From an optimization exercise on the open Yosys and OpenROAD flow, aimed at small area and a short achievable clock period; shortcuts taken in it are not production practice. Where RTL was checked, it was by simulation tests only, not by an equivalence proof against the original. Not every run is shown, and edits may drop behaviour that the tests do not exercise. For runs 2 to 7, only the layout was checked, not whether the RTL still works.

===== design/flow/run.sh =====
#!/bin/bash
# synth_recipe.tcl (not shown) runs the flow's synth.tcl, then flattens the netlist and writes it again
# the make line also repeats each setting of config.mk as NAME=value (left out here)
make -C /OpenROAD-flow-scripts/flow DESIGN_CONFIG=/design/flow/config.mk WORK_HOME=/design/flow/orfs CLKGATE_MAP_FILE= SYNTH_SCRIPT=/design/flow/synth_recipe.tcl finish

===== design/flow/config.mk =====
export PLATFORM = sky130hd
export DESIGN_NAME = pe_array_top
export DESIGN_NICKNAME = pe_array_top
export VERILOG_FILES = /design/flow/design.v
export SDC_FILE = /design/flow/constraint.sdc
export NUM_CORES = 8
export LEC_CHECK = 0
export CAP_MARGIN = 20
export CORE_MARGIN = 2
export CORE_UTILIZATION = 40
export SLEW_MARGIN = 20

===== design/flow/constraint.sdc =====
create_clock -name core_clock -period 10.0 [get_ports {clk}]
set_input_delay 2.0000 -clock core_clock [delete_from_list [all_inputs] [get_ports {clk}]]
set_output_delay 2.0000 -clock core_clock [all_outputs]
set_load 0.01 [all_outputs]

===== design/flow/design.v =====
module mac_unit(input logic clk,
                input logic rst_n_pe,
				input shortint input_feature,
				input shortint input_weight_bias,
				input logic [3:0]conv_num,
				input logic feature_valid,
				input logic weight_valid,
				input logic relu_en,
				input logic partial_en,
				output shortint output_feature
				);
	longint mac_result;
	int ac_result;
	enum {idle,work,relu} state;
	always_ff @(posedge clk) begin
  		if (rst_n_pe==0) begin
	 		mac_result     = 0;
         	ac_result      = 0; 
	 		output_feature <= 0;
	 		state = idle;
  		end
  		else
  		begin
  		case (state)
  		idle:begin
  			if(feature_valid && weight_valid) begin
				ac_result  = input_feature * input_weight_bias;
    			mac_result = mac_result + ac_result;         
  			end
  			else if(weight_valid) begin
  				if(partial_en == 1)
  				begin
  					case(conv_num)
						4'd0: ac_result = input_weight_bias * 65536; 
						4'd1: ac_result =  input_weight_bias * 65536;
						4'd2: ac_result = input_weight_bias * 32768;
						4'd3: ac_result = input_weight_bias *32768;
						4'd4: ac_result = input_weight_bias * 16384;
						4'd5: ac_result = input_weight_bias * 16384;
						4'd6: ac_result = input_weight_bias * 32768;
						4'd7: ac_result = input_weight_bias * 8192;
						4'd8: ac_result = input_weight_bias * 8192;
						4'd9: ac_result = input_weight_bias * 8192;
						4'd10: ac_result = input_weight_bias * 8192;
						4'd11: ac_result = input_weight_bias * 8192;
						4'd12: ac_result = input_weight_bias * 16384;
  					endcase
  				end
  				else
  				begin
  					case (conv_num)
						4'd0: ac_result = input_weight_bias*512; 
						4'd1: ac_result =  input_weight_bias*64;
						4'd2: ac_result =  input_weight_bias*8;
						4'd3: ac_result =  input_weight_bias*4;
						4'd4: ac_result =  input_weight_bias*2;
						4'd5: ac_result =  input_weight_bias*2;
						4'd6: ac_result =  input_weight_bias*2;
						4'd7: ac_result =  input_weight_bias*0;
						4'd8: ac_result =  input_weight_bias*2;
						4'd9: ac_result =  input_weight_bias*4;
						4'd10: ac_result =  input_weight_bias*8;
						4'd11: ac_result =  input_weight_bias*16;
						4'd12: ac_result =  input_weight_bias*512;
						4'd13: ac_result =  input_weight_bias;
						4'd14: ac_result =  input_weight_bias;
						4'd15: ac_result =  input_weight_bias;
					endcase
				end
				mac_result = mac_result + ac_result;
    			state = relu;
    		end
    	end
    	relu:begin
    		if (relu_en == 1)
    		begin
    			if (mac_result [31] == 1)
    			begin	
    				mac_result = 0;
    			end
    		end
    		state = work;
    	end
		work:begin
				case (conv_num)
				4'd0: output_feature <= mac_result[31:16];
				4'd1: output_feature <= mac_result[31:16];
				4'd2: output_feature <= mac_result[30:15];
				4'd3: output_feature <= mac_result[30:15];
				4'd4: output_feature <= mac_result[29:14];
				4'd5: output_feature <= mac_result[29:14];
				4'd6: output_feature <= mac_result[30:15];
				4'd7: output_feature <= mac_result[28:13];
				4'd8: output_feature <= mac_result[28:13];
				4'd9: output_feature <= mac_result[28:13];
				4'd10: output_feature <= mac_result[28:13];
				4'd11: output_feature <= mac_result[28:13];
				4'd12: output_feature <= mac_result[29:14];
				4'd13: output_feature <= mac_result[25:10];
				4'd14: output_feature <= mac_result[27:12];
				4'd15: output_feature <= mac_result[30:15];
				endcase
  		end
  		endcase
		end
	end
endmodule
module pe_array #(parameter NPE = 4)(
	input logic clk,
	input logic rst_n_pe,
	input logic weight_valid,
	input logic feature_valid,
	input logic[15:0]input_feature,
	input logic[NPE*16-1:0]input_weight_bias,
	input logic [3:0]conv_num,
	output logic[NPE*16-1:0]output_feature,
	input logic relu_en,
	input logic partial_en
);
	genvar i;
	generate
		for (i=0; i<NPE; i=i+1)
			begin:mac
			mac_unit mac(
				.clk(clk),
				.rst_n_pe(rst_n_pe),
				.input_feature(input_feature),
				.input_weight_bias(input_weight_bias[(i+1)*16-1:(i)*16]),
				.output_feature(   output_feature   [(i+1)*16-1:(i)*16]),
				.conv_num(conv_num),                  
				.weight_valid(weight_valid),
				.feature_valid(feature_valid),
				.relu_en(relu_en),
				.partial_en(partial_en)
			);
		end
	endgenerate
endmodule
module onchip_read_master_weight #(parameter NPE = 4)( 
	input logic clk,
	input logic rst_n,
	output logic [16:0]  addr_read,
	input logic  [NPE*16-1:0]data_read_input,
	output logic [NPE*2-1:0] byteenable,
	output logic         read,
	input  logic         wait_request,
	input  logic   	     readdatavalid,
	output logic chipselect,
	input logic[16:0]addr_read_input,
	input logic read_en_input,
	output logic [NPE*16-1:0]data_read,
	output logic data_valid,
	output logic readdatavalid_out
);
    enum {IDLE, READ} state;
    assign byteenable={(NPE*2){1'b1}};
    assign readdatavalid_out = readdatavalid;
	logic read_en_reg;
	always_ff @(posedge clk) 
	begin
		if (rst_n == 0) begin
			state <= IDLE;
			data_valid <= 1'b0;
			read <= 1'b0;
			chipselect <= 0;
			read_en_reg <= 0;
		end
		else begin	
			addr_read <= addr_read_input;
			read_en_reg <=	read_en_input;
			case(state)
			IDLE:
			begin
				if (read_en_reg == 1) begin 
					data_valid <= 1'b0;
					read  <= 1'b1;
					state <= READ;
					chipselect <= 1;
				end
				else if(read_en_reg == 0) begin
					data_valid <= 1'b0;
					state <= IDLE;
					chipselect <= 0;
				end
			end
            READ:
            	begin 
					if (readdatavalid == 1 && wait_request == 0) begin
                        data_read <= data_read_input;
                        data_valid <= 1'b1;
                        if (read_en_reg == 1) begin 
                            	state <= READ;
                            	chipselect <= 1;
                        end 
                        else begin 
                            state <= IDLE;
                            chipselect <= 0;
                        end
                    end 
                    else begin 
                        data_valid <= 1'b0;
                        chipselect <= 0;
                    end
                end
			endcase
		end
	end
endmodule
module onchip_read_master_input(
	input logic clk,
	input logic rst_n,
	output logic [16:0]addr_read,
	input  logic [15:0]data_read_input,
	output logic [1:0] byteenable,
	output logic 	   read,
	input  logic 	   wait_request,
	input  logic	   readdatavalid,
	output logic 	   chipselect,
	input logic [16:0]addr_read_input,
	input logic read_en_input,
	output logic [15:0]data_read,
	output logic data_valid,
	output logic readdatavalid_out
);
	enum {IDLE, READ, ENABLE_READ} state;
	assign byteenable = 2'b11;
	assign readdatavalid_out = readdatavalid;
	logic read_en_reg;
	always_ff @(posedge clk) 
	begin
		if (rst_n == 0) begin
			state <= IDLE;
			data_valid <= 1'b0;
			read <= 1'b0;
			chipselect <= 0;
			read_en_reg <= 0;
		end
		else begin	
			addr_read <= addr_read_input;
			read_en_reg <=	read_en_input;
			case(state)
			IDLE:
			begin
				if (read_en_reg == 1) begin 
					data_valid <= 1'b0;
					read  <= 1'b1;
					state <= READ;
					chipselect <= 1;
				end
				else if(read_en_reg == 0) begin
					data_valid <= 1'b0;
					state <= IDLE;
					chipselect <= 0;
				end
			end
            READ:
            	begin 
					if (readdatavalid == 1 && wait_request == 0) begin
                        data_read <= data_read_input;
                        data_valid <= 1'b1;
                        if (read_en_reg == 1) begin 
                            state <= READ;
                            chipselect <= 1;
                        end 
                        else begin 
                            state <= IDLE;
                            chipselect <= 0;
                        end
                    end 
                    else begin 
                        data_valid <= 1'b0;
                        chipselect <= 0;
                    end
                end
			endcase
		end
	end
endmodule
module p1024_to_s16 #(parameter NPE = 4)(
	input logic clk,
    input logic rst_n,
	input logic [NPE*16-1:0] datain_pe,
	input logic 		 input_en_control,
	input logic  [14:0] addr_in_control,
	input logic pool_en,
	input logic output_en,
	output logic [15:0] writedata_output,	
	output logic [14:0] address_output,
	output logic        write_output,
	input  logic 		waitrequest_output,
	output logic [1:0]	byteenable_output,
	output logic chipselect
);
	logic [NPE*16-1:0] buffer;
	logic [NPE*16-1:0] buffer_out;
	logic [6:0]    i,q;
	logic [14:0]   addr_out_base;
	logic [14:0]   address_output_in;
	shortint buffer_int[NPE-1:0];
	shortint buffer_out_int[NPE-1:0];
	shortint buffer_out_0;
	shortint buffer_0;
	logic [15:0]buffer_m;
	enum {IDLE,OUT,POOL,POOL_INIT,POOL_INIT2}state;
	assign byteenable_output=2'b11;
    always_ff @(posedge clk)
	begin
		if(rst_n==0) begin
			buffer <= '0;
			state <= IDLE;
			write_output <= 1;
			chipselect <= 0;
			buffer_out <= '0;
			i <= 0;
			address_output_in <= 0;
			address_output <= 0;
			writedata_output <= 0;
		end
		else begin
			case(state)
				IDLE: begin
					if (input_en_control==1) begin
						buffer <= datain_pe;
						i	   <= 0;
						state  <= POOL_INIT;
						address_output_in <= addr_in_control;
						write_output <= 1;
					end
				end
				POOL_INIT:
				begin
					for (int k = 0; k < NPE; k++) begin
						buffer_out_int[k] <= buffer_out[k*16 +: 16];
						buffer_int[k] <= buffer[k*16 +: 16];
					end
					state <= POOL;
				end
				POOL:begin
					if(pool_en==1)begin
						for (int k = 0; k < NPE; k++) begin
							if (buffer_int[k] > buffer_out_int[k])
								buffer_out[k*16 +: 16] <= buffer[k*16 +: 16];
						end
					end
					else if(pool_en == 0)
					begin
						buffer_out <= buffer;
					end
					state <= OUT;
				end
				OUT: begin
					if (output_en ==1)
					begin
						if (waitrequest_output == 0) begin
							if (i <= NPE-1)
							begin
								address_output    <= address_output_in;
								address_output_in <= address_output_in+2;
								writedata_output  <= buffer_out[15:0];
								buffer_out            <= buffer_out >> 16;
							end
							else if (i > NPE-1) begin
								state <= IDLE;
								chipselect <= 0;
								buffer <= '0;
								buffer_out <= '0;
							end
							else begin
								chipselect <= 1;
							end
							i <= i + 1;
						end
					end
					else if(output_en == 0)
					begin
						state <= IDLE;
					end
				end
			endcase
		end
	end
endmodule
module pe_array_top #(parameter NPE = 4)
                   (input logic clk,
                    input logic rst_n,
                    input logic rst_n_pe,
                    input logic [3:0] conv_num,
                    input logic partial_en_control,
                    input logic [NPE*16-1:0]data_readw_weight,
                    input logic [15:0]data_readi_input,
                    output logic [15:0]data_write_output,
                    output logic [16:0]addr_readi_input,
                    output logic [16:0]addr_readw_weight,
                    output logic [14:0]addr_write_output,
                    output logic [1:0]byteenable_readi_input,
                    output logic [NPE*2-1:0]byteenable_readw_weight,
		            output logic [1:0]byteenable_write_output,
                    input logic [16:0]addr_readi_control,
                    input logic [16:0]addr_readw_control,
                    input logic [14:0]addr_write_control,
                    input logic pool_en_control,
                    input logic relu_en_control,
                    input logic output_en_control,
		            input logic waitrequest_output,
		            input logic waitrequest_input,
		            input logic waitrequest_weight,
                    input logic en_write_control,
                    input logic en_readi_control,
                    input logic en_readw_control,
                    input logic readdatavalid_input,
                    input logic readdatavalid_weight,
                    output logic write_output,
                    output logic read_readw_weight,
                    output logic read_readi_input,
                    output logic chipselect_input,
                    output logic chipselect_weight,
                    output logic chipselect_output,
                    output logic readdatavalid_out_input,
                    output logic readdatavalid_out_weight
                    );
logic[NPE*16-1:0]data_write_pe;
logic[NPE*16-1:0]data_readw_pe;
logic[15:0]data_readi_pe;
logic data_valid_readi_pe;
logic data_valid_readw_pe;
p1024_to_s16 #(.NPE(NPE)) pts(.clk(clk),
			 	.rst_n(rst_n),
				.datain_pe(data_write_pe),
				.input_en_control(en_write_control),
				.addr_in_control(addr_write_control),
				.writedata_output(data_write_output),
				.address_output(addr_write_output),
				.write_output(write_output),
				.waitrequest_output(waitrequest_output),
				.byteenable_output(byteenable_write_output),
				.chipselect(chipselect_output),
				.pool_en(pool_en_control),
				.output_en(output_en_control)
                );
onchip_read_master_weight #(.NPE(NPE)) master_to_weight_bias(.clk(clk),
                                         .addr_read(addr_readw_weight),
                                         .data_read_input(data_readw_weight),
                                         .byteenable(byteenable_readw_weight),
                                         .read(read_readw_weight),
					                     .wait_request(waitrequest_weight),
                                         .addr_read_input(addr_readw_control),
                                         .read_en_input(en_readw_control),
                                         .rst_n(rst_n),
                                         .data_read(data_readw_pe),
                                         .readdatavalid(readdatavalid_weight),
                                         .data_valid(data_valid_readw_pe),
                                         .chipselect(chipselect_weight),
                                         .readdatavalid_out(readdatavalid_out_weight)
                                         );
onchip_read_master_input master_to_input(.clk(clk),
                                   .addr_read(addr_readi_input),
                                   .data_read_input(data_readi_input),
                                   .byteenable(byteenable_readi_input),
                                   .read(read_readi_input),
				   				   .wait_request(waitrequest_input),
                                   .addr_read_input(addr_readi_control),
                                   .read_en_input(en_readi_control),
                                   .rst_n(rst_n),
                                   .data_read(data_readi_pe),
                                   .readdatavalid(readdatavalid_input),
                                   .data_valid(data_valid_readi_pe),
                                   .chipselect(chipselect_input),
                                   .readdatavalid_out(readdatavalid_out_input)
                                   );
pe_array #(.NPE(NPE)) array(.clk(clk),
               .rst_n_pe(rst_n_pe),
               .feature_valid(data_valid_readi_pe),
	       	   .weight_valid(data_valid_readw_pe),
               .input_feature(data_readi_pe),
               .conv_num(conv_num),
               .output_feature(data_write_pe),
               .input_weight_bias(data_readw_pe),
               .relu_en(relu_en_control),
               .partial_en(partial_en_control));
endmodule 

==> metrics.md, run 1 <==
| Metric | Value |
|---|---|
| Critical Path Source Type | flip-flop |
| RSZ-0062 raised after global routing | false |
| Worst hold path type | reg -> reg |
| TNS Setup | 0 ps |
| CP max-delay cell | edfxtp_1 |
| CTS sink cnt | around 760 |
| CP delay by family, top | adder cells |
| Cell taking the most area after synthesis | fa_1 |
| Leading cell type in the layout, fill and taps excluded | inv_1 |
| Most used cell, CP | fa_1 |
| Reg-to-Reg Start | master_to_input.data_read[12] |
| Primary FF master, synth | dfxtp_1 |
| Number of placed cells counting well taps | approximately 12000 |
| Final Critical Period | around 9000 ps |
| Vias in the first global route | slightly below 70000 |
| Worst-case headroom to the max-slew limit | 0.210 |
| Yosys top cell area share | 0.259 |
| Crit. End Element | flip-flop |
| Crit Path Max Fanout | 20 |
| Layout fillers | approximately 20000 |
| Setup slack after placement | about 900 ps |
| First-pass GRT wire length | about 400000 um |
| Crit path kind | reg -> reg |
| Final nets | between 10000 and 15000 |
| Post-route ant nets | 0 |
| Most frequent cells in the layout | inv_1 (1319), nand2_1 (1069), fa_1 (1052) |
| Post-CTS resize count | 0 |
| Root Driver | clkbuf_16 |
| TritonCTS clock tree | built |
| Hold depth | 2 |
| Critical Path AT | approximately 10000 ps |
| Setup Buffers After CTS | 0 |
| Actual slew at the worst max-slew pin | roughly 1200 ps |
| Seq/Total Area, Yosys | 0.218 |
| Fin cells | ~12000 |
| Gpl congestion | 0.913 |
| Post-synthesis cell area | around 0.081 mm^2 |
| Clock Latency Late Sink | 770 ps |
| Die area | around 0.21 mm^2 |
| Die Height | 455 um |
| R2R Setup Slk | roughly 790 ps |
| Hold Path End | master_to_weight_bias.chipselect |
| FMAX | 0.109 GHz |
| I/O pin total | between 200 and 250 |
| Synth Register Bits | approximately 760 |
| Layout cells sized above 1 | 0.0435 |
| DR vias | around 67000 |
| Final Cycle Share | 0.921 |
| Effective utilization at floorplan | 0.402 |
| Routed len/inst | 21.2 um |
| Clock Path Buffers | 3 |
| Post-synth EDFFs | 242 |
| CTS Buf Count | ~90 |
| Die X | 455 um |
| DRC viols | 0 |
| R2R depth | 30 |
| Largest net degree at the start of global routing | between 90 and 100 |
| Outcome | finished clean |
| Final setup fails | 0 |
| Area Growth Syn to Fin | 9.57% |
| Clock slew at reported path FFs | about 60 ps |
| Via/cell ratio | between 5 and 6 |
| Final WS setup | 792 ps |
| Post-Syn Instances | a little over 9000 |
| Crit path buffers/inverters | 4 |
| Drt pass-1 iters | 14 |
| IO Port Bufs | about 220 |
| Max incr delay on CP | around 900 ps |
| Slew Viols, Final | 0 |
| Clock Skew | approximately 89 ps |
| Iteration-0 DRC count of the detailed router | 6857 |
| Grt total ovfl | 0 |
| Worst path required time | roughly 11000 ps |
| YS warnings | 6 |
| Final Hold Viols | 0 |
-- run 1: layout make-up --
cell class	instances	area (um^2)	share of cell area
clock buffers	120	2480	0.0279
repair buffers	404	3680	0.0414
flip-flops and latches	764	17700	0.199
well taps	2672	3340	0.0375
multi-input cells	6609	56300	0.632
inverters	1322	4970	0.0558
clock inverters	48	609	0.00684
diodes	2	5.00	0.0000562
-- run 1: per-layer routing --
metal / track usage / vias to the layer above / wire, um
met1: 0.330 / 33400 / 109000
met2: 0.393 / 2772 / 115000
met5: 0 / - / 40
met4: 0.0927 / 6 / 10100
li1: - / 30700 / -
met3: 0.0372 / 481 / 18900
-- run 1: worst max path at each step --
stage / depth (start not counted) / start / endpoint
2_1_floorplan: 35 / master_to_weight_bias.data_read[39] / array.mac[2].mac.mac_result[31]
3_3_place_gp: 32 / master_to_weight_bias.data_read[33] / array.mac[2].mac.mac_result[30]
3_5_place_dp: 30 / master_to_weight_bias.data_read[33] / array.mac[2].mac.mac_result[31]
4_1_cts: 31 / master_to_input.data_read[7] / array.mac[0].mac.mac_result[31]
5_1_grt: 30 / master_to_weight_bias.data_read[34] / array.mac[2].mac.mac_result[31]
6_report: 30 / master_to_input.data_read[12] / array.mac[1].mac.mac_result[31]
-- run 1: cells in the mapped netlist (60+ instances only) --
cell type  instances
buf_1             66
inv_1           1321
a21oi_1          506
a21o_1           100
xnor2_1          156
nand2b_1          76
clkbuf_1         592
a22oi_1          258
a31oi_1          110
nand2_1         1073
a221oi_1          66
and2_1           519
o21a_1            60
ha_1             527
dfxtp_1          522
o21ai_0          346
nor2_1           581
fa_1            1052
xor2_1            83
a222oi_1         119
edfxtp_1         242
nand3_1          208
nor3_1           121
-- run 1: cell families (layout without fill, tap and decap cells) --
kind of cell / Yosys count / count (layout) / synth area share
other cells: 1 / 15 / 0.0000461
compound gates: 1986 / 1986 / 0.162
fa+ha+maj: 1579 / 1579 / 0.340
xor+xnor: 239 / 239 / 0.0257
buf+inv: 1995 / 1894 / 0.0928
mux: 29 / 29 / 0.00359
flops: 764 / 764 / 0.218
simple gates: 2763 / 2763 / 0.157
-- run 1: through the flow --
step                area [um^2]   util
global placement          85900  0.425
CTS                       89000  0.441
floorplan                 81400      -
global route              89100  0.441
detailed placement        85900  0.425
finish                    89100  0.441
-- run 1: worst reg2reg max path, delay by kind of cell, from the launching register on --
kind            cells  cell delay, ps
fa+ha+maj           8            3790
xor+xnor            2             410
simple gates        3             330
buf+inv             4             580
flops               1             920
compound gates     13            3120
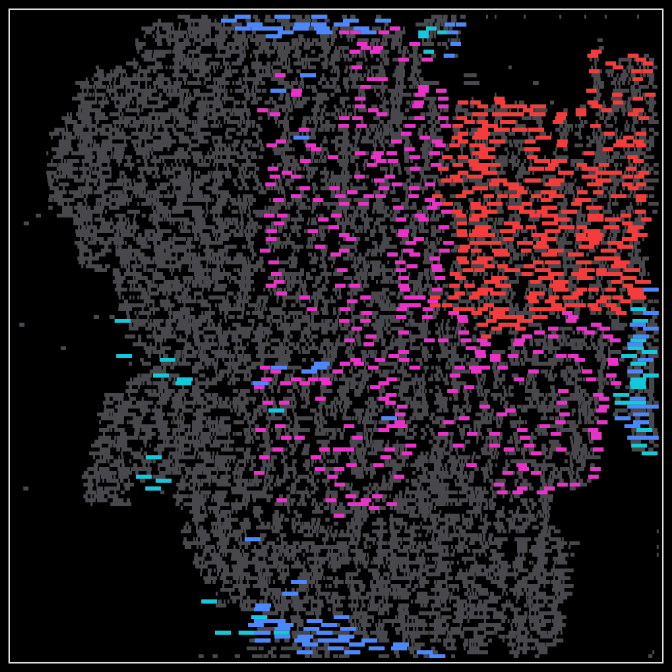
(run_1/by_instance.png)
magenta -> array  # placed flops 328
blue -> master_to_weight_bias  # placed flops 86
red -> pts  # placed flops 312
cyan -> master_to_input  # placed flops 38, where spread over the die

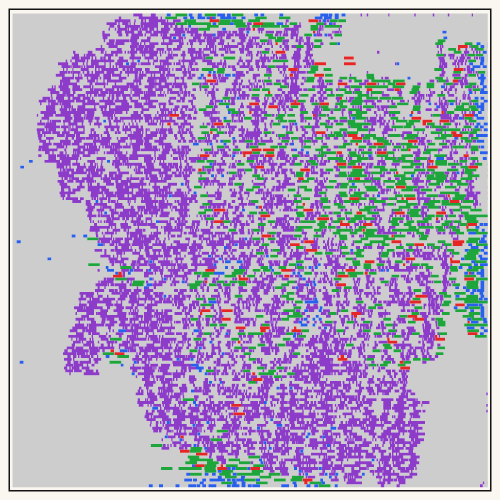
(run_1/placement_by_type.png)
Fill, decap, tap and diode cells in grey.
green -> flops  # cells 764, share of their area 21%
purple -> combinational and other logic  # cells 7931, share of their area 71%
blue -> other buffers and delay cells  # cells 404, share of their area 4.3%
red -> clock drivers and dummy loads  # cells 168, share of their area 3.6%
CORE AREA: 0.202 mm^2
final core utilization: 0.441

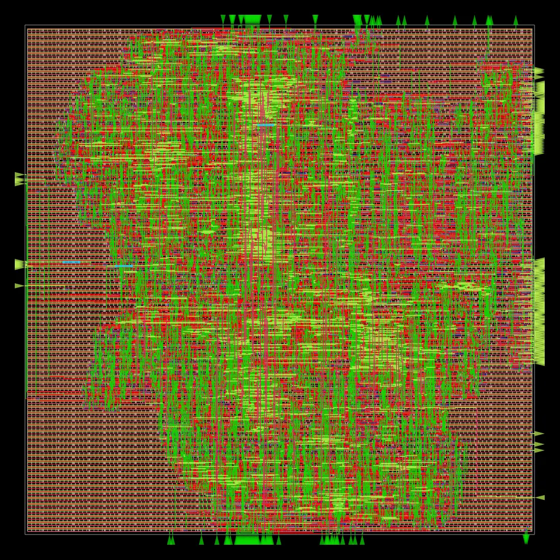
(run_1/routing.png)
M1 WL: 109000 um
DR WL met2: 115000 um
final wirelength: 253000 um
met3 wire length: 18900 um
GRT Overall Usage: 0.244

## Run 2: files that changed since run 1, shown whole
==> design/flow/design.v <==
module mac_unit(
	input  logic        clk,
	input  logic        rst_n_pe,
	input  logic [7:0]  neg, one, two,
	input  logic        four7,
	input  logic [15:0] weight,
	input  logic [3:0]  conv_prev,
	input  logic        load_product,
	input  logic        add,
	input  logic        fold,
	input  logic        relu,
	input  logic        out_valid,
	output logic [15:0] output_feature
);
	logic [31:0] acc, addend, sum, product;
	booth_mul mul(.neg(neg), .one(one), .two(two), .four7(four7), .w(weight), .p(product));
	assign sum = acc + addend;
	always_ff @(posedge clk) begin
		if (!rst_n_pe) begin
			acc    <= '0;
			addend <= '0;
		end else begin
			if (load_product)
				addend <= product;
			if (add)
				acc <= sum;
			else if (fold)
				acc <= (relu && sum[31]) ? '0 : sum;
		end
	end
	always_comb begin
		case (conv_prev)
			4'd0, 4'd1:              output_feature = acc[31:16];
			4'd2, 4'd3, 4'd6, 4'd15: output_feature = acc[30:15];
			4'd4, 4'd5, 4'd12:       output_feature = acc[29:14];
			4'd13:                   output_feature = acc[25:10];
			4'd14:                   output_feature = acc[27:12];
			default:                 output_feature = acc[28:13];
		endcase
		if (!out_valid) output_feature = '0;
	end
endmodule
module booth_mul(input [7:0] neg, input [7:0] one, input [7:0] two, input four7, input [15:0] w, output [31:0] p);
  wire m1;
  assign m1 = (one[0] & w[0]) | (two[0] & 1'b0);
  wire pp2;
  assign pp2 = m1 ^ neg[0];
  wire m3;
  assign m3 = (one[0] & w[1]) | (two[0] & w[0]);
  wire pp4;
  assign pp4 = m3 ^ neg[0];
  wire m5;
  assign m5 = (one[0] & w[2]) | (two[0] & w[1]);
  wire pp6;
  assign pp6 = m5 ^ neg[0];
  wire m7;
  assign m7 = (one[0] & w[3]) | (two[0] & w[2]);
  wire pp8;
  assign pp8 = m7 ^ neg[0];
  wire m9;
  assign m9 = (one[0] & w[4]) | (two[0] & w[3]);
  wire pp10;
  assign pp10 = m9 ^ neg[0];
  wire m11;
  assign m11 = (one[0] & w[5]) | (two[0] & w[4]);
  wire pp12;
  assign pp12 = m11 ^ neg[0];
  wire m13;
  assign m13 = (one[0] & w[6]) | (two[0] & w[5]);
  wire pp14;
  assign pp14 = m13 ^ neg[0];
  wire m15;
  assign m15 = (one[0] & w[7]) | (two[0] & w[6]);
  wire pp16;
  assign pp16 = m15 ^ neg[0];
  wire m17;
  assign m17 = (one[0] & w[8]) | (two[0] & w[7]);
  wire pp18;
  assign pp18 = m17 ^ neg[0];
  wire m19;
  assign m19 = (one[0] & w[9]) | (two[0] & w[8]);
  wire pp20;
  assign pp20 = m19 ^ neg[0];
  wire m21;
  assign m21 = (one[0] & w[10]) | (two[0] & w[9]);
  wire pp22;
  assign pp22 = m21 ^ neg[0];
  wire m23;
  assign m23 = (one[0] & w[11]) | (two[0] & w[10]);
  wire pp24;
  assign pp24 = m23 ^ neg[0];
  wire m25;
  assign m25 = (one[0] & w[12]) | (two[0] & w[11]);
  wire pp26;
  assign pp26 = m25 ^ neg[0];
  wire m27;
  assign m27 = (one[0] & w[13]) | (two[0] & w[12]);
  wire pp28;
  assign pp28 = m27 ^ neg[0];
  wire m29;
  assign m29 = (one[0] & w[14]) | (two[0] & w[13]);
  wire pp30;
  assign pp30 = m29 ^ neg[0];
  wire m31;
  assign m31 = (one[0] & w[15]) | (two[0] & w[14]);
  wire pp32;
  assign pp32 = m31 ^ neg[0];
  wire m33;
  assign m33 = (one[0] & w[15]) | (two[0] & w[15]);
  wire ps34;
  assign ps34 = ~(m33 ^ neg[0]);
  wire m35;
  assign m35 = (one[1] & w[0]) | (two[1] & 1'b0);
  wire pp36;
  assign pp36 = m35 ^ neg[1];
  wire m37;
  assign m37 = (one[1] & w[1]) | (two[1] & w[0]);
  wire pp38;
  assign pp38 = m37 ^ neg[1];
  wire m39;
  assign m39 = (one[1] & w[2]) | (two[1] & w[1]);
  wire pp40;
  assign pp40 = m39 ^ neg[1];
  wire m41;
  assign m41 = (one[1] & w[3]) | (two[1] & w[2]);
  wire pp42;
  assign pp42 = m41 ^ neg[1];
  wire m43;
  assign m43 = (one[1] & w[4]) | (two[1] & w[3]);
  wire pp44;
  assign pp44 = m43 ^ neg[1];
  wire m45;
  assign m45 = (one[1] & w[5]) | (two[1] & w[4]);
  wire pp46;
  assign pp46 = m45 ^ neg[1];
  wire m47;
  assign m47 = (one[1] & w[6]) | (two[1] & w[5]);
  wire pp48;
  assign pp48 = m47 ^ neg[1];
  wire m49;
  assign m49 = (one[1] & w[7]) | (two[1] & w[6]);
  wire pp50;
  assign pp50 = m49 ^ neg[1];
  wire m51;
  assign m51 = (one[1] & w[8]) | (two[1] & w[7]);
  wire pp52;
  assign pp52 = m51 ^ neg[1];
  wire m53;
  assign m53 = (one[1] & w[9]) | (two[1] & w[8]);
  wire pp54;
  assign pp54 = m53 ^ neg[1];
  wire m55;
  assign m55 = (one[1] & w[10]) | (two[1] & w[9]);
  wire pp56;
  assign pp56 = m55 ^ neg[1];
  wire m57;
  assign m57 = (one[1] & w[11]) | (two[1] & w[10]);
  wire pp58;
  assign pp58 = m57 ^ neg[1];
  wire m59;
  assign m59 = (one[1] & w[12]) | (two[1] & w[11]);
  wire pp60;
  assign pp60 = m59 ^ neg[1];
  wire m61;
  assign m61 = (one[1] & w[13]) | (two[1] & w[12]);
  wire pp62;
  assign pp62 = m61 ^ neg[1];
  wire m63;
  assign m63 = (one[1] & w[14]) | (two[1] & w[13]);
  wire pp64;
  assign pp64 = m63 ^ neg[1];
  wire m65;
  assign m65 = (one[1] & w[15]) | (two[1] & w[14]);
  wire pp66;
  assign pp66 = m65 ^ neg[1];
  wire m67;
  assign m67 = (one[1] & w[15]) | (two[1] & w[15]);
  wire ps68;
  assign ps68 = ~(m67 ^ neg[1]);
  wire m69;
  assign m69 = (one[2] & w[0]) | (two[2] & 1'b0);
  wire pp70;
  assign pp70 = m69 ^ neg[2];
  wire m71;
  assign m71 = (one[2] & w[1]) | (two[2] & w[0]);
  wire pp72;
  assign pp72 = m71 ^ neg[2];
  wire m73;
  assign m73 = (one[2] & w[2]) | (two[2] & w[1]);
  wire pp74;
  assign pp74 = m73 ^ neg[2];
  wire m75;
  assign m75 = (one[2] & w[3]) | (two[2] & w[2]);
  wire pp76;
  assign pp76 = m75 ^ neg[2];
  wire m77;
  assign m77 = (one[2] & w[4]) | (two[2] & w[3]);
  wire pp78;
  assign pp78 = m77 ^ neg[2];
  wire m79;
  assign m79 = (one[2] & w[5]) | (two[2] & w[4]);
  wire pp80;
  assign pp80 = m79 ^ neg[2];
  wire m81;
  assign m81 = (one[2] & w[6]) | (two[2] & w[5]);
  wire pp82;
  assign pp82 = m81 ^ neg[2];
  wire m83;
  assign m83 = (one[2] & w[7]) | (two[2] & w[6]);
  wire pp84;
  assign pp84 = m83 ^ neg[2];
  wire m85;
  assign m85 = (one[2] & w[8]) | (two[2] & w[7]);
  wire pp86;
  assign pp86 = m85 ^ neg[2];
  wire m87;
  assign m87 = (one[2] & w[9]) | (two[2] & w[8]);
  wire pp88;
  assign pp88 = m87 ^ neg[2];
  wire m89;
  assign m89 = (one[2] & w[10]) | (two[2] & w[9]);
  wire pp90;
  assign pp90 = m89 ^ neg[2];
  wire m91;
  assign m91 = (one[2] & w[11]) | (two[2] & w[10]);
  wire pp92;
  assign pp92 = m91 ^ neg[2];
  wire m93;
  assign m93 = (one[2] & w[12]) | (two[2] & w[11]);
  wire pp94;
  assign pp94 = m93 ^ neg[2];
  wire m95;
  assign m95 = (one[2] & w[13]) | (two[2] & w[12]);
  wire pp96;
  assign pp96 = m95 ^ neg[2];
  wire m97;
  assign m97 = (one[2] & w[14]) | (two[2] & w[13]);
  wire pp98;
  assign pp98 = m97 ^ neg[2];
  wire m99;
  assign m99 = (one[2] & w[15]) | (two[2] & w[14]);
  wire pp100;
  assign pp100 = m99 ^ neg[2];
  wire m101;
  assign m101 = (one[2] & w[15]) | (two[2] & w[15]);
  wire ps102;
  assign ps102 = ~(m101 ^ neg[2]);
  wire m103;
  assign m103 = (one[3] & w[0]) | (two[3] & 1'b0);
  wire pp104;
  assign pp104 = m103 ^ neg[3];
  wire m105;
  assign m105 = (one[3] & w[1]) | (two[3] & w[0]);
  wire pp106;
  assign pp106 = m105 ^ neg[3];
  wire m107;
  assign m107 = (one[3] & w[2]) | (two[3] & w[1]);
  wire pp108;
  assign pp108 = m107 ^ neg[3];
  wire m109;
  assign m109 = (one[3] & w[3]) | (two[3] & w[2]);
  wire pp110;
  assign pp110 = m109 ^ neg[3];
  wire m111;
  assign m111 = (one[3] & w[4]) | (two[3] & w[3]);
  wire pp112;
  assign pp112 = m111 ^ neg[3];
  wire m113;
  assign m113 = (one[3] & w[5]) | (two[3] & w[4]);
  wire pp114;
  assign pp114 = m113 ^ neg[3];
  wire m115;
  assign m115 = (one[3] & w[6]) | (two[3] & w[5]);
  wire pp116;
  assign pp116 = m115 ^ neg[3];
  wire m117;
  assign m117 = (one[3] & w[7]) | (two[3] & w[6]);
  wire pp118;
  assign pp118 = m117 ^ neg[3];
  wire m119;
  assign m119 = (one[3] & w[8]) | (two[3] & w[7]);
  wire pp120;
  assign pp120 = m119 ^ neg[3];
  wire m121;
  assign m121 = (one[3] & w[9]) | (two[3] & w[8]);
  wire pp122;
  assign pp122 = m121 ^ neg[3];
  wire m123;
  assign m123 = (one[3] & w[10]) | (two[3] & w[9]);
  wire pp124;
  assign pp124 = m123 ^ neg[3];
  wire m125;
  assign m125 = (one[3] & w[11]) | (two[3] & w[10]);
  wire pp126;
  assign pp126 = m125 ^ neg[3];
  wire m127;
  assign m127 = (one[3] & w[12]) | (two[3] & w[11]);
  wire pp128;
  assign pp128 = m127 ^ neg[3];
  wire m129;
  assign m129 = (one[3] & w[13]) | (two[3] & w[12]);
  wire pp130;
  assign pp130 = m129 ^ neg[3];
  wire m131;
  assign m131 = (one[3] & w[14]) | (two[3] & w[13]);
  wire pp132;
  assign pp132 = m131 ^ neg[3];
  wire m133;
  assign m133 = (one[3] & w[15]) | (two[3] & w[14]);
  wire pp134;
  assign pp134 = m133 ^ neg[3];
  wire m135;
  assign m135 = (one[3] & w[15]) | (two[3] & w[15]);
  wire ps136;
  assign ps136 = ~(m135 ^ neg[3]);
  wire m137;
  assign m137 = (one[4] & w[0]) | (two[4] & 1'b0);
  wire pp138;
  assign pp138 = m137 ^ neg[4];
  wire m139;
  assign m139 = (one[4] & w[1]) | (two[4] & w[0]);
  wire pp140;
  assign pp140 = m139 ^ neg[4];
  wire m141;
  assign m141 = (one[4] & w[2]) | (two[4] & w[1]);
  wire pp142;
  assign pp142 = m141 ^ neg[4];
  wire m143;
  assign m143 = (one[4] & w[3]) | (two[4] & w[2]);
  wire pp144;
  assign pp144 = m143 ^ neg[4];
  wire m145;
  assign m145 = (one[4] & w[4]) | (two[4] & w[3]);
  wire pp146;
  assign pp146 = m145 ^ neg[4];
  wire m147;
  assign m147 = (one[4] & w[5]) | (two[4] & w[4]);
  wire pp148;
  assign pp148 = m147 ^ neg[4];
  wire m149;
  assign m149 = (one[4] & w[6]) | (two[4] & w[5]);
  wire pp150;
  assign pp150 = m149 ^ neg[4];
  wire m151;
  assign m151 = (one[4] & w[7]) | (two[4] & w[6]);
  wire pp152;
  assign pp152 = m151 ^ neg[4];
  wire m153;
  assign m153 = (one[4] & w[8]) | (two[4] & w[7]);
  wire pp154;
  assign pp154 = m153 ^ neg[4];
  wire m155;
  assign m155 = (one[4] & w[9]) | (two[4] & w[8]);
  wire pp156;
  assign pp156 = m155 ^ neg[4];
  wire m157;
  assign m157 = (one[4] & w[10]) | (two[4] & w[9]);
  wire pp158;
  assign pp158 = m157 ^ neg[4];
  wire m159;
  assign m159 = (one[4] & w[11]) | (two[4] & w[10]);
  wire pp160;
  assign pp160 = m159 ^ neg[4];
  wire m161;
  assign m161 = (one[4] & w[12]) | (two[4] & w[11]);
  wire pp162;
  assign pp162 = m161 ^ neg[4];
  wire m163;
  assign m163 = (one[4] & w[13]) | (two[4] & w[12]);
  wire pp164;
  assign pp164 = m163 ^ neg[4];
  wire m165;
  assign m165 = (one[4] & w[14]) | (two[4] & w[13]);
  wire pp166;
  assign pp166 = m165 ^ neg[4];
  wire m167;
  assign m167 = (one[4] & w[15]) | (two[4] & w[14]);
  wire pp168;
  assign pp168 = m167 ^ neg[4];
  wire m169;
  assign m169 = (one[4] & w[15]) | (two[4] & w[15]);
  wire ps170;
  assign ps170 = ~(m169 ^ neg[4]);
  wire m171;
  assign m171 = (one[5] & w[0]) | (two[5] & 1'b0);
  wire pp172;
  assign pp172 = m171 ^ neg[5];
  wire m173;
  assign m173 = (one[5] & w[1]) | (two[5] & w[0]);
  wire pp174;
  assign pp174 = m173 ^ neg[5];
  wire m175;
  assign m175 = (one[5] & w[2]) | (two[5] & w[1]);
  wire pp176;
  assign pp176 = m175 ^ neg[5];
  wire m177;
  assign m177 = (one[5] & w[3]) | (two[5] & w[2]);
  wire pp178;
  assign pp178 = m177 ^ neg[5];
  wire m179;
  assign m179 = (one[5] & w[4]) | (two[5] & w[3]);
  wire pp180;
  assign pp180 = m179 ^ neg[5];
  wire m181;
  assign m181 = (one[5] & w[5]) | (two[5] & w[4]);
  wire pp182;
  assign pp182 = m181 ^ neg[5];
  wire m183;
  assign m183 = (one[5] & w[6]) | (two[5] & w[5]);
  wire pp184;
  assign pp184 = m183 ^ neg[5];
  wire m185;
  assign m185 = (one[5] & w[7]) | (two[5] & w[6]);
  wire pp186;
  assign pp186 = m185 ^ neg[5];
  wire m187;
  assign m187 = (one[5] & w[8]) | (two[5] & w[7]);
  wire pp188;
  assign pp188 = m187 ^ neg[5];
  wire m189;
  assign m189 = (one[5] & w[9]) | (two[5] & w[8]);
  wire pp190;
  assign pp190 = m189 ^ neg[5];
  wire m191;
  assign m191 = (one[5] & w[10]) | (two[5] & w[9]);
  wire pp192;
  assign pp192 = m191 ^ neg[5];
  wire m193;
  assign m193 = (one[5] & w[11]) | (two[5] & w[10]);
  wire pp194;
  assign pp194 = m193 ^ neg[5];
  wire m195;
  assign m195 = (one[5] & w[12]) | (two[5] & w[11]);
  wire pp196;
  assign pp196 = m195 ^ neg[5];
  wire m197;
  assign m197 = (one[5] & w[13]) | (two[5] & w[12]);
  wire pp198;
  assign pp198 = m197 ^ neg[5];
  wire m199;
  assign m199 = (one[5] & w[14]) | (two[5] & w[13]);
  wire pp200;
  assign pp200 = m199 ^ neg[5];
  wire m201;
  assign m201 = (one[5] & w[15]) | (two[5] & w[14]);
  wire pp202;
  assign pp202 = m201 ^ neg[5];
  wire m203;
  assign m203 = (one[5] & w[15]) | (two[5] & w[15]);
  wire ps204;
  assign ps204 = ~(m203 ^ neg[5]);
  wire m205;
  assign m205 = (one[6] & w[0]) | (two[6] & 1'b0);
  wire pp206;
  assign pp206 = m205 ^ neg[6];
  wire m207;
  assign m207 = (one[6] & w[1]) | (two[6] & w[0]);
  wire pp208;
  assign pp208 = m207 ^ neg[6];
  wire m209;
  assign m209 = (one[6] & w[2]) | (two[6] & w[1]);
  wire pp210;
  assign pp210 = m209 ^ neg[6];
  wire m211;
  assign m211 = (one[6] & w[3]) | (two[6] & w[2]);
  wire pp212;
  assign pp212 = m211 ^ neg[6];
  wire m213;
  assign m213 = (one[6] & w[4]) | (two[6] & w[3]);
  wire pp214;
  assign pp214 = m213 ^ neg[6];
  wire m215;
  assign m215 = (one[6] & w[5]) | (two[6] & w[4]);
  wire pp216;
  assign pp216 = m215 ^ neg[6];
  wire m217;
  assign m217 = (one[6] & w[6]) | (two[6] & w[5]);
  wire pp218;
  assign pp218 = m217 ^ neg[6];
  wire m219;
  assign m219 = (one[6] & w[7]) | (two[6] & w[6]);
  wire pp220;
  assign pp220 = m219 ^ neg[6];
  wire m221;
  assign m221 = (one[6] & w[8]) | (two[6] & w[7]);
  wire pp222;
  assign pp222 = m221 ^ neg[6];
  wire m223;
  assign m223 = (one[6] & w[9]) | (two[6] & w[8]);
  wire pp224;
  assign pp224 = m223 ^ neg[6];
  wire m225;
  assign m225 = (one[6] & w[10]) | (two[6] & w[9]);
  wire pp226;
  assign pp226 = m225 ^ neg[6];
  wire m227;
  assign m227 = (one[6] & w[11]) | (two[6] & w[10]);
  wire pp228;
  assign pp228 = m227 ^ neg[6];
  wire m229;
  assign m229 = (one[6] & w[12]) | (two[6] & w[11]);
  wire pp230;
  assign pp230 = m229 ^ neg[6];
  wire m231;
  assign m231 = (one[6] & w[13]) | (two[6] & w[12]);
  wire pp232;
  assign pp232 = m231 ^ neg[6];
  wire m233;
  assign m233 = (one[6] & w[14]) | (two[6] & w[13]);
  wire pp234;
  assign pp234 = m233 ^ neg[6];
  wire m235;
  assign m235 = (one[6] & w[15]) | (two[6] & w[14]);
  wire pp236;
  assign pp236 = m235 ^ neg[6];
  wire m237;
  assign m237 = (one[6] & w[15]) | (two[6] & w[15]);
  wire ps238;
  assign ps238 = ~(m237 ^ neg[6]);
  wire m239;
  assign m239 = (one[7] & w[0]) | (two[7] & 1'b0) | (four7 & 1'b0);
  wire pp240;
  assign pp240 = m239 ^ neg[7];
  wire m241;
  assign m241 = (one[7] & w[1]) | (two[7] & w[0]) | (four7 & 1'b0);
  wire pp242;
  assign pp242 = m241 ^ neg[7];
  wire m243;
  assign m243 = (one[7] & w[2]) | (two[7] & w[1]) | (four7 & w[0]);
  wire pp244;
  assign pp244 = m243 ^ neg[7];
  wire m245;
  assign m245 = (one[7] & w[3]) | (two[7] & w[2]) | (four7 & w[1]);
  wire pp246;
  assign pp246 = m245 ^ neg[7];
  wire m247;
  assign m247 = (one[7] & w[4]) | (two[7] & w[3]) | (four7 & w[2]);
  wire pp248;
  assign pp248 = m247 ^ neg[7];
  wire m249;
  assign m249 = (one[7] & w[5]) | (two[7] & w[4]) | (four7 & w[3]);
  wire pp250;
  assign pp250 = m249 ^ neg[7];
  wire m251;
  assign m251 = (one[7] & w[6]) | (two[7] & w[5]) | (four7 & w[4]);
  wire pp252;
  assign pp252 = m251 ^ neg[7];
  wire m253;
  assign m253 = (one[7] & w[7]) | (two[7] & w[6]) | (four7 & w[5]);
  wire pp254;
  assign pp254 = m253 ^ neg[7];
  wire m255;
  assign m255 = (one[7] & w[8]) | (two[7] & w[7]) | (four7 & w[6]);
  wire pp256;
  assign pp256 = m255 ^ neg[7];
  wire m257;
  assign m257 = (one[7] & w[9]) | (two[7] & w[8]) | (four7 & w[7]);
  wire pp258;
  assign pp258 = m257 ^ neg[7];
  wire m259;
  assign m259 = (one[7] & w[10]) | (two[7] & w[9]) | (four7 & w[8]);
  wire pp260;
  assign pp260 = m259 ^ neg[7];
  wire m261;
  assign m261 = (one[7] & w[11]) | (two[7] & w[10]) | (four7 & w[9]);
  wire pp262;
  assign pp262 = m261 ^ neg[7];
  wire m263;
  assign m263 = (one[7] & w[12]) | (two[7] & w[11]) | (four7 & w[10]);
  wire pp264;
  assign pp264 = m263 ^ neg[7];
  wire m265;
  assign m265 = (one[7] & w[13]) | (two[7] & w[12]) | (four7 & w[11]);
  wire pp266;
  assign pp266 = m265 ^ neg[7];
  wire m267;
  assign m267 = (one[7] & w[14]) | (two[7] & w[13]) | (four7 & w[12]);
  wire pp268;
  assign pp268 = m267 ^ neg[7];
  wire m269;
  assign m269 = (one[7] & w[15]) | (two[7] & w[14]) | (four7 & w[13]);
  wire pp270;
  assign pp270 = m269 ^ neg[7];
  wire m271;
  assign m271 = (one[7] & w[15]) | (two[7] & w[15]) | (four7 & w[14]);
  wire pp272;
  assign pp272 = m271 ^ neg[7];
  wire m273;
  assign m273 = (one[7] & w[15]) | (two[7] & w[15]) | (four7 & w[15]);
  wire pp274;
  assign pp274 = m273 ^ neg[7];
  wire s275;
  wire c276;
  assign s275 = pp22 ^ pp52;
  assign c276 = pp22 & pp52;
  wire s277;
  wire c278;
  assign s277 = pp24 ^ pp54;
  assign c278 = pp24 & pp54;
  wire s279;
  wire c280;
  assign s279 = pp26 ^ pp56 ^ pp86;
  assign c280 = (pp26 & pp56) | (pp26 & pp86) | (pp56 & pp86);
  wire s281;
  wire c282;
  assign s281 = pp116 ^ pp146;
  assign c282 = pp116 & pp146;
  wire s283;
  wire c284;
  assign s283 = pp28 ^ pp58 ^ pp88;
  assign c284 = (pp28 & pp58) | (pp28 & pp88) | (pp58 & pp88);
  wire s285;
  wire c286;
  assign s285 = pp118 ^ pp148;
  assign c286 = pp118 & pp148;
  wire s287;
  wire c288;
  assign s287 = pp30 ^ pp60 ^ pp90;
  assign c288 = (pp30 & pp60) | (pp30 & pp90) | (pp60 & pp90);
  wire s289;
  wire c290;
  assign s289 = pp120 ^ pp150 ^ pp180;
  assign c290 = (pp120 & pp150) | (pp120 & pp180) | (pp150 & pp180);
  wire s291;
  wire c292;
  assign s291 = pp210 ^ pp240;
  assign c292 = pp210 & pp240;
  wire s293;
  wire c294;
  assign s293 = pp32 ^ pp62 ^ pp92;
  assign c294 = (pp32 & pp62) | (pp32 & pp92) | (pp62 & pp92);
  wire s295;
  wire c296;
  assign s295 = pp122 ^ pp152 ^ pp182;
  assign c296 = (pp122 & pp152) | (pp122 & pp182) | (pp152 & pp182);
  wire s297;
  wire c298;
  assign s297 = pp212 ^ pp242;
  assign c298 = pp212 & pp242;
  wire s299;
  wire c300;
  assign s299 = ps34 ^ pp64 ^ pp94;
  assign c300 = (ps34 & pp64) | (ps34 & pp94) | (pp64 & pp94);
  wire s301;
  wire c302;
  assign s301 = pp124 ^ pp154 ^ pp184;
  assign c302 = (pp124 & pp154) | (pp124 & pp184) | (pp154 & pp184);
  wire s303;
  wire c304;
  assign s303 = pp214 ^ pp244 ^ 1'b1;
  assign c304 = (pp214 & pp244) | (pp214 & 1'b1) | (pp244 & 1'b1);
  wire s305;
  wire c306;
  assign s305 = pp66 ^ pp96 ^ pp126;
  assign c306 = (pp66 & pp96) | (pp66 & pp126) | (pp96 & pp126);
  wire s307;
  wire c308;
  assign s307 = pp156 ^ pp186 ^ pp216;
  assign c308 = (pp156 & pp186) | (pp156 & pp216) | (pp186 & pp216);
  wire s309;
  wire c310;
  assign s309 = pp246 ^ 1'b1;
  assign c310 = pp246 & 1'b1;
  wire s311;
  wire c312;
  assign s311 = ps68 ^ pp98 ^ pp128;
  assign c312 = (ps68 & pp98) | (ps68 & pp128) | (pp98 & pp128);
  wire s313;
  wire c314;
  assign s313 = pp158 ^ pp188 ^ pp218;
  assign c314 = (pp158 & pp188) | (pp158 & pp218) | (pp188 & pp218);
  wire s315;
  wire c316;
  assign s315 = pp100 ^ pp130 ^ pp160;
  assign c316 = (pp100 & pp130) | (pp100 & pp160) | (pp130 & pp160);
  wire s317;
  wire c318;
  assign s317 = pp190 ^ pp220;
  assign c318 = pp190 & pp220;
  wire s319;
  wire c320;
  assign s319 = ps102 ^ pp132 ^ pp162;
  assign c320 = (ps102 & pp132) | (ps102 & pp162) | (pp132 & pp162);
  wire s321;
  wire c322;
  assign s321 = pp134 ^ pp164;
  assign c322 = pp134 & pp164;
  wire s323;
  wire c324;
  assign s323 = pp14 ^ pp44;
  assign c324 = pp14 & pp44;
  wire s325;
  wire c326;
  assign s325 = pp16 ^ pp46;
  assign c326 = pp16 & pp46;
  wire s327;
  wire c328;
  assign s327 = pp18 ^ pp48 ^ pp78;
  assign c328 = (pp18 & pp48) | (pp18 & pp78) | (pp48 & pp78);
  wire s329;
  wire c330;
  assign s329 = pp108 ^ pp138;
  assign c330 = pp108 & pp138;
  wire s331;
  wire c332;
  assign s331 = pp20 ^ pp50 ^ pp80;
  assign c332 = (pp20 & pp50) | (pp20 & pp80) | (pp50 & pp80);
  wire s333;
  wire c334;
  assign s333 = pp110 ^ pp140;
  assign c334 = pp110 & pp140;
  wire s335;
  wire c336;
  assign s335 = s275 ^ pp82 ^ pp112;
  assign c336 = (s275 & pp82) | (s275 & pp112) | (pp82 & pp112);
  wire s337;
  wire c338;
  assign s337 = pp142 ^ pp172 ^ neg[5];
  assign c338 = (pp142 & pp172) | (pp142 & neg[5]) | (pp172 & neg[5]);
  wire s339;
  wire c340;
  assign s339 = c276 ^ s277 ^ pp84;
  assign c340 = (c276 & s277) | (c276 & pp84) | (s277 & pp84);
  wire s341;
  wire c342;
  assign s341 = pp114 ^ pp144 ^ pp174;
  assign c342 = (pp114 & pp144) | (pp114 & pp174) | (pp144 & pp174);
  wire s343;
  wire c344;
  assign s343 = c278 ^ s279 ^ s281;
  assign c344 = (c278 & s279) | (c278 & s281) | (s279 & s281);
  wire s345;
  wire c346;
  assign s345 = pp176 ^ pp206 ^ neg[6];
  assign c346 = (pp176 & pp206) | (pp176 & neg[6]) | (pp206 & neg[6]);
  wire s347;
  wire c348;
  assign s347 = c280 ^ c282 ^ s283;
  assign c348 = (c280 & c282) | (c280 & s283) | (c282 & s283);
  wire s349;
  wire c350;
  assign s349 = s285 ^ pp178 ^ pp208;
  assign c350 = (s285 & pp178) | (s285 & pp208) | (pp178 & pp208);
  wire s351;
  wire c352;
  assign s351 = c284 ^ c286 ^ s287;
  assign c352 = (c284 & c286) | (c284 & s287) | (c286 & s287);
  wire s353;
  wire c354;
  assign s353 = s289 ^ s291 ^ neg[7];
  assign c354 = (s289 & s291) | (s289 & neg[7]) | (s291 & neg[7]);
  wire s355;
  wire c356;
  assign s355 = c288 ^ c290 ^ c292;
  assign c356 = (c288 & c290) | (c288 & c292) | (c290 & c292);
  wire s357;
  wire c358;
  assign s357 = s293 ^ s295 ^ s297;
  assign c358 = (s293 & s295) | (s293 & s297) | (s295 & s297);
  wire s359;
  wire c360;
  assign s359 = c294 ^ c296 ^ c298;
  assign c360 = (c294 & c296) | (c294 & c298) | (c296 & c298);
  wire s361;
  wire c362;
  assign s361 = s299 ^ s301 ^ s303;
  assign c362 = (s299 & s301) | (s299 & s303) | (s301 & s303);
  wire s363;
  wire c364;
  assign s363 = c300 ^ c302 ^ c304;
  assign c364 = (c300 & c302) | (c300 & c304) | (c302 & c304);
  wire s365;
  wire c366;
  assign s365 = s305 ^ s307 ^ s309;
  assign c366 = (s305 & s307) | (s305 & s309) | (s307 & s309);
  wire s367;
  wire c368;
  assign s367 = c306 ^ c308 ^ c310;
  assign c368 = (c306 & c308) | (c306 & c310) | (c308 & c310);
  wire s369;
  wire c370;
  assign s369 = s311 ^ s313 ^ pp248;
  assign c370 = (s311 & s313) | (s311 & pp248) | (s313 & pp248);
  wire s371;
  wire c372;
  assign s371 = c312 ^ c314 ^ s315;
  assign c372 = (c312 & c314) | (c312 & s315) | (c314 & s315);
  wire s373;
  wire c374;
  assign s373 = s317 ^ pp250 ^ 1'b1;
  assign c374 = (s317 & pp250) | (s317 & 1'b1) | (pp250 & 1'b1);
  wire s375;
  wire c376;
  assign s375 = c316 ^ c318 ^ s319;
  assign c376 = (c316 & c318) | (c316 & s319) | (c318 & s319);
  wire s377;
  wire c378;
  assign s377 = pp192 ^ pp222 ^ pp252;
  assign c378 = (pp192 & pp222) | (pp192 & pp252) | (pp222 & pp252);
  wire s379;
  wire c380;
  assign s379 = c320 ^ s321 ^ pp194;
  assign c380 = (c320 & s321) | (c320 & pp194) | (s321 & pp194);
  wire s381;
  wire c382;
  assign s381 = pp224 ^ pp254 ^ 1'b1;
  assign c382 = (pp224 & pp254) | (pp224 & 1'b1) | (pp254 & 1'b1);
  wire s383;
  wire c384;
  assign s383 = c322 ^ ps136 ^ pp166;
  assign c384 = (c322 & ps136) | (c322 & pp166) | (ps136 & pp166);
  wire s385;
  wire c386;
  assign s385 = pp196 ^ pp226 ^ pp256;
  assign c386 = (pp196 & pp226) | (pp196 & pp256) | (pp226 & pp256);
  wire s387;
  wire c388;
  assign s387 = pp168 ^ pp198 ^ pp228;
  assign c388 = (pp168 & pp198) | (pp168 & pp228) | (pp198 & pp228);
  wire s389;
  wire c390;
  assign s389 = pp258 ^ 1'b1;
  assign c390 = pp258 & 1'b1;
  wire s391;
  wire c392;
  assign s391 = ps170 ^ pp200 ^ pp230;
  assign c392 = (ps170 & pp200) | (ps170 & pp230) | (pp200 & pp230);
  wire s393;
  wire c394;
  assign s393 = pp202 ^ pp232;
  assign c394 = pp202 & pp232;
  wire s395;
  wire c396;
  assign s395 = pp10 ^ pp40;
  assign c396 = pp10 & pp40;
  wire s397;
  wire c398;
  assign s397 = pp12 ^ pp42;
  assign c398 = pp12 & pp42;
  wire s399;
  wire c400;
  assign s399 = s323 ^ pp74 ^ pp104;
  assign c400 = (s323 & pp74) | (s323 & pp104) | (pp74 & pp104);
  wire s401;
  wire c402;
  assign s401 = c324 ^ s325 ^ pp76;
  assign c402 = (c324 & s325) | (c324 & pp76) | (s325 & pp76);
  wire s403;
  wire c404;
  assign s403 = c326 ^ s327 ^ s329;
  assign c404 = (c326 & s327) | (c326 & s329) | (s327 & s329);
  wire s405;
  wire c406;
  assign s405 = c328 ^ c330 ^ s331;
  assign c406 = (c328 & c330) | (c328 & s331) | (c330 & s331);
  wire s407;
  wire c408;
  assign s407 = c332 ^ c334 ^ s335;
  assign c408 = (c332 & c334) | (c332 & s335) | (c334 & s335);
  wire s409;
  wire c410;
  assign s409 = c336 ^ c338 ^ s339;
  assign c410 = (c336 & c338) | (c336 & s339) | (c338 & s339);
  wire s411;
  wire c412;
  assign s411 = c340 ^ c342 ^ s343;
  assign c412 = (c340 & c342) | (c340 & s343) | (c342 & s343);
  wire s413;
  wire c414;
  assign s413 = c344 ^ c346 ^ s347;
  assign c414 = (c344 & c346) | (c344 & s347) | (c346 & s347);
  wire s415;
  wire c416;
  assign s415 = c348 ^ c350 ^ s351;
  assign c416 = (c348 & c350) | (c348 & s351) | (c350 & s351);
  wire s417;
  wire c418;
  assign s417 = c352 ^ c354 ^ s355;
  assign c418 = (c352 & c354) | (c352 & s355) | (c354 & s355);
  wire s419;
  wire c420;
  assign s419 = c356 ^ c358 ^ s359;
  assign c420 = (c356 & c358) | (c356 & s359) | (c358 & s359);
  wire s421;
  wire c422;
  assign s421 = c360 ^ c362 ^ s363;
  assign c422 = (c360 & c362) | (c360 & s363) | (c362 & s363);
  wire s423;
  wire c424;
  assign s423 = c364 ^ c366 ^ s367;
  assign c424 = (c364 & c366) | (c364 & s367) | (c366 & s367);
  wire s425;
  wire c426;
  assign s425 = c368 ^ c370 ^ s371;
  assign c426 = (c368 & c370) | (c368 & s371) | (c370 & s371);
  wire s427;
  wire c428;
  assign s427 = c372 ^ c374 ^ s375;
  assign c428 = (c372 & c374) | (c372 & s375) | (c374 & s375);
  wire s429;
  wire c430;
  assign s429 = c376 ^ c378 ^ s379;
  assign c430 = (c376 & c378) | (c376 & s379) | (c378 & s379);
  wire s431;
  wire c432;
  assign s431 = c380 ^ c382 ^ s383;
  assign c432 = (c380 & c382) | (c380 & s383) | (c382 & s383);
  wire s433;
  wire c434;
  assign s433 = c384 ^ c386 ^ s387;
  assign c434 = (c384 & c386) | (c384 & s387) | (c386 & s387);
  wire s435;
  wire c436;
  assign s435 = c388 ^ c390 ^ s391;
  assign c436 = (c388 & c390) | (c388 & s391) | (c390 & s391);
  wire s437;
  wire c438;
  assign s437 = c392 ^ s393 ^ pp262;
  assign c438 = (c392 & s393) | (c392 & pp262) | (s393 & pp262);
  wire s439;
  wire c440;
  assign s439 = c394 ^ ps204 ^ pp234;
  assign c440 = (c394 & ps204) | (c394 & pp234) | (ps204 & pp234);
  wire s441;
  wire c442;
  assign s441 = pp236 ^ pp266;
  assign c442 = pp236 & pp266;
  wire s443;
  wire c444;
  assign s443 = pp6 ^ pp36;
  assign c444 = pp6 & pp36;
  wire s445;
  wire c446;
  assign s445 = pp8 ^ pp38;
  assign c446 = pp8 & pp38;
  wire s447;
  wire c448;
  assign s447 = s395 ^ pp70 ^ neg[2];
  assign c448 = (s395 & pp70) | (s395 & neg[2]) | (pp70 & neg[2]);
  wire s449;
  wire c450;
  assign s449 = c396 ^ s397 ^ pp72;
  assign c450 = (c396 & s397) | (c396 & pp72) | (s397 & pp72);
  wire s451;
  wire c452;
  assign s451 = c398 ^ s399 ^ neg[3];
  assign c452 = (c398 & s399) | (c398 & neg[3]) | (s399 & neg[3]);
  wire s453;
  wire c454;
  assign s453 = c400 ^ s401 ^ pp106;
  assign c454 = (c400 & s401) | (c400 & pp106) | (s401 & pp106);
  wire s455;
  wire c456;
  assign s455 = c402 ^ s403 ^ neg[4];
  assign c456 = (c402 & s403) | (c402 & neg[4]) | (s403 & neg[4]);
  wire s457;
  wire c458;
  assign s457 = c404 ^ s405 ^ s333;
  assign c458 = (c404 & s405) | (c404 & s333) | (s405 & s333);
  wire s459;
  wire c460;
  assign s459 = c406 ^ s407 ^ s337;
  assign c460 = (c406 & s407) | (c406 & s337) | (s407 & s337);
  wire s461;
  wire c462;
  assign s461 = c408 ^ s409 ^ s341;
  assign c462 = (c408 & s409) | (c408 & s341) | (s409 & s341);
  wire s463;
  wire c464;
  assign s463 = c410 ^ s411 ^ s345;
  assign c464 = (c410 & s411) | (c410 & s345) | (s411 & s345);
  wire s465;
  wire c466;
  assign s465 = c412 ^ s413 ^ s349;
  assign c466 = (c412 & s413) | (c412 & s349) | (s413 & s349);
  wire s467;
  wire c468;
  assign s467 = c414 ^ s415 ^ s353;
  assign c468 = (c414 & s415) | (c414 & s353) | (s415 & s353);
  wire s469;
  wire c470;
  assign s469 = c416 ^ s417 ^ s357;
  assign c470 = (c416 & s417) | (c416 & s357) | (s417 & s357);
  wire s471;
  wire c472;
  assign s471 = c418 ^ s419 ^ s361;
  assign c472 = (c418 & s419) | (c418 & s361) | (s419 & s361);
  wire s473;
  wire c474;
  assign s473 = c420 ^ s421 ^ s365;
  assign c474 = (c420 & s421) | (c420 & s365) | (s421 & s365);
  wire s475;
  wire c476;
  assign s475 = c422 ^ s423 ^ s369;
  assign c476 = (c422 & s423) | (c422 & s369) | (s423 & s369);
  wire s477;
  wire c478;
  assign s477 = c424 ^ s425 ^ s373;
  assign c478 = (c424 & s425) | (c424 & s373) | (s425 & s373);
  wire s479;
  wire c480;
  assign s479 = c426 ^ s427 ^ s377;
  assign c480 = (c426 & s427) | (c426 & s377) | (s427 & s377);
  wire s481;
  wire c482;
  assign s481 = c428 ^ s429 ^ s381;
  assign c482 = (c428 & s429) | (c428 & s381) | (s429 & s381);
  wire s483;
  wire c484;
  assign s483 = c430 ^ s431 ^ s385;
  assign c484 = (c430 & s431) | (c430 & s385) | (s431 & s385);
  wire s485;
  wire c486;
  assign s485 = c432 ^ s433 ^ s389;
  assign c486 = (c432 & s433) | (c432 & s389) | (s433 & s389);
  wire s487;
  wire c488;
  assign s487 = c434 ^ s435 ^ pp260;
  assign c488 = (c434 & s435) | (c434 & pp260) | (s435 & pp260);
  wire s489;
  wire c490;
  assign s489 = c436 ^ s437 ^ 1'b1;
  assign c490 = (c436 & s437) | (c436 & 1'b1) | (s437 & 1'b1);
  wire s491;
  wire c492;
  assign s491 = c438 ^ s439 ^ pp264;
  assign c492 = (c438 & s439) | (c438 & pp264) | (s439 & pp264);
  wire s493;
  wire c494;
  assign s493 = c440 ^ s441 ^ 1'b1;
  assign c494 = (c440 & s441) | (c440 & 1'b1) | (s441 & 1'b1);
  wire s495;
  wire c496;
  assign s495 = c442 ^ ps238 ^ pp268;
  assign c496 = (c442 & ps238) | (c442 & pp268) | (ps238 & pp268);
  wire s497;
  wire c498;
  assign s497 = pp270 ^ 1'b1;
  assign c498 = pp270 & 1'b1;
  wire s499;
  wire c500;
  assign s499 = pp272 ^ 1'b1;
  assign c500 = pp272 & 1'b1;
  wire s501;
  wire c502;
  assign s501 = pp274 ^ 1'b1;
  assign c502 = pp274 & 1'b1;
  assign p = {c500, c498, c496, c494, c492, c490, c488, c486, c484, c482, c480, c478, c476, c474, c472, c470, c468, c466, c464, c462, c460, c458, c456, c454, c452, c450, c448, c446, c444, s443, pp4, pp2} + {s501, s499, s497, s495, s493, s491, s489, s487, s485, s483, s481, s479, s477, s475, s473, s471, s469, s467, s465, s463, s461, s459, s457, s455, s453, s451, s449, s447, s445, neg[1], 1'b0, neg[0]};
endmodule
module pe_array #(parameter NPE = 4)(
	input  logic              clk,
	input  logic              rst_n_pe,
	input  logic              weight_valid,
	input  logic              feature_valid,
	input  logic [15:0]       feature_in,      
	input  logic [NPE*16-1:0] weight_in,       
	input  logic [3:0]        conv_num,
	output logic [NPE*16-1:0] output_feature,
	input  logic              relu_en,
	input  logic              partial_en
);
	localparam logic [1:0] IDLE = 2'd0, BIAS = 2'd1, FOLD = 2'd2, OUT = 2'd3;
	logic [1:0] state;
	logic [3:0] conv_prev;
	logic       relu_prev, keep_prev;
	logic       mac_step, bias_step, bias_load;
	logic [7:0] neg, one, two;
	logic       four7;
	logic [7:0] f_neg, f_one, f_two, b_one, b_two;
	logic       b_four7, keep;
	logic [NPE*16-1:0] weight;
	assign mac_step  = (state == IDLE) & feature_valid & weight_valid;
	assign bias_step = (state == IDLE) & ~feature_valid & weight_valid;
	assign bias_load = bias_step & rst_n_pe;
	booth_enc enc(.f(feature_in), .neg(f_neg), .one(f_one), .two(f_two));
	always_comb begin
		logic [4:0] sh;
		logic       zero;
		keep = 1'b0;
		zero = 1'b0;
		sh = 5'd0;
		if (partial_en) begin
			case (conv_num)
				4'd0, 4'd1:                     sh = 5'd16;
				4'd2, 4'd3, 4'd6:               sh = 5'd15;
				4'd4, 4'd5, 4'd12:              sh = 5'd14;
				4'd7, 4'd8, 4'd9, 4'd10, 4'd11: sh = 5'd13;
				default:                        keep = 1'b1;
			endcase
		end else begin
			case (conv_num)
				4'd0, 4'd12:                    sh = 5'd9;
				4'd1:                           sh = 5'd6;
				4'd2, 4'd10:                    sh = 5'd3;
				4'd3, 4'd9:                     sh = 5'd2;
				4'd4, 4'd5, 4'd6, 4'd8:         sh = 5'd1;
				4'd7:                           zero = 1'b1;
				4'd11:                          sh = 5'd4;
				default:                        sh = 5'd0;
			endcase
		end
		for (int j = 0; j < 8; j++) begin
			b_one[j] = ~zero & ~keep & (sh == 5'(2 * j));
			b_two[j] = ~zero & ~keep & (sh == 5'(2 * j + 1));
		end
		b_four7 = ~keep & (sh == 5'd16);
	end
	always_ff @(posedge clk) begin
		conv_prev <= conv_num;
		relu_prev <= relu_en;
		keep_prev <= keep;
		if (bias_load) begin
			neg <= '0; one <= b_one; two <= b_two; four7 <= b_four7;
		end else begin
			neg <= f_neg; one <= f_one; two <= f_two; four7 <= 1'b0;
			weight <= weight_in;
		end
		if (!rst_n_pe)
			state <= IDLE;
		else case (state)
			IDLE: if (bias_step) state <= BIAS;
			BIAS: state <= FOLD;
			default: state <= OUT;
		endcase
	end
	for (genvar i = 0; i < NPE; i++) begin : mac
		mac_unit u(
			.clk(clk),
			.rst_n_pe(rst_n_pe),
			.neg(neg), .one(one), .two(two), .four7(four7),
			.weight(weight[i*16 +: 16]),
			.conv_prev(conv_prev),
			.load_product(mac_step | (state == BIAS && !keep_prev)),
			.add(mac_step | bias_step),
			.fold(state == FOLD),
			.relu(relu_prev),
			.out_valid(state == OUT),
			.output_feature(output_feature[i*16 +: 16])
		);
	end
endmodule
module booth_enc(input logic [15:0] f, output logic [7:0] neg, output logic [7:0] one,
                 output logic [7:0] two);
	logic [16:0] fx;
	assign fx = {f, 1'b0};
	always_comb
		for (int j = 0; j < 8; j++) begin
			neg[j] = fx[2*j+2] & ~(fx[2*j+1] & fx[2*j]);
			one[j] = fx[2*j+1] ^ fx[2*j];
			two[j] = (fx[2*j+2] & ~fx[2*j+1] & ~fx[2*j]) | (~fx[2*j+2] & fx[2*j+1] & fx[2*j]);
		end
endmodule
module onchip_read_master_weight #(parameter NPE = 4)(
	input  logic        clk,
	input  logic        rst_n,
	output logic [16:0] addr_read,
	output logic [NPE*2-1:0] byteenable,
	output logic        read,
	input  logic        wait_request,
	input  logic        readdatavalid,
	output logic        chipselect,
	input  logic [16:0] addr_read_input,
	input  logic        read_en_input,
	output logic        data_valid,
	output logic        readdatavalid_out
);
	logic state;         
	logic read_en_reg;
	logic xfer;
	assign byteenable = {(NPE*2){1'b1}};
	assign readdatavalid_out = readdatavalid;
	assign xfer = readdatavalid & ~wait_request;
	always_ff @(posedge clk) begin
		if (rst_n) addr_read <= addr_read_input;
	end
	always_ff @(posedge clk) begin
		if (!rst_n) begin
			state       <= 1'b0;
			data_valid  <= 1'b0;
			read        <= 1'b0;
			chipselect  <= 1'b0;
			read_en_reg <= 1'b0;
		end else begin
			read_en_reg <= read_en_input;
			data_valid  <= state & xfer;
			chipselect  <= read_en_reg & (~state | xfer);
			if (!state && read_en_reg) read <= 1'b1;
			if (!state) state <= read_en_reg;
			else if (xfer && !read_en_reg) state <= 1'b0;
		end
	end
endmodule
module onchip_read_master_input(
	input  logic        clk,
	input  logic        rst_n,
	output logic [16:0] addr_read,
	output logic [1:0]  byteenable,
	output logic        read,
	input  logic        wait_request,
	input  logic        readdatavalid,
	output logic        chipselect,
	input  logic [16:0] addr_read_input,
	input  logic        read_en_input,
	output logic        data_valid,
	output logic        readdatavalid_out
);
	logic state;         
	logic read_en_reg;
	logic xfer;
	assign byteenable = 2'b11;
	assign readdatavalid_out = readdatavalid;
	assign xfer = readdatavalid & ~wait_request;
	always_ff @(posedge clk) begin
		if (rst_n) addr_read <= addr_read_input;
	end
	always_ff @(posedge clk) begin
		if (!rst_n) begin
			state       <= 1'b0;
			data_valid  <= 1'b0;
			read        <= 1'b0;
			chipselect  <= 1'b0;
			read_en_reg <= 1'b0;
		end else begin
			read_en_reg <= read_en_input;
			data_valid  <= state & xfer;
			chipselect  <= read_en_reg & (~state | xfer);
			if (!state && read_en_reg) read <= 1'b1;
			if (!state) state <= read_en_reg;
			else if (xfer && !read_en_reg) state <= 1'b0;
		end
	end
endmodule
module p1024_to_s16 #(parameter NPE = 4)(
	input  logic            clk,
	input  logic            rst_n,
	input  logic [NPE*16-1:0] datain_pe,
	input  logic            input_en_control,
	input  logic [14:0]     addr_in_control,
	input  logic            pool_en,
	input  logic            output_en,
	output logic [15:0]     writedata_output,
	output logic [14:0]     address_output,
	output logic            write_output,
	input  logic            waitrequest_output,
	output logic [1:0]      byteenable_output,
	output logic            chipselect
);
	localparam logic [2:0] IDLE = 3'd0, POOL_INIT = 3'd1, POOL = 3'd2, OUT0 = 3'd3;
	localparam logic [2:0] OUTN = OUT0 + NPE;
	logic [2:0]  state;
	logic [NPE*16-1:0] buffer, buffer_out;
	logic [14:0] address_output_in;
	assign byteenable_output = 2'b11;
	assign write_output = 1'b1;
	assign chipselect = 1'b0;
	always_ff @(posedge clk) begin
		if (state == IDLE && input_en_control) begin
			buffer <= datain_pe;
			address_output_in <= addr_in_control;
		end else if (state >= OUT0 && state != OUTN && output_en && !waitrequest_output)
			address_output_in <= address_output_in + 15'd2;
	end
	always_ff @(posedge clk) begin
		if (!rst_n) begin
			state <= IDLE;
			buffer_out <= '0;
			address_output <= '0;
			writedata_output <= '0;
		end else begin
			case (state)
				IDLE: if (input_en_control) state <= POOL_INIT;
				POOL_INIT: state <= POOL;
				POOL: begin
					for (int k = 0; k < NPE; k++)
						if (!pool_en || $signed(buffer[k*16 +: 16]) > $signed(buffer_out[k*16 +: 16]))
							buffer_out[k*16 +: 16] <= buffer[k*16 +: 16];
					state <= OUT0;
				end
				default: begin
					if (!output_en)
						state <= IDLE;
					else if (!waitrequest_output) begin
						if (state == OUTN)
							state <= IDLE;
						else begin
							address_output   <= address_output_in;
							writedata_output <= buffer_out[15:0];
							buffer_out       <= buffer_out >> 16;
							state            <= state + 3'd1;
						end
					end
				end
			endcase
		end
	end
endmodule
module pe_array_top #(parameter NPE = 4)
                   (input logic clk,
                    input logic rst_n,
                    input logic rst_n_pe,
                    input logic [3:0] conv_num,
                    input logic partial_en_control,
                    input logic [NPE*16-1:0]data_readw_weight,
                    input logic [15:0]data_readi_input,
                    output logic [15:0]data_write_output,
                    output logic [16:0]addr_readi_input,
                    output logic [16:0]addr_readw_weight,
                    output logic [14:0]addr_write_output,
                    output logic [1:0]byteenable_readi_input,
                    output logic [NPE*2-1:0]byteenable_readw_weight,
		            output logic [1:0]byteenable_write_output,
                    input logic [16:0]addr_readi_control,
                    input logic [16:0]addr_readw_control,
                    input logic [14:0]addr_write_control,
                    input logic pool_en_control,
                    input logic relu_en_control,
                    input logic output_en_control,
		            input logic waitrequest_output,
		            input logic waitrequest_input,
		            input logic waitrequest_weight,
                    input logic en_write_control,
                    input logic en_readi_control,
                    input logic en_readw_control,
                    input logic readdatavalid_input,
                    input logic readdatavalid_weight,
                    output logic write_output,
                    output logic read_readw_weight,
                    output logic read_readi_input,
                    output logic chipselect_input,
                    output logic chipselect_weight,
                    output logic chipselect_output,
                    output logic readdatavalid_out_input,
                    output logic readdatavalid_out_weight
                    );
logic[NPE*16-1:0]data_write_pe;
logic data_valid_readi_pe;
logic data_valid_readw_pe;
p1024_to_s16 #(.NPE(NPE)) pts(.clk(clk),
			 	.rst_n(rst_n),
				.datain_pe(data_write_pe),
				.input_en_control(en_write_control),
				.addr_in_control(addr_write_control),
				.writedata_output(data_write_output),
				.address_output(addr_write_output),
				.write_output(write_output),
				.waitrequest_output(waitrequest_output),
				.byteenable_output(byteenable_write_output),
				.chipselect(chipselect_output),
				.pool_en(pool_en_control),
				.output_en(output_en_control)
                );
onchip_read_master_weight #(.NPE(NPE)) master_to_weight_bias(.clk(clk),
                                         .addr_read(addr_readw_weight),
                                         .byteenable(byteenable_readw_weight),
                                         .read(read_readw_weight),
					                     .wait_request(waitrequest_weight),
                                         .addr_read_input(addr_readw_control),
                                         .read_en_input(en_readw_control),
                                         .rst_n(rst_n),
                                         .readdatavalid(readdatavalid_weight),
                                         .data_valid(data_valid_readw_pe),
                                         .chipselect(chipselect_weight),
                                         .readdatavalid_out(readdatavalid_out_weight)
                                         );
onchip_read_master_input master_to_input(.clk(clk),
                                   .addr_read(addr_readi_input),
                                   .byteenable(byteenable_readi_input),
                                   .read(read_readi_input),
				   				   .wait_request(waitrequest_input),
                                   .addr_read_input(addr_readi_control),
                                   .read_en_input(en_readi_control),
                                   .rst_n(rst_n),
                                   .readdatavalid(readdatavalid_input),
                                   .data_valid(data_valid_readi_pe),
                                   .chipselect(chipselect_input),
                                   .readdatavalid_out(readdatavalid_out_input)
                                   );
pe_array #(.NPE(NPE)) array(.clk(clk),
               .rst_n_pe(rst_n_pe),
               .feature_valid(data_valid_readi_pe),
	       	   .weight_valid(data_valid_readw_pe),
               .feature_in(data_readi_input),
               .conv_num(conv_num),
               .output_feature(data_write_pe),
               .weight_in(data_readw_weight),
               .relu_en(relu_en_control),
               .partial_en(partial_en_control));
endmodule 
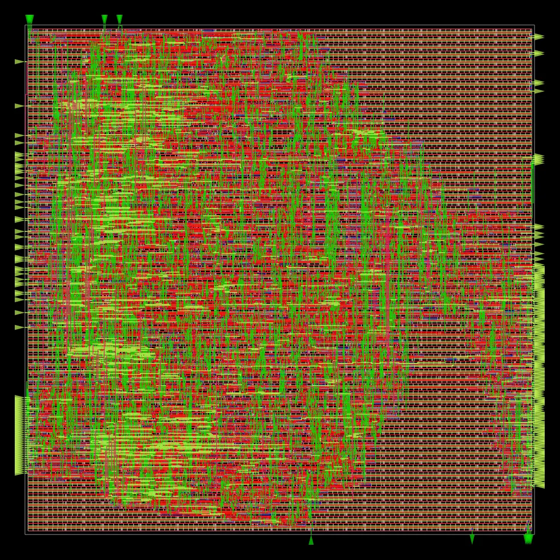
(run_2/routing.png)
DR WL met2: 64400 um
met3 wire length: 13000 um
top routing layer in use: met4
final wirelength: 158000 um

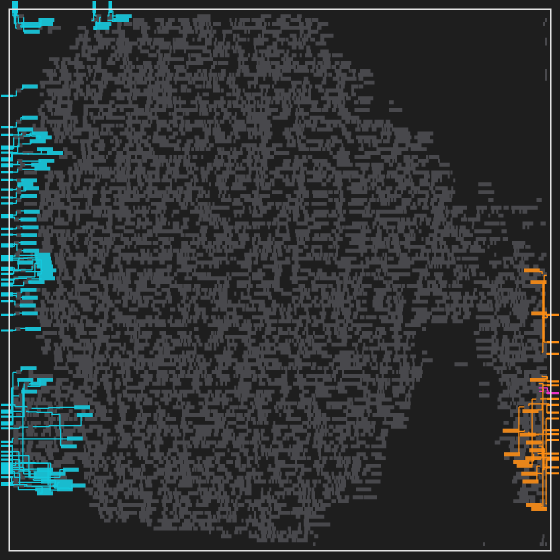
(run_2/io_fan.png)
magenta -> readdatavalid_out_input  # bits 1, direction output, edge east, end cells 0, buffers 2, wire 15.7 um
cyan -> data_readw_weight  # bits 64, direction input, edge 56 west, 8 north, end cells 64, buffers 64, wire 1490 um
orange -> addr_readi_input  # bits 17, direction output, edge east, end cells 17, buffers 17, wire 523 um
I/O pin total: 233
IO Port Bufs: 218

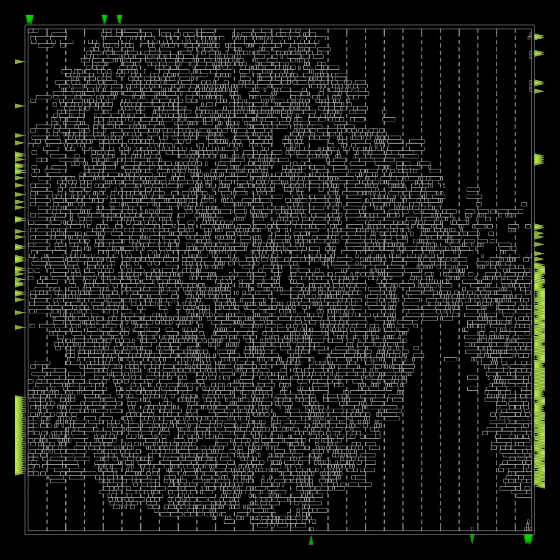
(run_2/placement.png)
final core utilization: 0.443
total number of sequential cells: 574

==> metrics.md, run 2 <==
| Metric | Value |
|---|---|
| Outcome | finished clean |
| Most used cell, CP | fa_1 |
| Actual slew at the worst max-slew pin | 1120 ps |
| Maxcap violations | 0 |
| Layout cells sized above 1 | 0.0477 |
| Seq/Total Area, Yosys | 0.240 |
| RSZ-0062 raised after global routing | false |
| Final instance area | a little over 0.06 mm^2 |
| Cts hold-fix bufs | 0 |
| Max incr delay on CP | about 850 ps |
| Top Usage Layer GRT | met1 |
| Hold path start | master_to_weight_bias.read_en_reg |
| TritonCTS clock tree | built |
| Post-CTS resize count | 0 |
| Critical Path Source Type | flip-flop |
| Most frequent cells in the layout | inv_1 (545), nand2_1 (532), xnor2_1 (492) |
| Area Growth Syn to Fin | 10.2% |
| Final nets | between 7000 and 8000 |
| Critical Path AT | around 7000 ps |
| Root Driver | clkbuf_16 |
| Final setup fails | 0 |
| Hold depth | 2 |
| Worst hold path type | reg -> reg |
| Drt pass-1 iters | 9 |
| Final Cycle Share | 0.644 |
| Die Height | 376 um |
| Die area | roughly 0.14 mm^2 |
| Crit Path Max Fanout | 56 |
| FMAX | roughly 0.16 GHz |
| Post-synthesis cell area | approximately 0.055 mm^2 |
| Gpl congestion | ~0.89 |
| Crit path kind | reg -> reg |
| Iteration-0 DRC count of the detailed router | 4489 |
| Yosys top cell area share | 0.144 |
| Crit. End Element | flip-flop |
| Clock Path Buffers | 3 |
| Post-synth EDFFs | 177 |
| Post-synth cell types | 90 |
| First-pass GRT wire length | approximately 250000 um |
| Inserted Diodes | 0 |
| Async SR Flop Fraction | 0 |
| R2R depth | 19 |
| Primary FF master, synth | dfxtp_1 |
| Final Hold Viols | 0 |
| Hold Path End | master_to_weight_bias.chipselect |
| FF-to-FF End | array.mac[0].u.addend[30] |
| Largest net degree at the start of global routing | 76 |
| GRT Overall Usage | 0.220 |
| DR vias | 45900 |
| Most numerous cell in the Yosys netlist | inv_1 |
| R2R Setup Slk | about 3600 ps |
| Dpl hpwl | about 110000 um |
| Clock slew at reported path FFs | 60 ps |
| Worst-case headroom to the max-slew limit | 0.254 |
| Antenna violations before repair | 1 |
| CTS Buf Count | 74 |
| Setup Buffers After CTS | 0 |
| Avg Cell Area, Syn | between 8 and 9 um^2 |
| Cell Area, Placed | a little under 0.06 mm^2 |
| Final Critical Period | about 6400 ps |
| Synth Register Bits | 574 |
| Number of placed cells counting well taps | 7847 |
| TNS Setup | 0 ps |
| Layout fillers | about 13000 |
| CP max-delay cell | buf_4 |
| Effective utilization at floorplan | 0.402 |
| Clock Latency Late Sink | ~680 ps |
| CP Cell Sequence | buf_4 > xnor2_1 > fa_1 > fa_1 > inv_1 > fa_1 > inv_1 > fa_1 > ha_1 > a21o_1 > a21o_1 > a21oi_1 > nor2b_1 > a211oi_1 > o21ai_0 > a2111oi_1 > o31ai_1 > xnor2_1 > o21ai_0 |
| Fin cells | 7983 |
| Post-route ant nets | 0 |
| YS warnings | 6 |
| Routing usage on met1 | 0.328 |
| Vias in the first global route | ~44000 |
| Post-Syn Instances | 6276 |
| Slew Viols, Final | 0 |
| Synth area leaders | dfxtp_1 (14%), fa_1 (12%), edfxtp_1 (9.6%), ha_1 (9.6%), xnor2_1 (7.8%) |
| H-tree depth | 3 |
| Grt total ovfl | 0 |
| Routed len/inst | 19.8 um |
| Std-Cell Rows | 136 |
| Met2 Resource Use GR | 0.321 |
| Met3 Use GR | 0.0446 |
| Reg-to-Reg Start | array.neg[0] |
| Synth top cells by count | inv_1 (547), nand2_1 (534), xnor2_1 (492), a22oi_1 (428), ha_1 (422) |
| Via/cell ratio | 5.75 |
| Worst path required time | between 10000 and 15000 ps |
| CORE AREA | around 0.14 mm^2 |
| DRC viols | 0 |
| Leading cell type in the layout, fill and taps excluded | inv_1 |
| Cell taking the most area after synthesis | dfxtp_1 |
| CTS sink cnt | ~570 |
| Die X | roughly 380 um |
| Clock Skew | between 20 and 30 ps |
## run 2: cell count changes after synthesis, sizes merged, moves of 234 or more
| cell | before | now |
|---|---|---|
| fa | 1052 | 336 |
| nor2 | 581 | 263 |
| xnor2 | 156 | 492 |
| nand2 | 1073 | 534 |
| and2 | 521 | 21 |
| o21ai | 393 | 159 |
| inv | 1322 | 549 |
## run 2: routing by layer
layer	routed length, um	share of wire
met5	0	0
met2	64400	0.41
met4	4510	0.028
met1	76600	0.48
met3	13000	0.082
## run 2: worst max-delay path: cells and delay by family, from the launching register on
| kind | cells | cell delay [ps] |
|---|---|---|
| adder cells (fa/ha/maj) | 5 | 2310 |
| AO/OA/AOI/OAI | 8 | 1920 |
| buffers and inverters | 3 | 950 |
| flip-flops | 1 | 560 |
| XOR/XNOR | 2 | 400 |
| AND/OR/NAND/NOR | 1 | 70 |
## run 2: cell type report
class	instances	area, um^2	share of cell area
Clock buffer	98	2070	0.0340
Multi-Input combinational cell	4651	38000	0.625
Timing Repair Buffer	278	2620	0.0431
Sequential cell	574	13300	0.219
Clock inverter	38	509	0.00837
Tap cell	1794	2240	0.0369
Inverter	550	2070	0.0340
## run 2: worst max path at each step
stage	startpoint	to	slack, ps	depth (start not counted)
floorplan	array.neg[0]	array.mac[3].u.addend[30]	4050	21
global placement	array.neg[0]	array.mac[0].u.addend[30]	3750	19
detailed placement	array.neg[0]	array.mac[0].u.addend[30]	3620	19
CTS	array.neg[0]	array.mac[0].u.addend[30]	3600	19
global route	array.one[1]	array.mac[0].u.addend[30]	3200	20
finish	array.neg[0]	array.mac[0].u.addend[30]	3560	19
## run 2: cells by family (layout without fill, tap and decap cells)
family          count (synthesis)  after routing  share of synthesized area
flops                         574            574                      0.240
buf+inv                      1063            964                     0.0738
fa+ha+maj                     758            758                      0.217
simple gates                 1196           1196                     0.0990
compound gates               1888           1888                      0.242
mux                            46             46                    0.00886
xor+xnor                      749            749                      0.119
other cells                     2             14                   0.000136
## run 2: through the flow
stage | hold WS, ps | worst slack, ps | util
2_1_floorplan | 425 | 4050 | -
3_3_place_gp | 439 | 3750 | 0.424
3_5_place_dp | 440 | 3620 | 0.424
4_1_cts | 453 | 3600 | 0.443
5_1_grt | 467 | 3200 | 0.443
6_report | 451 | 3560 | 0.443
==> inputs of run 3 (changes only) <==
--- a/design/flow/config.mk
+++ b/design/flow/config.mk
@@ -10,2 +10,3 @@
 export CORE_UTILIZATION = 40
+export SETUP_SLACK_MARGIN = 5
 export SLEW_MARGIN = 20
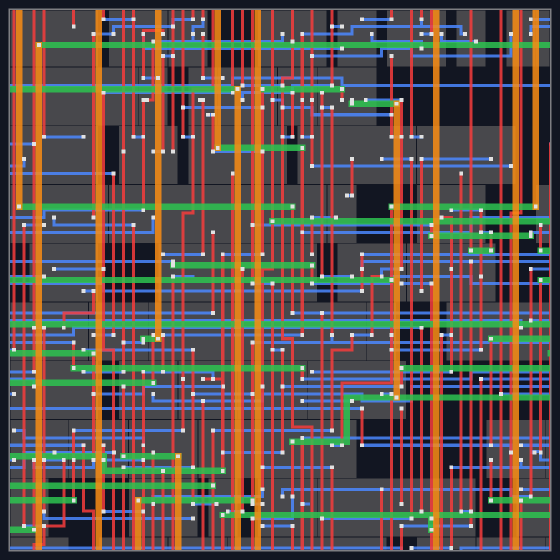
(run_3/detail.png)
Window x 81 to 106, y 81 to 106 um. Cells in grey, sequential cells in the stronger grey; small squares are vias.
blue -> metal 1
orange -> metal 4
red -> metal 2
green -> metal 3
most frequent = xnor2_1 (7), a22oi_1 (6), inv_1 (5)
sequential cells in the window = 0
cells with their middle in the window = 42

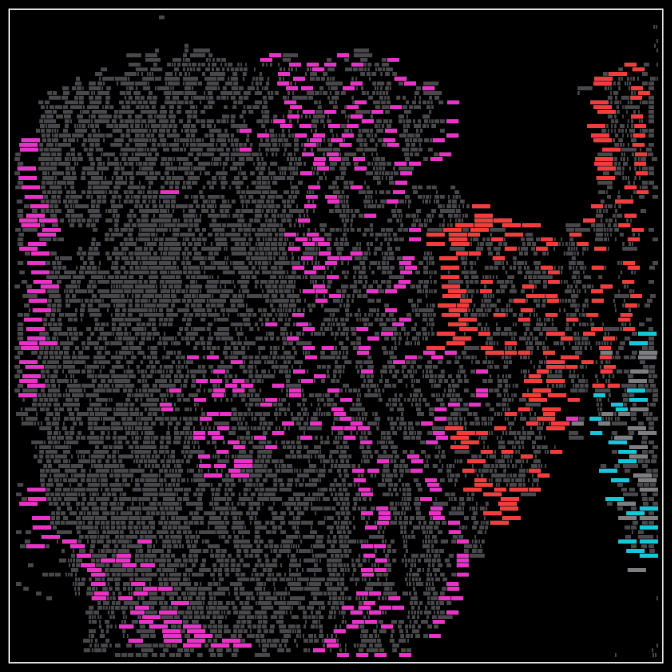
(run_3/by_instance.png)
cyan -> master_to_input  # placed flops 22
red -> pts  # placed flops 177
magenta -> array  # placed flops 353, where spread over the die
not coloured = 22

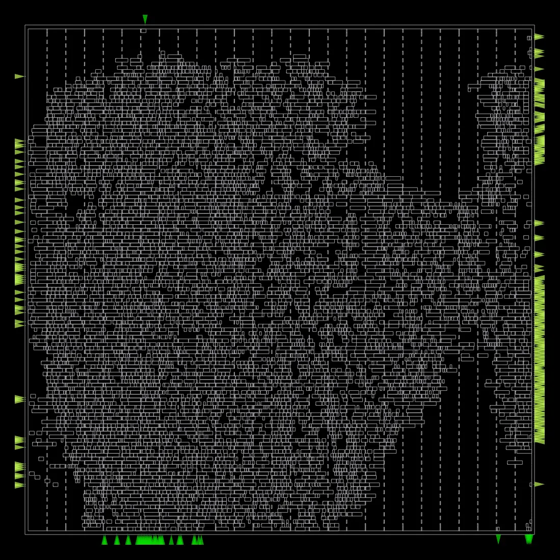
(run_3/placement.png)
Std-Cell Rows: 136
Layout fillers: 12600
CORE AREA: 0.137 mm^2

==> metrics.md, run 3 <==
| Metric | Value |
|---|---|
| Outcome | finished clean |
| Worst-case headroom to the max-slew limit | 0.311 |
| Most numerous cell in the Yosys netlist | inv_1 |
| Most frequent cells in the layout | nand2_1 (523), inv_1 (521), xnor2_1 (470) |
| DRC viols | 0 |
| Largest family of logic cells by synthesized area | compound AO/OA/AOI/OAI gates |
| IO Port Bufs | around 220 |
| Synth area leaders | dfxtp_1 (14%), fa_1 (12%), edfxtp_1 (9.6%), ha_1 (9.6%), xnor2_1 (7.8%) |
| TNS Setup | 0 ps |
| Crit path from | array.weight[49] |
| Gpl congestion | between 0.8 and 0.9 |
| CP max-delay cell | edfxtp_1 |
| Final setup fails | 0 |
| Primary FF master, synth | dfxtp_1 |
| Final Cycle Share | 0.537 |
| Mux contribution to synthesized area | 0.00886 |
| Antenna violations before repair | 1 |
| Drt pass-1 iters | 10 |
| Post-synth cell types | 90 |
| Final Critical Period | 5370 ps |
| Critical Path AT | around 6000 ps |
| Crit. End Element | flip-flop |
| RSZ-0062 raised after global routing | true |
| Maxcap violations | 0 |
| Effective utilization at floorplan | 0.402 |
| Avg Cell Area, Syn | around 8.8 um^2 |
| Die Height | roughly 380 um |
| Synth Register Bits | ~570 |
| Root Driver | clkbuf_16 |
| CTS Buf Count | 72 |
| Yosys top cell area share | 0.144 |
| Die X | about 380 um |
| Routed len/inst | roughly 22 um |
| CTS sink cnt | roughly 570 |
| GRT Overall Usage | 0.257 |
| TritonCTS clock tree | built |
| Post-Syn Instances | ~6300 |
| Synth top cells by count | inv_1 (547), nand2_1 (534), xnor2_1 (492), a22oi_1 (428), ha_1 (422) |
| Clock Latency Late Sink | between 600 and 700 ps |
| First-pass GRT wire length | roughly 290000 um |
| I/O pin total | roughly 230 |
| Seq/Total Area, Yosys | 0.240 |
| Leading cell type in the layout, fill and taps excluded | nand2_1 |
| Die area | between 0.1 and 0.15 mm^2 |
| CP Cell Sequence | a22oi_1 > xnor2_1 > ha_1 > inv_1 > fa_1 > inv_1 > fa_2 > ha_1 > a21o_1 > a21o_1 > a211oi_4 > buf_4 > a2111oi_2 > o41ai_2 > a31oi_2 > a221o_1 > buf_4 > buf_6 > a31oi_4 > nand4_1 > o211ai_1 |
| Post-Synth Adder-Cell Area | 0.217 |
| Post-route ant nets | 0 |
| Post-synthesis cell area | ~0.055 mm^2 |
| Worst hold path type | reg -> reg |
| Clock Skew | between 30 and 40 ps |
| Dpl hpwl | ~110000 um |
| Area Growth Syn to Fin | 22.4% |
| Final wirelength | around 190000 um |
## run 3: worst paths after layout
path | depth (start not counted) | to | slack [ps]
worst min register to register | 2 | pts.address_output[3] | 450
worst max-delay path | 21 | array.mac[3].u.addend[28] | 4630
worst max register to register | 21 | array.mac[3].u.addend[28] | 4630
worst min-delay path | 2 | pts.address_output[3] | 450
## run 3: final cells by class
type | count | area, um^2
Clock buffer | 102 | 2060
Fill cell | 12600 | 69700
Multi-Input combinational cell | 4651 | 40200
Sequential cell | 574 | 13400
Inverter | 550 | 2080
Tap cell | 1794 | 2240
Timing Repair Buffer | 686 | 7350
Clock inverter | 29 | 324
Antenna cell | 1 | 2.50
## run 3: logic make-up (layout without fill, tap and decap cells)
kind of cell	count (synthesis)	count (layout)
simple gates	1196	1196
xor+xnor	749	749
flops	574	574
other cells	2	15
compound gates	1888	1888
mux	46	46
buf+inv	1063	1367
fa+ha+maj	758	758
## run 3: worst register-to-register path, delay by kind of cell (launching register included)
family                   cells  cell delay (ps)
buffers and inverters        5              610
AND/OR/NAND/NOR              1              100
AO/OA/AOI/OAI               10             2090
adder cells (fa/ha/maj)      4             1370
flip-flops                   1              820
XOR/XNOR                     1              280
## run 3: metrics by stage
step                worst slack, ps  cells  cell area (um^2)  hold WS (ps)  utilization
floorplan                      4870   6288             56000           425            -
global placement               3660   7846             58500           435        0.426
detailed placement             3560   7847             58500           445        0.426
CTS                            4650   8325             66100           453        0.481
global route                   4450   8386             67600           464        0.492
finish                         4630   8387             67600           452        0.492
## run 3: repair_timing
| item | 4_1_cts | 5_1_grt |
|---|---|---|
| gates cloned | 21 | 2 |
| buffers inserted | 326 | 58 |
| resized for setup | 351 | 219 |
| hold buffers | 0 | 0 |
| endpoints found under the setup margin | 86 | 72 |
| pin swaps | 179 | 209 |
## run 3: per-layer routing
layer  vias to the layer above  global-route usage  part of all wire
li1                      22800                   -                 -
met1                     23600               0.350              0.43
met2                      2603               0.382              0.42
met3                       613              0.0531             0.093
met4                         0               0.135             0.060
met5                         -                   0                 0
==> inputs of run 4 (changes only) <==
==> design/flow/flow/run.sh (new file) <==
#!/bin/bash
# Standard layout, unchanged; logs kept in the work folder.
set -o pipefail
bash standard.sh > standard.log 2>&1
==> design/flow/standard.sh (new file) <==
#!/bin/bash
# synth_recipe.tcl (not shown) runs the flow's synth.tcl, then flattens the netlist and writes it again
# the make line also repeats each setting of config.mk as NAME=value (left out here)
make -C /OpenROAD-flow-scripts/flow DESIGN_CONFIG=/design/flow/config.mk WORK_HOME=/design/flow/orfs CLKGATE_MAP_FILE= SYNTH_SCRIPT=/design/flow/synth_recipe.tcl "${@:-finish}"
--- a/design/flow/config.mk
+++ b/design/flow/config.mk
@@ -10,3 +10,2 @@
 export CORE_UTILIZATION = 40
-export SETUP_SLACK_MARGIN = 5
 export SLEW_MARGIN = 20
removed: design/flow/run.sh
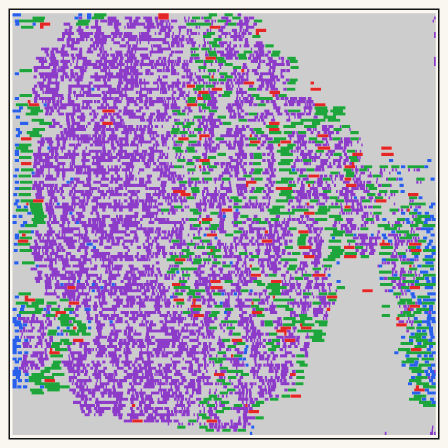
(run_4/placement_by_type.png)
Fill, decap, tap and diode cells in grey.
green -> flops  # cells 574, share of their area 23%
red -> clock drivers and dummy loads  # cells 136, share of their area 4.4%
purple -> combinational and other logic  # cells 5201, share of their area 68%
blue -> other buffers and delay cells  # cells 278, share of their area 4.5%
sequential share of cell area: 0.219
final instance area: 0.0609 mm^2

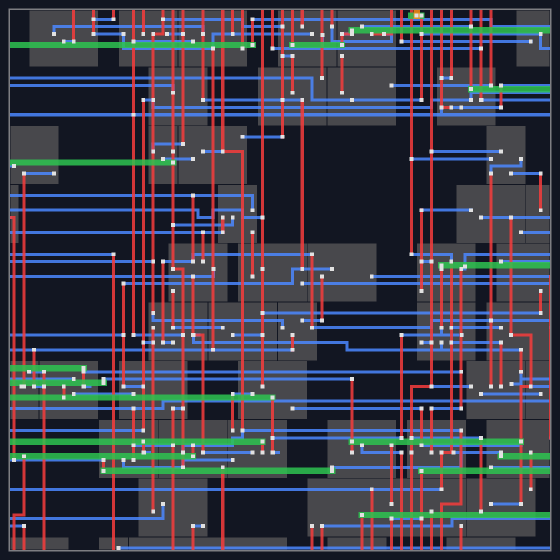
(run_4/detail.png)
Window x 81 to 106, y 81 to 106 um. Cells in grey, sequential cells in the stronger grey; small squares are vias.
red -> metal 2
orange -> metal 4
green -> metal 3
blue -> metal 1
cells with their middle in the window = 37
most frequent = a22oi_1 (13), xnor2_1 (10), xor2_1 (6)
sequential cells in the window = 0

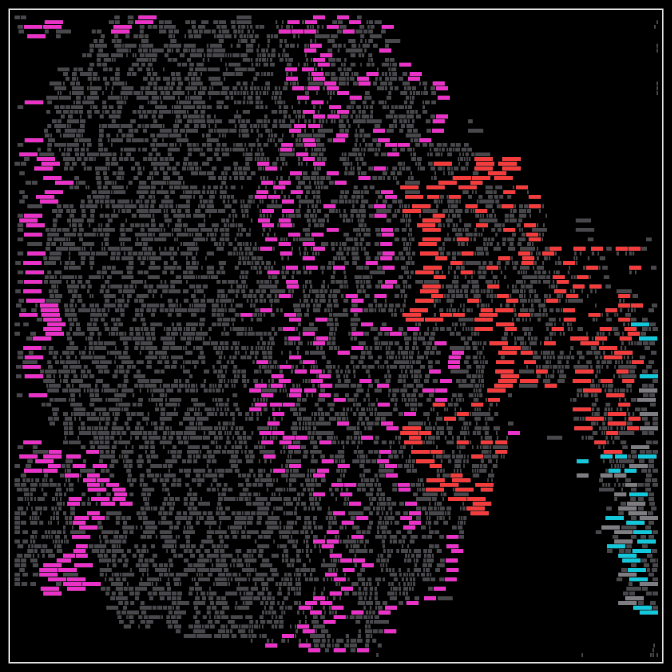
(run_4/by_instance.png)
magenta -> array  # placed flops 353
cyan -> master_to_input  # placed flops 22, where south-east
red -> pts  # placed flops 177, where east
not coloured = 22

==> metrics.md, run 4 <==
| Metric | Value |
|---|---|
| Outcome | finished clean |
| Final setup fails | 0 |
| Die Height | 376 um |
| DRC viols | 0 |
| First-pass GRT wire length | 253000 um |
| Post-synth cell types | 90 |
| R2R depth | 19 |
| Crit Path Max Fanout | 56 |
| Cell taking the most area after synthesis | dfxtp_1 |
| Worst-case headroom to the max-slew limit | 0.254 |
| Final Critical Period | between 6000 and 7000 ps |
| Root Driver | clkbuf_16 |
| Effective utilization at floorplan | 0.402 |
| Seq/Total Area, Yosys | 0.240 |
| FMAX | 0.155 GHz |
| Cts hold-fix bufs | 0 |
| Grt total ovfl | 0 |
| Most numerous cell in the Yosys netlist | inv_1 |
| Number of placed cells counting well taps | 7847 |
| GRT Overall Usage | 0.220 |
| RSZ-0062 raised after global routing | false |
| Vias in the first global route | ~44000 |
| Post-route ant nets | 0 |
| Final core utilization | 0.443 |
| Maxcap violations | 0 |
| Worst path depth | 19 |
| YS warnings | 6 |
| Post-Syn Instances | between 6000 and 7000 |
| Async SR Flop Fraction | 0 |
| Yosys top cell area share | 0.144 |
| Post-CTS resize count | 0 |
| H-tree depth | 3 |
| Most frequent cells in the layout | inv_1 (545), nand2_1 (532), xnor2_1 (492) |
| Post-synth EDFFs | roughly 180 |
| Dpl hpwl | 111000 um |
| Drt pass-1 iters | 9 |
| Most used cell, CP | fa_1 |
| Final wirelength | around 160000 um |
| Inserted Diodes | 0 |
| Clock slew at reported path FFs | roughly 60 ps |
| Routed len/inst | roughly 20 um |
| Clock Path Buffers | 3 |
| Slew Viols, Final | 0 |
| Crit path buffers/inverters | 3 |
| Clock Skew | approximately 30 ps |
| Layout cells sized above 1 | 0.0477 |
| Crit. End Element | flip-flop |
| Std-Cell Rows | between 100 and 150 |
| TritonCTS clock tree | built |
| Worst setup path end | array.mac[0].u.addend[30] |
| Synth area leaders | dfxtp_1 (14%), fa_1 (12%), edfxtp_1 (9.6%), ha_1 (9.6%), xnor2_1 (7.8%) |
| Sequential standard cell area | between 0.01 and 0.015 mm^2 |
| Gpl congestion | around 0.9 |
| I/O pin total | about 230 |
| Final Hold Viols | 0 |
| Fin cells | between 7000 and 8000 |
| CTS Buf Count | between 70 and 80 |
| FF-to-FF End | array.mac[0].u.addend[30] |
| Antenna violations before repair | 1 |
| Synth Register Bits | 574 |
| Multi-input gate area | about 0.038 mm^2 |
| Layout fillers | 13300 |
| Primary FF master, synth | dfxtp_1 |
| CP Cell Sequence | buf_4 > xnor2_1 > fa_1 > fa_1 > inv_1 > fa_1 > inv_1 > fa_1 > ha_1 > a21o_1 > a21o_1 > a21oi_1 > nor2b_1 > a211oi_1 > o21ai_0 > a2111oi_1 > o31ai_1 > xnor2_1 > o21ai_0 |
| DR vias | about 46000 |
| Avg Cell Area, Syn | between 8 and 9 um^2 |
| CP max-delay cell | buf_4 |
| Largest net degree at the start of global routing | 76 |
| CTS sink cnt | approximately 570 |
| Leading cell type in the layout, fill and taps excluded | inv_1 |
| TNS Setup | 0 ps |
| Final nets | 7035 |
| Crit path kind | reg -> reg |
| Actual slew at the worst max-slew pin | ~1100 ps |
| Area Growth Syn to Fin | 10.2% |
| CORE AREA | ~0.14 mm^2 |
| Critical Path Source Type | flip-flop |
| Via/cell ratio | about 5.7 |
| Die area | about 0.14 mm^2 |
| Reg-to-Reg Start | array.neg[0] |
| R2R Setup Slk | 3560 ps |
| Crit path from | array.neg[0] |
| CP delay by family, top | adder cells |
| IO Port Bufs | around 220 |
| Synth top cells by count | inv_1 (547), nand2_1 (534), xnor2_1 (492), a22oi_1 (428), ha_1 (422) |
| Clock Latency Late Sink | 680 ps |
| Post-synthesis cell area | about 0.055 mm^2 |
| Final Cycle Share | 0.644 |
| Iteration-0 DRC count of the detailed router | between 4000 and 5000 |
| Setup Buffers After CTS | 0 |
| Max incr delay on CP | about 850 ps |
| Critical Path AT | just under 7000 ps |
| Worst path required time | approximately 11000 ps |
| Die X | 376 um |
| Worst hold path type | reg -> reg |
run 4: cell counts after synthesis:
Identical to the previous run, type by type.
run 4: per-stage QoR:
stage,hold WS [ps],instance area [um^2],worst slack (ps)
5_1_grt,467,60900,3200
4_1_cts,453,60900,3600
3_5_place_dp,440,58300,3620
6_report,451,60900,3560
2_1_floorplan,425,55300,4050
3_3_place_gp,439,58300,3750
run 4: final cells by class:
| type | instances | share of cell area |
|---|---|---|
| repair buffers | 278 | 0.0431 |
| clock inverters | 38 | 0.00837 |
| clock buffers | 98 | 0.0340 |
| well taps | 1794 | 0.0369 |
| flip-flops and latches | 574 | 0.219 |
| multi-input cells | 4651 | 0.625 |
| inverters | 550 | 0.0340 |
run 4: worst min-delay path by stage:
| stage | end | startpoint | cells after the start |
|---|---|---|---|
| 6_report | master_to_weight_bias.chipselect | master_to_weight_bias.read_en_reg | 2 |
| 5_1_grt | array.mac[2].u.addend[28] | array.mac[2].u.addend[28] | 2 |
| 4_1_cts | master_to_input.chipselect | master_to_input.read_en_reg | 2 |
| 3_5_place_dp | master_to_input.chipselect | master_to_input.read_en_reg | 2 |
| 3_3_place_gp | master_to_weight_bias.chipselect | master_to_weight_bias.state | 1 |
| 2_1_floorplan | master_to_input.chipselect | master_to_input.read_en_reg | 2 |
run 4: cell families after synthesis:
family,Yosys count,synth area share
AO/OA/AOI/OAI,1888,0.242
AND/OR/NAND/NOR,1196,0.0990
buffers and inverters,1063,0.0738
adder cells (fa/ha/maj),758,0.217
XOR/XNOR,749,0.119
flip-flops,574,0.240
multiplexers,46,0.00886
other,2,0.000136
run 4: layer usage:
metal / wire length [um] / global-route usage / up-vias
met4: 4510 / 0.0601 / 0
met1: 76600 / 0.328 / 21800
li1: - / - / 21900
met5: 0 / 0 / -
met2: 64400 / 0.321 / 1847
met3: 13000 / 0.0446 / 267
run 4: worst reg2reg max path, delay by kind of cell (launching register included):
family                   cells  cell delay, ps
AO/OA/AOI/OAI                8            1920
XOR/XNOR                     2             450
adder cells (fa/ha/maj)      5            2310
buffers and inverters        3             960
flip-flops                   1             560
AND/OR/NAND/NOR              1              70
==> inputs of run 5 (changes only) <==
--- a/design/flow/design.v
+++ b/design/flow/design.v
@@ -14,16 +14,22 @@
 );
-	logic [31:0] acc, addend, sum, product;
-	booth_mul mul(.neg(neg), .one(one), .two(two), .four7(four7), .w(weight), .p(product));
-	assign sum = acc + addend;
+	logic [31:0] acc, addend_s, addend_c, sum, product_s, product_c;
+	logic        zero;    
+	booth_mul mul(.neg(neg), .one(one), .two(two), .four7(four7), .w(weight),
+	              .ps(product_s), .pc(product_c));
+	add3 adder(.a(acc), .b(addend_s), .c(addend_c), .s(sum));
 	always_ff @(posedge clk) begin
 		if (!rst_n_pe) begin
-			acc    <= '0;
-			addend <= '0;
+			acc      <= '0;
+			addend_s <= '0;
+			addend_c <= '0;
+			zero     <= 1'b0;
 		end else begin
-			if (load_product)
-				addend <= product;
-			if (add)
+			if (load_product) begin
+				addend_s <= product_s;
+				addend_c <= product_c;
+			end
+			if (add || fold)
 				acc <= sum;
-			else if (fold)
-				acc <= (relu && sum[31]) ? '0 : sum;
+			if (fold)
+				zero <= relu & sum[31];
 		end
@@ -39,6 +45,27 @@
 		endcase
-		if (!out_valid) output_feature = '0;
+		if (!out_valid || zero) output_feature = '0;
 	end
 endmodule
-module booth_mul(input [7:0] neg, input [7:0] one, input [7:0] two, input four7, input [15:0] w, output [31:0] p);
+module add3(input logic [31:0] a, input logic [31:0] b, input logic [31:0] c,
+            output logic [31:0] s);
+	logic [31:0] x, y, p, g;
+	logic [32:0] cy;
+	always_comb begin
+		x = a ^ b ^ c;
+		y = {(a[30:0] & b[30:0]) | (a[30:0] & c[30:0]) | (b[30:0] & c[30:0]), 1'b0};
+		p = x ^ y;
+		g = x & y;
+		cy[0] = 1'b0;
+		for (int k = 0; k < 32; k += 4) begin
+			cy[k+1] = g[k] | (p[k] & cy[k]);
+			cy[k+2] = g[k+1] | (p[k+1] & g[k]) | (p[k+1] & p[k] & cy[k]);
+			cy[k+3] = g[k+2] | (p[k+2] & g[k+1]) | (p[k+2] & p[k+1] & g[k])
+			        | (p[k+2] & p[k+1] & p[k] & cy[k]);
+			cy[k+4] = g[k+3] | (p[k+3] & g[k+2]) | (p[k+3] & p[k+2] & g[k+1])
+			        | (p[k+3] & p[k+2] & p[k+1] & g[k]) | (p[k+3] & p[k+2] & p[k+1] & p[k] & cy[k]);
+		end
+		s = p ^ cy[31:0];
+	end
+endmodule
+module booth_mul(input [7:0] neg, input [7:0] one, input [7:0] two, input four7, input [15:0] w, output [31:0] ps, output [31:0] pc);
   wire m1;
@@ -1047,3 +1074,4 @@
   assign c502 = pp274 & 1'b1;
-  assign p = {c500, c498, c496, c494, c492, c490, c488, c486, c484, c482, c480, c478, c476, c474, c472, c470, c468, c466, c464, c462, c460, c458, c456, c454, c452, c450, c448, c446, c444, s443, pp4, pp2} + {s501, s499, s497, s495, s493, s491, s489, s487, s485, s483, s481, s479, s477, s475, s473, s471, s469, s467, s465, s463, s461, s459, s457, s455, s453, s451, s449, s447, s445, neg[1], 1'b0, neg[0]};
+  assign ps = {c500, c498, c496, c494, c492, c490, c488, c486, c484, c482, c480, c478, c476, c474, c472, c470, c468, c466, c464, c462, c460, c458, c456, c454, c452, c450, c448, c446, c444, s443, pp4, pp2};
+  assign pc = {s501, s499, s497, s495, s493, s491, s489, s487, s485, s483, s481, s479, s477, s475, s473, s471, s469, s467, s465, s463, s461, s459, s457, s455, s453, s451, s449, s447, s445, neg[1], 1'b0, neg[0]};
 endmodule
==> design/flow/run.sh (new file) <==
#!/bin/bash
# synth_recipe.tcl (not shown) runs the flow's synth.tcl, then flattens the netlist and writes it again
# the make line also repeats each setting of config.mk as NAME=value (left out here)
make -C /OpenROAD-flow-scripts/flow DESIGN_CONFIG=/design/flow/config.mk WORK_HOME=/design/flow/orfs CLKGATE_MAP_FILE= SYNTH_SCRIPT=/design/flow/synth_recipe.tcl finish
--- a/design/flow/config.mk
+++ b/design/flow/config.mk
@@ -10,2 +10,3 @@
 export CORE_UTILIZATION = 40
+export SETUP_SLACK_MARGIN = 5
 export SLEW_MARGIN = 20
removed: design/flow/flow/run.sh
removed: design/flow/standard.sh
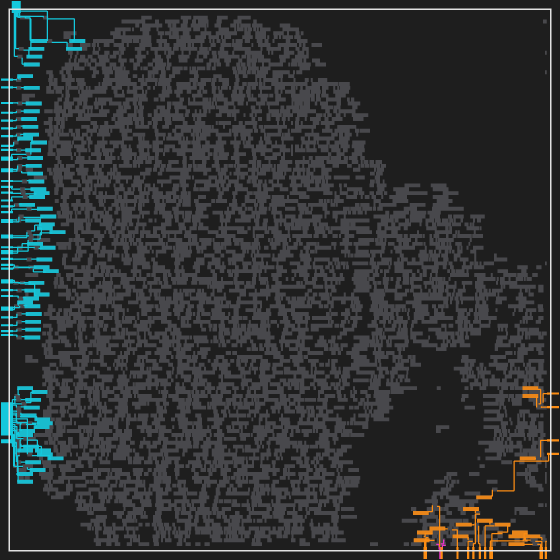
(run_5/io_fan.png)
cyan -> data_readw_weight  # bits 64, direction input, edge 58 west, 6 north, end cells 64, buffers 64, wire 1240 um
magenta -> readdatavalid_out_input  # bits 1, direction output, edge south, end cells 0, buffers 2, wire 16.7 um
orange -> addr_readi_input  # bits 17, direction output, edge 13 south, 4 east, end cells 17, buffers 17, wire 415 um

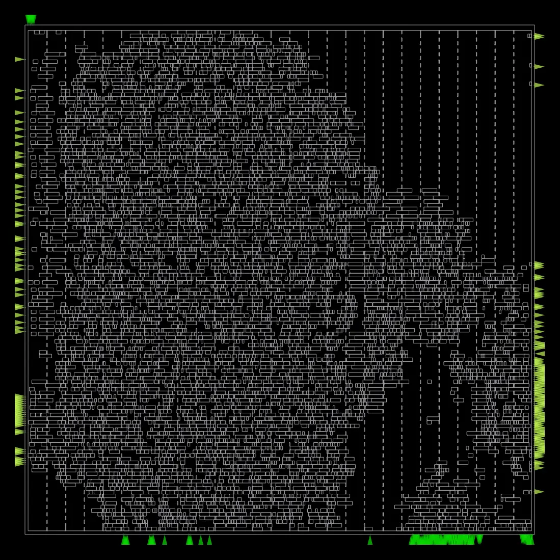
(run_5/placement.png)
CORE AREA: 0.138 mm^2
final core utilization: 0.446
TAP cells: 1794
Layout fillers: 13200
fin cells: 7657

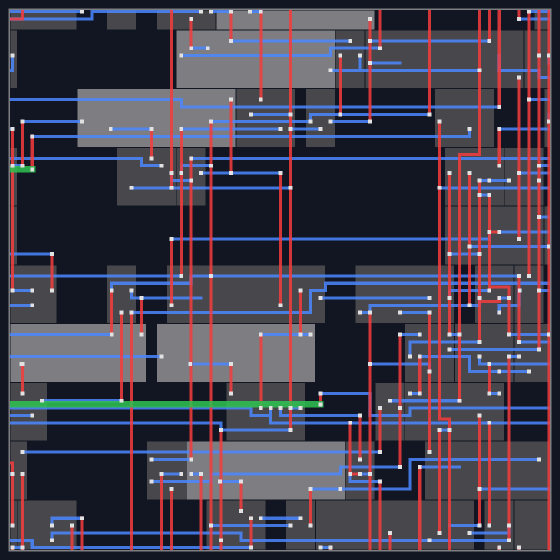
(run_5/detail.png)
Window x 82 to 107, y 82 to 107 um. Cells in grey, sequential cells in the stronger grey; small squares are vias.
red -> metal 2
green -> metal 3
blue -> metal 1
sequential cells in the window = 5
cells with their middle in the window = 36
most frequent = nand2_1 (7), dfxtp_1 (5)
netlist names of flops here include = array.mac.u.addend_c (3)

==> metrics.md, run 5 <==
| Metric | Value |
|---|---|
| Final Cycle Share | 0.474 |
| Clock Skew | about 62 ps |
| R2R Setup Slk | approximately 5500 ps |
| DR vias | about 43000 |
| Crit path buffers/inverters | 2 |
| Async SR Flop Fraction | 0 |
| Setup slack after placement | 4980 ps |
| Worst path depth | 2 |
| Max incr delay on CP | ~480 ps |
| CTS Buf Count | 86 |
| Post-synth cell types | 78 |
| Actual slew at the worst max-slew pin | about 1100 ps |
| Crit Path Max Fanout | 2 |
| Crit path from | readdatavalid_weight |
| Seq/Total Area, Yosys | 0.283 |
| Slew Viols, Final | 0 |
| CP delay by family, top | buffers and inverters |
| H-tree depth | 3 |
| Final setup fails | 0 |
| Antenna violations before repair | 1 |
| Gpl congestion | roughly 0.84 |
| Worst hold path type | reg -> reg |
| Critical Path Source Type | input port |
| Grt total ovfl | 0 |
| Final wirelength | between 150000 and 200000 um |
| FF-to-FF End | array.mac[0].u.addend_c[16] |
| First-pass GRT wire length | about 250000 um |
| FMAX | around 0.21 GHz |
| Worst-case headroom to the max-slew limit | 0.269 |
| Drt pass-1 iters | 7 |
| Layout cells sized above 1 | 0.0473 |
| Worst path required time | around 8000 ps |
| Critical Path AT | around 2700 ps |
| Std-Cell Rows | about 140 |
| CP max-delay cell | clkdlybuf4s50_1 |
| Most frequent cells in the layout | nand2_1 (905), dfxtp_1 (494), fa_1 (484) |
| Post-synthesis cell area | 0.0555 mm^2 |
| Final WS setup | ~5300 ps |
| Leading cell type in the layout, fill and taps excluded | nand2_1 |
| Synth Register Bits | between 600 and 700 |
| I/O pin total | around 230 |
| Number of placed cells counting well taps | 7499 |
| Synth top cells by count | nand2_1 (907), dfxtp_1 (519), fa_1 (484), inv_1 (463), clkbuf_1 (453) |
| Clock Path Buffers | 3 |
| CTS sink cnt | 696 |
| Routed len/inst | between 20 and 25 um |
| Root Driver | clkbuf_16 |
| Most numerous cell in the Yosys netlist | nand2_1 |
| Via/cell ratio | approximately 5.6 |
| Synth area leaders | dfxtp_1 (19%), fa_1 (17%), edfxtp_1 (9.6%), xnor2_1 (6.9%), ha_1 (6.7%) |
| Largest net degree at the start of global routing | 101 |
| Sequential standard cell area | approximately 0.016 mm^2 |
| Outcome | finished clean |
| Crit path kind | in -> out |
| Final Critical Period | 4740 ps |
| Vias in the first global route | roughly 43000 |
| Iteration-0 DRC count of the detailed router | between 4000 and 5000 |
| IO Port Bufs | roughly 220 |
| Primary FF master, synth | dfxtp_1 |
| Die X | about 380 um |
| Maxcap violations | 0 |
| TNS Setup | 0 ps |
| R2R depth | 12 |
| Clock Latency Late Sink | roughly 700 ps |
| Effective utilization at floorplan | 0.403 |
| Setup Buffers After CTS | 0 |
| Cts hold-fix bufs | 0 |
| Clock slew at reported path FFs | 60 ps |
| CP Cell Sequence | clkdlybuf4s50_1 > dlygate4sd2_1 |
| Crit. End Element | output port |
| Area Growth Syn to Fin | 10.5% |
| Post-Syn Instances | between 5000 and 6000 |
| Multi-input gate area | roughly 0.036 mm^2 |
| Die area | roughly 0.14 mm^2 |
| Post-synth EDFFs | around 180 |
| Yosys top cell area share | 0.187 |
| Final nets | a little under 7000 |
## run 5: cell families (layout without fill, tap and decap cells)
logic type	Yosys count	in the layout	synth area share
AO/OA/AOI/OAI	1523	1523	0.202
XOR/XNOR	656	656	0.103
adder cells (fa/ha/maj)	782	782	0.242
buffers and inverters	1017	896	0.0701
flip-flops	696	696	0.283
multiplexers	14	14	0.00255
other	2	15	0.000135
AND/OR/NAND/NOR	1281	1281	0.0975
## run 5: area by class of cell
cell class / instances / share of cell area
Multi-Input combinational cell: 4270 / 0.588
Sequential cell: 696 / 0.257
Timing Repair Buffer: 275 / 0.0425
Clock buffer: 116 / 0.0398
Tap cell: 1794 / 0.0366
Inverter: 464 / 0.0284
Clock inverter: 41 / 0.00844
Antenna cell: 1 / 0.0000408
## run 5: worst min path at each step
stage                        start                 endpoint  slack [ps]  cells past startpoint
3_5_place_dp   array.mac[0].u.zero      array.mac[0].u.zero         430                      2
6_report       array.mac[0].u.zero      array.mac[0].u.zero         440                      2
3_3_place_gp   array.mac[0].u.zero      array.mac[0].u.zero         430                      2
5_1_grt          pts.buffer_out[3]  pts.writedata_output[3]         460                      2
2_1_floorplan  array.mac[0].u.zero      array.mac[0].u.zero         420                      2
4_1_cts        array.mac[2].u.zero      array.mac[2].u.zero         450                      2
## run 5: routing by layer
metal,up-vias,track usage,part of all wire
met4,0,0.0664,0.024
met2,1721,0.331,0.43
met3,260,0.0430,0.082
met5,-,0,0
li1,20000,-,-
met1,21000,0.325,0.47
## run 5: metrics by stage
step                hold slack (ps)  cell area (um^2)
finish                          444             61400
global route                    464             61400
CTS                             447             61400
detailed placement              434             58400
global placement                431             58400
floorplan                       417             55600
==> inputs of run 6 (changes only) <==
--- a/design/flow/config.mk
+++ b/design/flow/config.mk
@@ -10,3 +10,2 @@
 export CORE_UTILIZATION = 40
-export SETUP_SLACK_MARGIN = 5
 export SLEW_MARGIN = 20
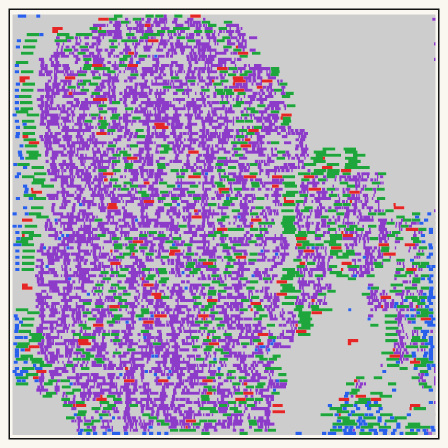
(run_6/placement_by_type.png)
Fill, decap, tap and diode cells in grey.
green -> flops  # cells 696, share of their area 27%
blue -> other buffers and delay cells  # cells 275, share of their area 4.4%
red -> clock drivers and dummy loads  # cells 157, share of their area 5.0%
purple -> combinational and other logic  # cells 4734, share of their area 64%
final core utilization: 0.446
sequential share of cell area: 0.257
final instance area: 0.0614 mm^2

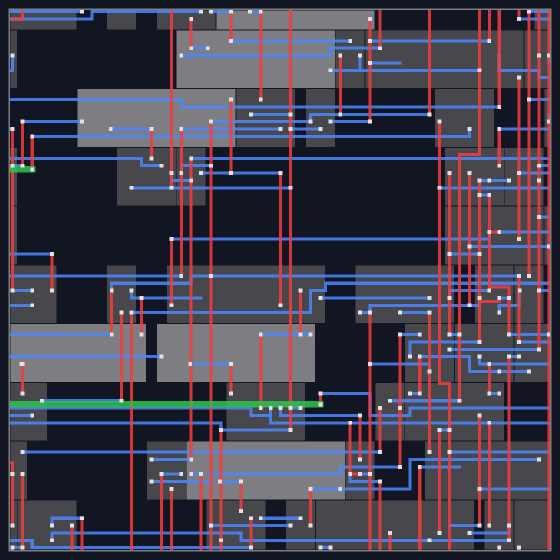
(run_6/detail.png)
Window x 82 to 107, y 82 to 107 um. Cells in grey, sequential cells in the stronger grey; small squares are vias.
red -> metal 2
green -> metal 3
blue -> metal 1
sequential cells in the window = 5
netlist names of flops here include = array.mac.u.addend_c (3)
most frequent = nand2_1 (7), dfxtp_1 (5)
cells with their middle in the window = 36

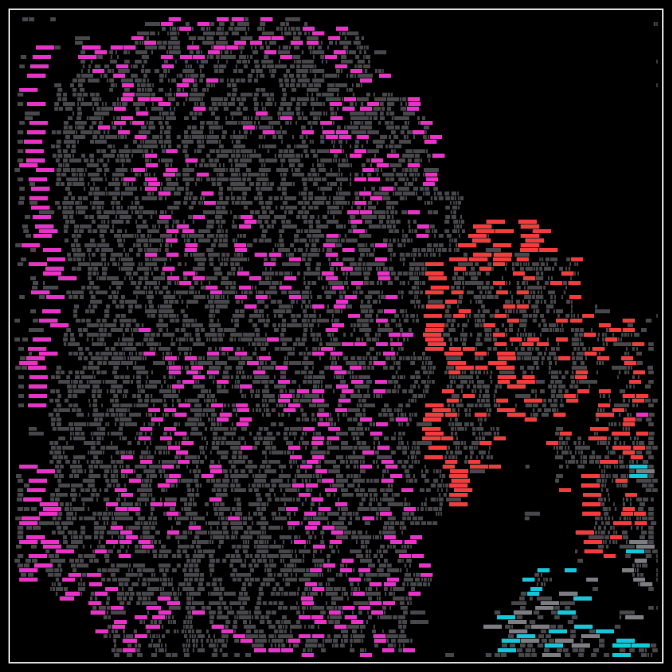
(run_6/by_instance.png)
red -> pts  # placed flops 177, where east
cyan -> master_to_input  # placed flops 22, where south-east
magenta -> array  # placed flops 475
not coloured = 22
die area: 0.142 mm^2

==> metrics.md, run 6 <==
| Metric | Value |
|---|---|
| Outcome | finished clean |
| Most used cell, CP | clkdlybuf4s50_1 |
| Yosys top cell area share | 0.187 |
| Actual slew at the worst max-slew pin | approximately 1100 ps |
| Worst path required time | 8000 ps |
| Slew Viols, Final | 0 |
| Clock slew at reported path FFs | 60 ps |
| DR vias | 43000 |
| First-pass GRT wire length | around 250000 um |
| Final setup fails | 0 |
| Compound-cell area share of the yosys netlist | 0.202 |
| Grt total ovfl | 0 |
| YS warnings | 7 |
| Crit path kind | in -> out |
| Area Growth Syn to Fin | 10.5% |
| Maxcap violations | 0 |
| Post-Synth Adder-Cell Area | 0.242 |
| Async SR Flop Fraction | 0 |
| Crit path buffers/inverters | 2 |
| Via/cell ratio | between 5 and 6 |
| IO Port Bufs | 218 |
| Clock Skew | 62.0 ps |
| Final nets | between 6000 and 7000 |
| Post-synth EDFFs | between 150 and 200 |
| Crit path from | readdatavalid_weight |
| RSZ-0062 raised after global routing | false |
| Post-synthesis cell area | roughly 0.056 mm^2 |
| Largest family of logic cells by synthesized area | adder cells |
| Vias in the first global route | 42700 |
| Final Critical Period | 5010 ps |
| Crit. End Element | output port |
| Gpl congestion | between 0.8 and 0.9 |
| Worst-case headroom to the max-slew limit | 0.268 |
| CTS sink cnt | roughly 700 |
| Cell taking the most area after synthesis | dfxtp_1 |
| Hold path start | array.mac[0].u.zero |
| Synth Register Bits | 696 |
| Die X | between 300 and 400 um |
| FMAX | roughly 0.2 GHz |
| TNS Setup | 0 ps |
| Most numerous cell in the Yosys netlist | nand2_1 |
| TritonCTS clock tree | built |
| Primary FF master, synth | dfxtp_1 |
| Layout cells sized above 1 | 0.0473 |
| GRT Overall Usage | 0.222 |
| Synth top cells by count | nand2_1 (907), dfxtp_1 (519), fa_1 (484), inv_1 (463), clkbuf_1 (453) |
| XOR/XNOR Fraction of Synth Area | 0.103 |
| Dpl hpwl | roughly 110000 um |
| Effective utilization at floorplan | 0.403 |
| Reg-to-Reg Start | array.neg[3] |
| Seq/Total Area, Yosys | 0.283 |
| Final Cycle Share | 0.501 |
| CTS Buf Count | 86 |
| CORE AREA | around 0.14 mm^2 |
| CP delay by family, top | buffers and inverters |
| Std-Cell Rows | between 100 and 150 |
| Cts hold-fix bufs | 0 |
| I/O pin total | around 230 |
| H-tree depth | 3 |
| Avg Cell Area, Syn | between 9 and 10 um^2 |
| Post-Syn Instances | 5971 |
| Routed len/inst | 20.9 um |
| Cell Area, Placed | just under 0.06 mm^2 |
| Mux contribution to synthesized area | 0.00255 |
| CP max-delay cell | clkdlybuf4s50_1 |
| Setup slack after placement | between 4000 and 5000 ps |
| Max incr delay on CP | between 500 and 600 ps |
| Final wirelength | 160000 um |
| Leading cell type in the layout, fill and taps excluded | nand2_1 |
| Layout fillers | approximately 13000 |
| Critical Path Source Type | input port |
| Clock Path Buffers | 3 |
| Most frequent cells in the layout | nand2_1 (905), dfxtp_1 (494), fa_1 (484) |
| Iteration-0 DRC count of the detailed router | around 4400 |
| Final WS setup | around 5000 ps |
| DRC viols | 0 |
| Root Driver | clkbuf_16 |
| Worst hold path type | reg -> reg |
| Post-CTS resize count | 0 |
| Setup Buffers After CTS | 0 |
| Largest net degree at the start of global routing | around 100 |
| Drt pass-1 iters | 10 |
| Die Height | 377 um |
| Post-route ant nets | 0 |
| Crit Path Max Fanout | 2 |
| Critical Path AT | 3010 ps |
| Antenna violations before repair | 1 |
| Simple-gate share of the synthesized area | 0.0975 |
| CP Cell Sequence | clkdlybuf4s50_1 > clkdlybuf4s50_1 |
| Post-synth cell types | 78 |
| Final Hold Viols | 0 |
| Clock Latency Late Sink | approximately 720 ps |
| Synth area leaders | dfxtp_1 (19%), fa_1 (17%), edfxtp_1 (9.6%), xnor2_1 (6.9%), ha_1 (6.7%) |
## run 6: cell types whose count changed in the layout (fill, tap and decap cells not counted), sizes merged
cell and change:
clkdlybuf4s50 +2, dlygate4sd2 -2
## run 6: cell families (layout without fill, tap and decap cells)
logic type,Yosys count,after routing
muxes,14,14
and+or+nand+nor,1281,1281
AOI/OAI and AO/OA,1523,1523
xor gates and xnor gates,656,656
adders and majority gates,782,782
DFF,696,696
other,2,15
buffers and inverters,1017,896
## run 6: per-layer routing
layer  part of all wire  GRT usage  vias to the layer above  wire (um)
li1                   -          -                    20000          -
met1               0.47      0.325                    21100      75000
met2               0.43      0.331                     1709      68000
met3              0.081     0.0430                      255      13000
met4              0.023     0.0664                        0       3740
met5                  0          0                        -          0
## run 6: worst paths after layout
kind / cells past startpoint / to / slack, ps
max: 2 / readdatavalid_out_weight / 4990
min: 2 / array.mac[0].u.zero / 440
min reg2reg: 2 / array.mac[0].u.zero / 440
max reg2reg: 12 / array.mac[0].u.addend_c[16] / 5470
## run 6: final cells by class
class                   count  area [um^2]  share of cell area
diodes                      1         2.50           0.0000408
repair buffers            275         2610              0.0425
clock inverters            41          518             0.00844
multi-input cells        4270        36100               0.588
well taps                1794         2240              0.0366
inverters                 464         1740              0.0284
flip-flops and latches    696        15800               0.257
clock buffers             116         2450              0.0398
## run 6: through the flow
| step | std cells | hold slack (ps) | utilization |
|---|---|---|---|
| 2_1_floorplan | 5983 | 417 | - |
| 3_3_place_gp | 7499 | 431 | 0.424 |
| 3_5_place_dp | 7499 | 434 | 0.424 |
| 4_1_cts | 7656 | 447 | 0.446 |
| 5_1_grt | 7656 | 464 | 0.446 |
| 6_report | 7657 | 444 | 0.446 |
==> inputs of run 7 (changes only) <==
==> design/flow/flow/run.sh (new file) <==
#!/bin/bash
# Standard synthesis unchanged, then the standard layout steps with port
# buffers of sky130_fd_sc_hd__buf_1 and a setup margin for timing repair.
set -eo pipefail
bash standard.sh synth > synth.log 2>&1
bash standard.sh BUFFER_PORTS_ARGS="-buffer_cell sky130_fd_sc_hd__buf_1" SETUP_SLACK_MARGIN=5.6 finish > layout.log 2>&1
==> design/flow/standard.sh (new file) <==
#!/bin/bash
# synth_recipe.tcl (not shown) runs the flow's synth.tcl, then flattens the netlist and writes it again
# the make line also repeats each setting of config.mk as NAME=value (left out here)
make -C /OpenROAD-flow-scripts/flow DESIGN_CONFIG=/design/flow/config.mk WORK_HOME=/design/flow/orfs CLKGATE_MAP_FILE= SYNTH_SCRIPT=/design/flow/synth_recipe.tcl "${@:-finish}"
removed: design/flow/run.sh
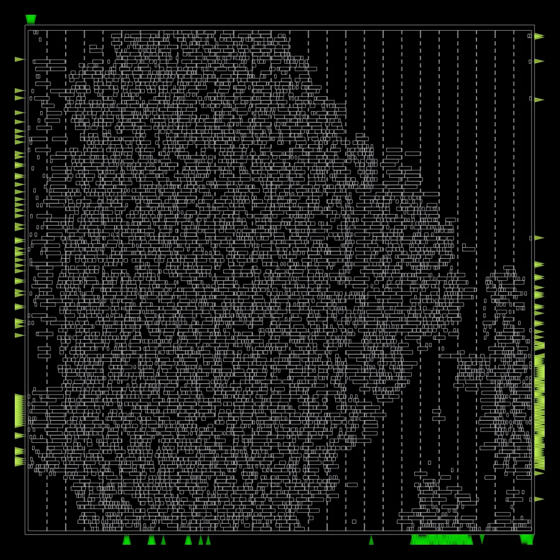
(run_7/placement.png)
final core utilization: 0.436
sequential share of cell area: 0.262
Layout fillers: 13300
total number of sequential cells: 696

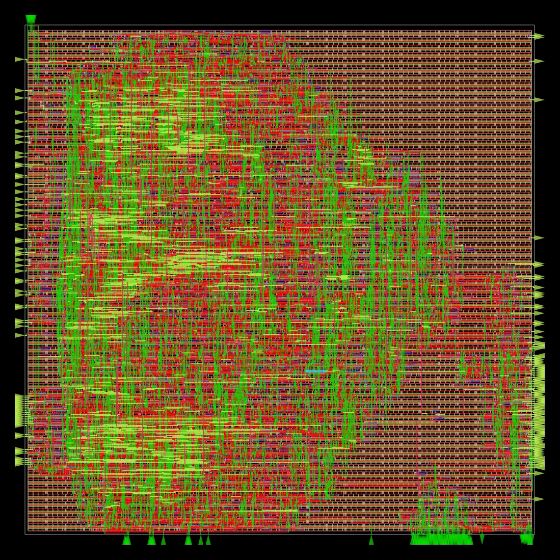
(run_7/routing.png)
GRT Overall Usage: 0.225
DR vias: 43000
M1 WL: 76600 um
final wirelength: 161000 um
top routing layer in use: met5

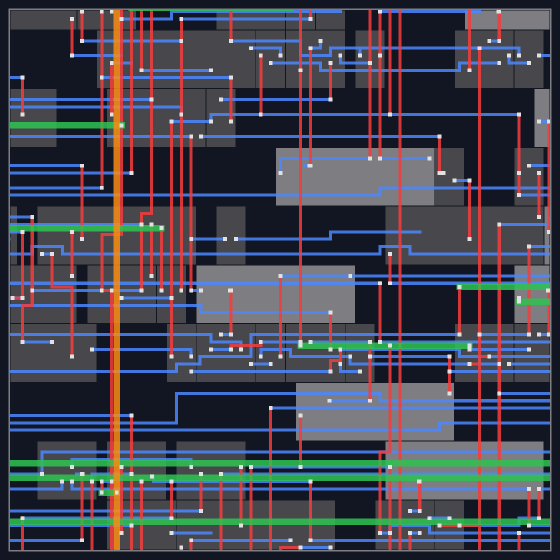
(run_7/detail.png)
Window x 82 to 107, y 82 to 107 um. Cells in grey, sequential cells in the stronger grey; small squares are vias.
red -> metal 2
orange -> metal 4
blue -> metal 1
green -> metal 3
sequential cells in the window = 4
most frequent = nand2_1 (10), a21boi_0 (7), fa_1 (5)
netlist names of flops here include = array.mac.u.addend_c (2), array.mac.u.addend_s (2)
cells with their middle in the window = 36

==> metrics.md, run 7 <==
| Metric | Value |
|---|---|
| Final instance area | 0.0601 mm^2 |
| First-pass GRT wire length | 252000 um |
| Seq/Total Area, Yosys | 0.283 |
| FMAX | about 0.23 GHz |
| Die X | ~380 um |
| Layout cells sized above 1 | 0.0481 |
| Synth area leaders | dfxtp_1 (19%), fa_1 (17%), edfxtp_1 (9.6%), xnor2_1 (6.9%), ha_1 (6.7%) |
| Grt total ovfl | 0 |
| Final nets | just under 7000 |
| Antenna violations before repair | 2 |
| CTS Buf Count | 87 |
| H-tree depth | 3 |
| Async SR Flop Fraction | 0 |
| TritonCTS clock tree | built |
| Post-synth cell types | slightly below 80 |
| Worst path required time | approximately 11000 ps |
| Leading cell type in the layout, fill and taps excluded | nand2_1 |
| Final Hold Viols | 0 |
| Synth top cells by count | nand2_1 (907), dfxtp_1 (519), fa_1 (484), inv_1 (463), clkbuf_1 (453) |
| Clock slew at reported path FFs | 60 ps |
| Clock Latency Late Sink | 710 ps |
| Outcome | finished clean |
| Post-synthesis cell area | approximately 0.056 mm^2 |
| I/O pin total | ~230 |
| Post-route ant nets | 0 |
| Maxcap violations | 0 |
| Final Critical Period | between 4000 and 5000 ps |
| Crit path from | array.one[5] |
| Routed len/inst | between 20 and 25 um |
==> run 7: cells by family after synthesis <==
kind of cell / count (synthesis) / share of synthesized area
AOI/OAI and AO/OA: 1523 / 0.202
and+or+nand+nor: 1281 / 0.0975
buffers and inverters: 1017 / 0.0701
adders and majority gates: 782 / 0.242
DFF: 696 / 0.283
xor gates and xnor gates: 656 / 0.103
muxes: 14 / 0.00255
other: 2 / 0.000135
==> run 7: routing by layer <==
layer | global-route usage | wire [um] | vias to the layer above
li1 | - | - | 20000
met1 | 0.334 | 76600 | 20900
met2 | 0.327 | 67000 | 1762
met3 | 0.0447 | 13800 | 245
met4 | 0.0645 | 3680 | 2
met5 | 0 | 12 | -
==> run 7: what timing repair did <==
| item | CTS | global route |
|---|---|---|
| resized for setup | 0 | 5 |
| buffers inserted | 0 | 1 |
| endpoints found under the hold margin | 0 | 0 |
| endpoints found under the setup margin | 0 | 8 |
==> run 7: worst paths after layout <==
kind,cells after the start,slack [ps],endpoint
worst max-delay path,10,5730,array.mac[1].u.addend_c[19]
worst min register to register,2,450,array.mac[3].u.zero
worst min-delay path,2,450,array.mac[3].u.zero
worst max register to register,10,5730,array.mac[1].u.addend_c[19]
==> run 7: critical path: stages, from the launching register on <==
cell and delay, ps:
dfxtp_2 600, buf_4 720, a22oi_1 230, xor2_1 220, fa_1 540, fa_1 440
fa_1 510, inv_1 60, fa_1 500, nand2_1 40, a21boi_0 160
==> run 7: layout make-up <==
type	count	area (um^2)	area share
Clock buffer	113	2460	0.0410
Multi-Input combinational cell	4271	36100	0.601
Sequential cell	696	15800	0.262
Inverter	464	1750	0.0291
Clock inverter	50	492	0.00818
Timing Repair Buffer	272	1300	0.0216
Tap cell	1794	2240	0.0374
==> run 7: per-stage QoR <==
step                      hold slack (ps)  cells  worst slack (ps)
final                                 448   7660              5730
after global routing                  459   7660              5640
after CTS                             448   7656              5660
after detailed placement              438   7493              5570
after global placement                427   7493              5600
after floorplan                       417   5983              5880

## what the ideal ports hide
How much do the figures lean on ideal ports? The routed layouts below were timed once more, with nothing changed but the port constraints.
Step 1 (the two cells are an assumption about what drives the block):
set clk [get_ports {clk}]
set_driving_cell -lib_cell sky130_fd_sc_hd__clkbuf_16 $clk
set_driving_cell -lib_cell sky130_fd_sc_hd__buf_2 [delete_from_list [all_inputs] $clk]
Step 2 also shifts input and output timing later by t, the mid clock arrival at the registers, as if the neighbouring blocks saw the same clock.
Three values: no drivers, after step 1, after step 2; two values: the first two.
| run | t (ns) | setup slack, ns | worst setup path at the end | worst register clock-pin slew, ns |
|---|---|---|---|---|
| run 1 | 0.809 | 0.792 / 0.792 / 0.792 | register to register | 0.09 / 0.09 |
| run 2 | 0.743 | 3.561 / 3.561 / 3.561 | register to register | 0.07 / 0.07 |
| run 3 | 0.749 | 4.631 / 4.631 / 4.631 | register to register | 0.06 / 0.06 |
| run 4 | 0.743 | 3.561 / 3.561 / 3.561 | register to register | 0.07 / 0.07 |
| run 5 | 0.768 | 5.258 / 5.232 / 5.232 | input to output | 0.07 / 0.07 |
| run 6 | 0.768 | 4.986 / 4.960 / 4.960 | input to output | 0.07 / 0.07 |
| run 7 | 0.770 | 5.728 / 5.728 / 5.529 | input to register | 0.07 / 0.07 |
After both steps every run listed still meets setup and hold. For run 7, which loses most, drivers alone change the setup slack by 0.000 ns; drivers and shift together by -0.199 ns.
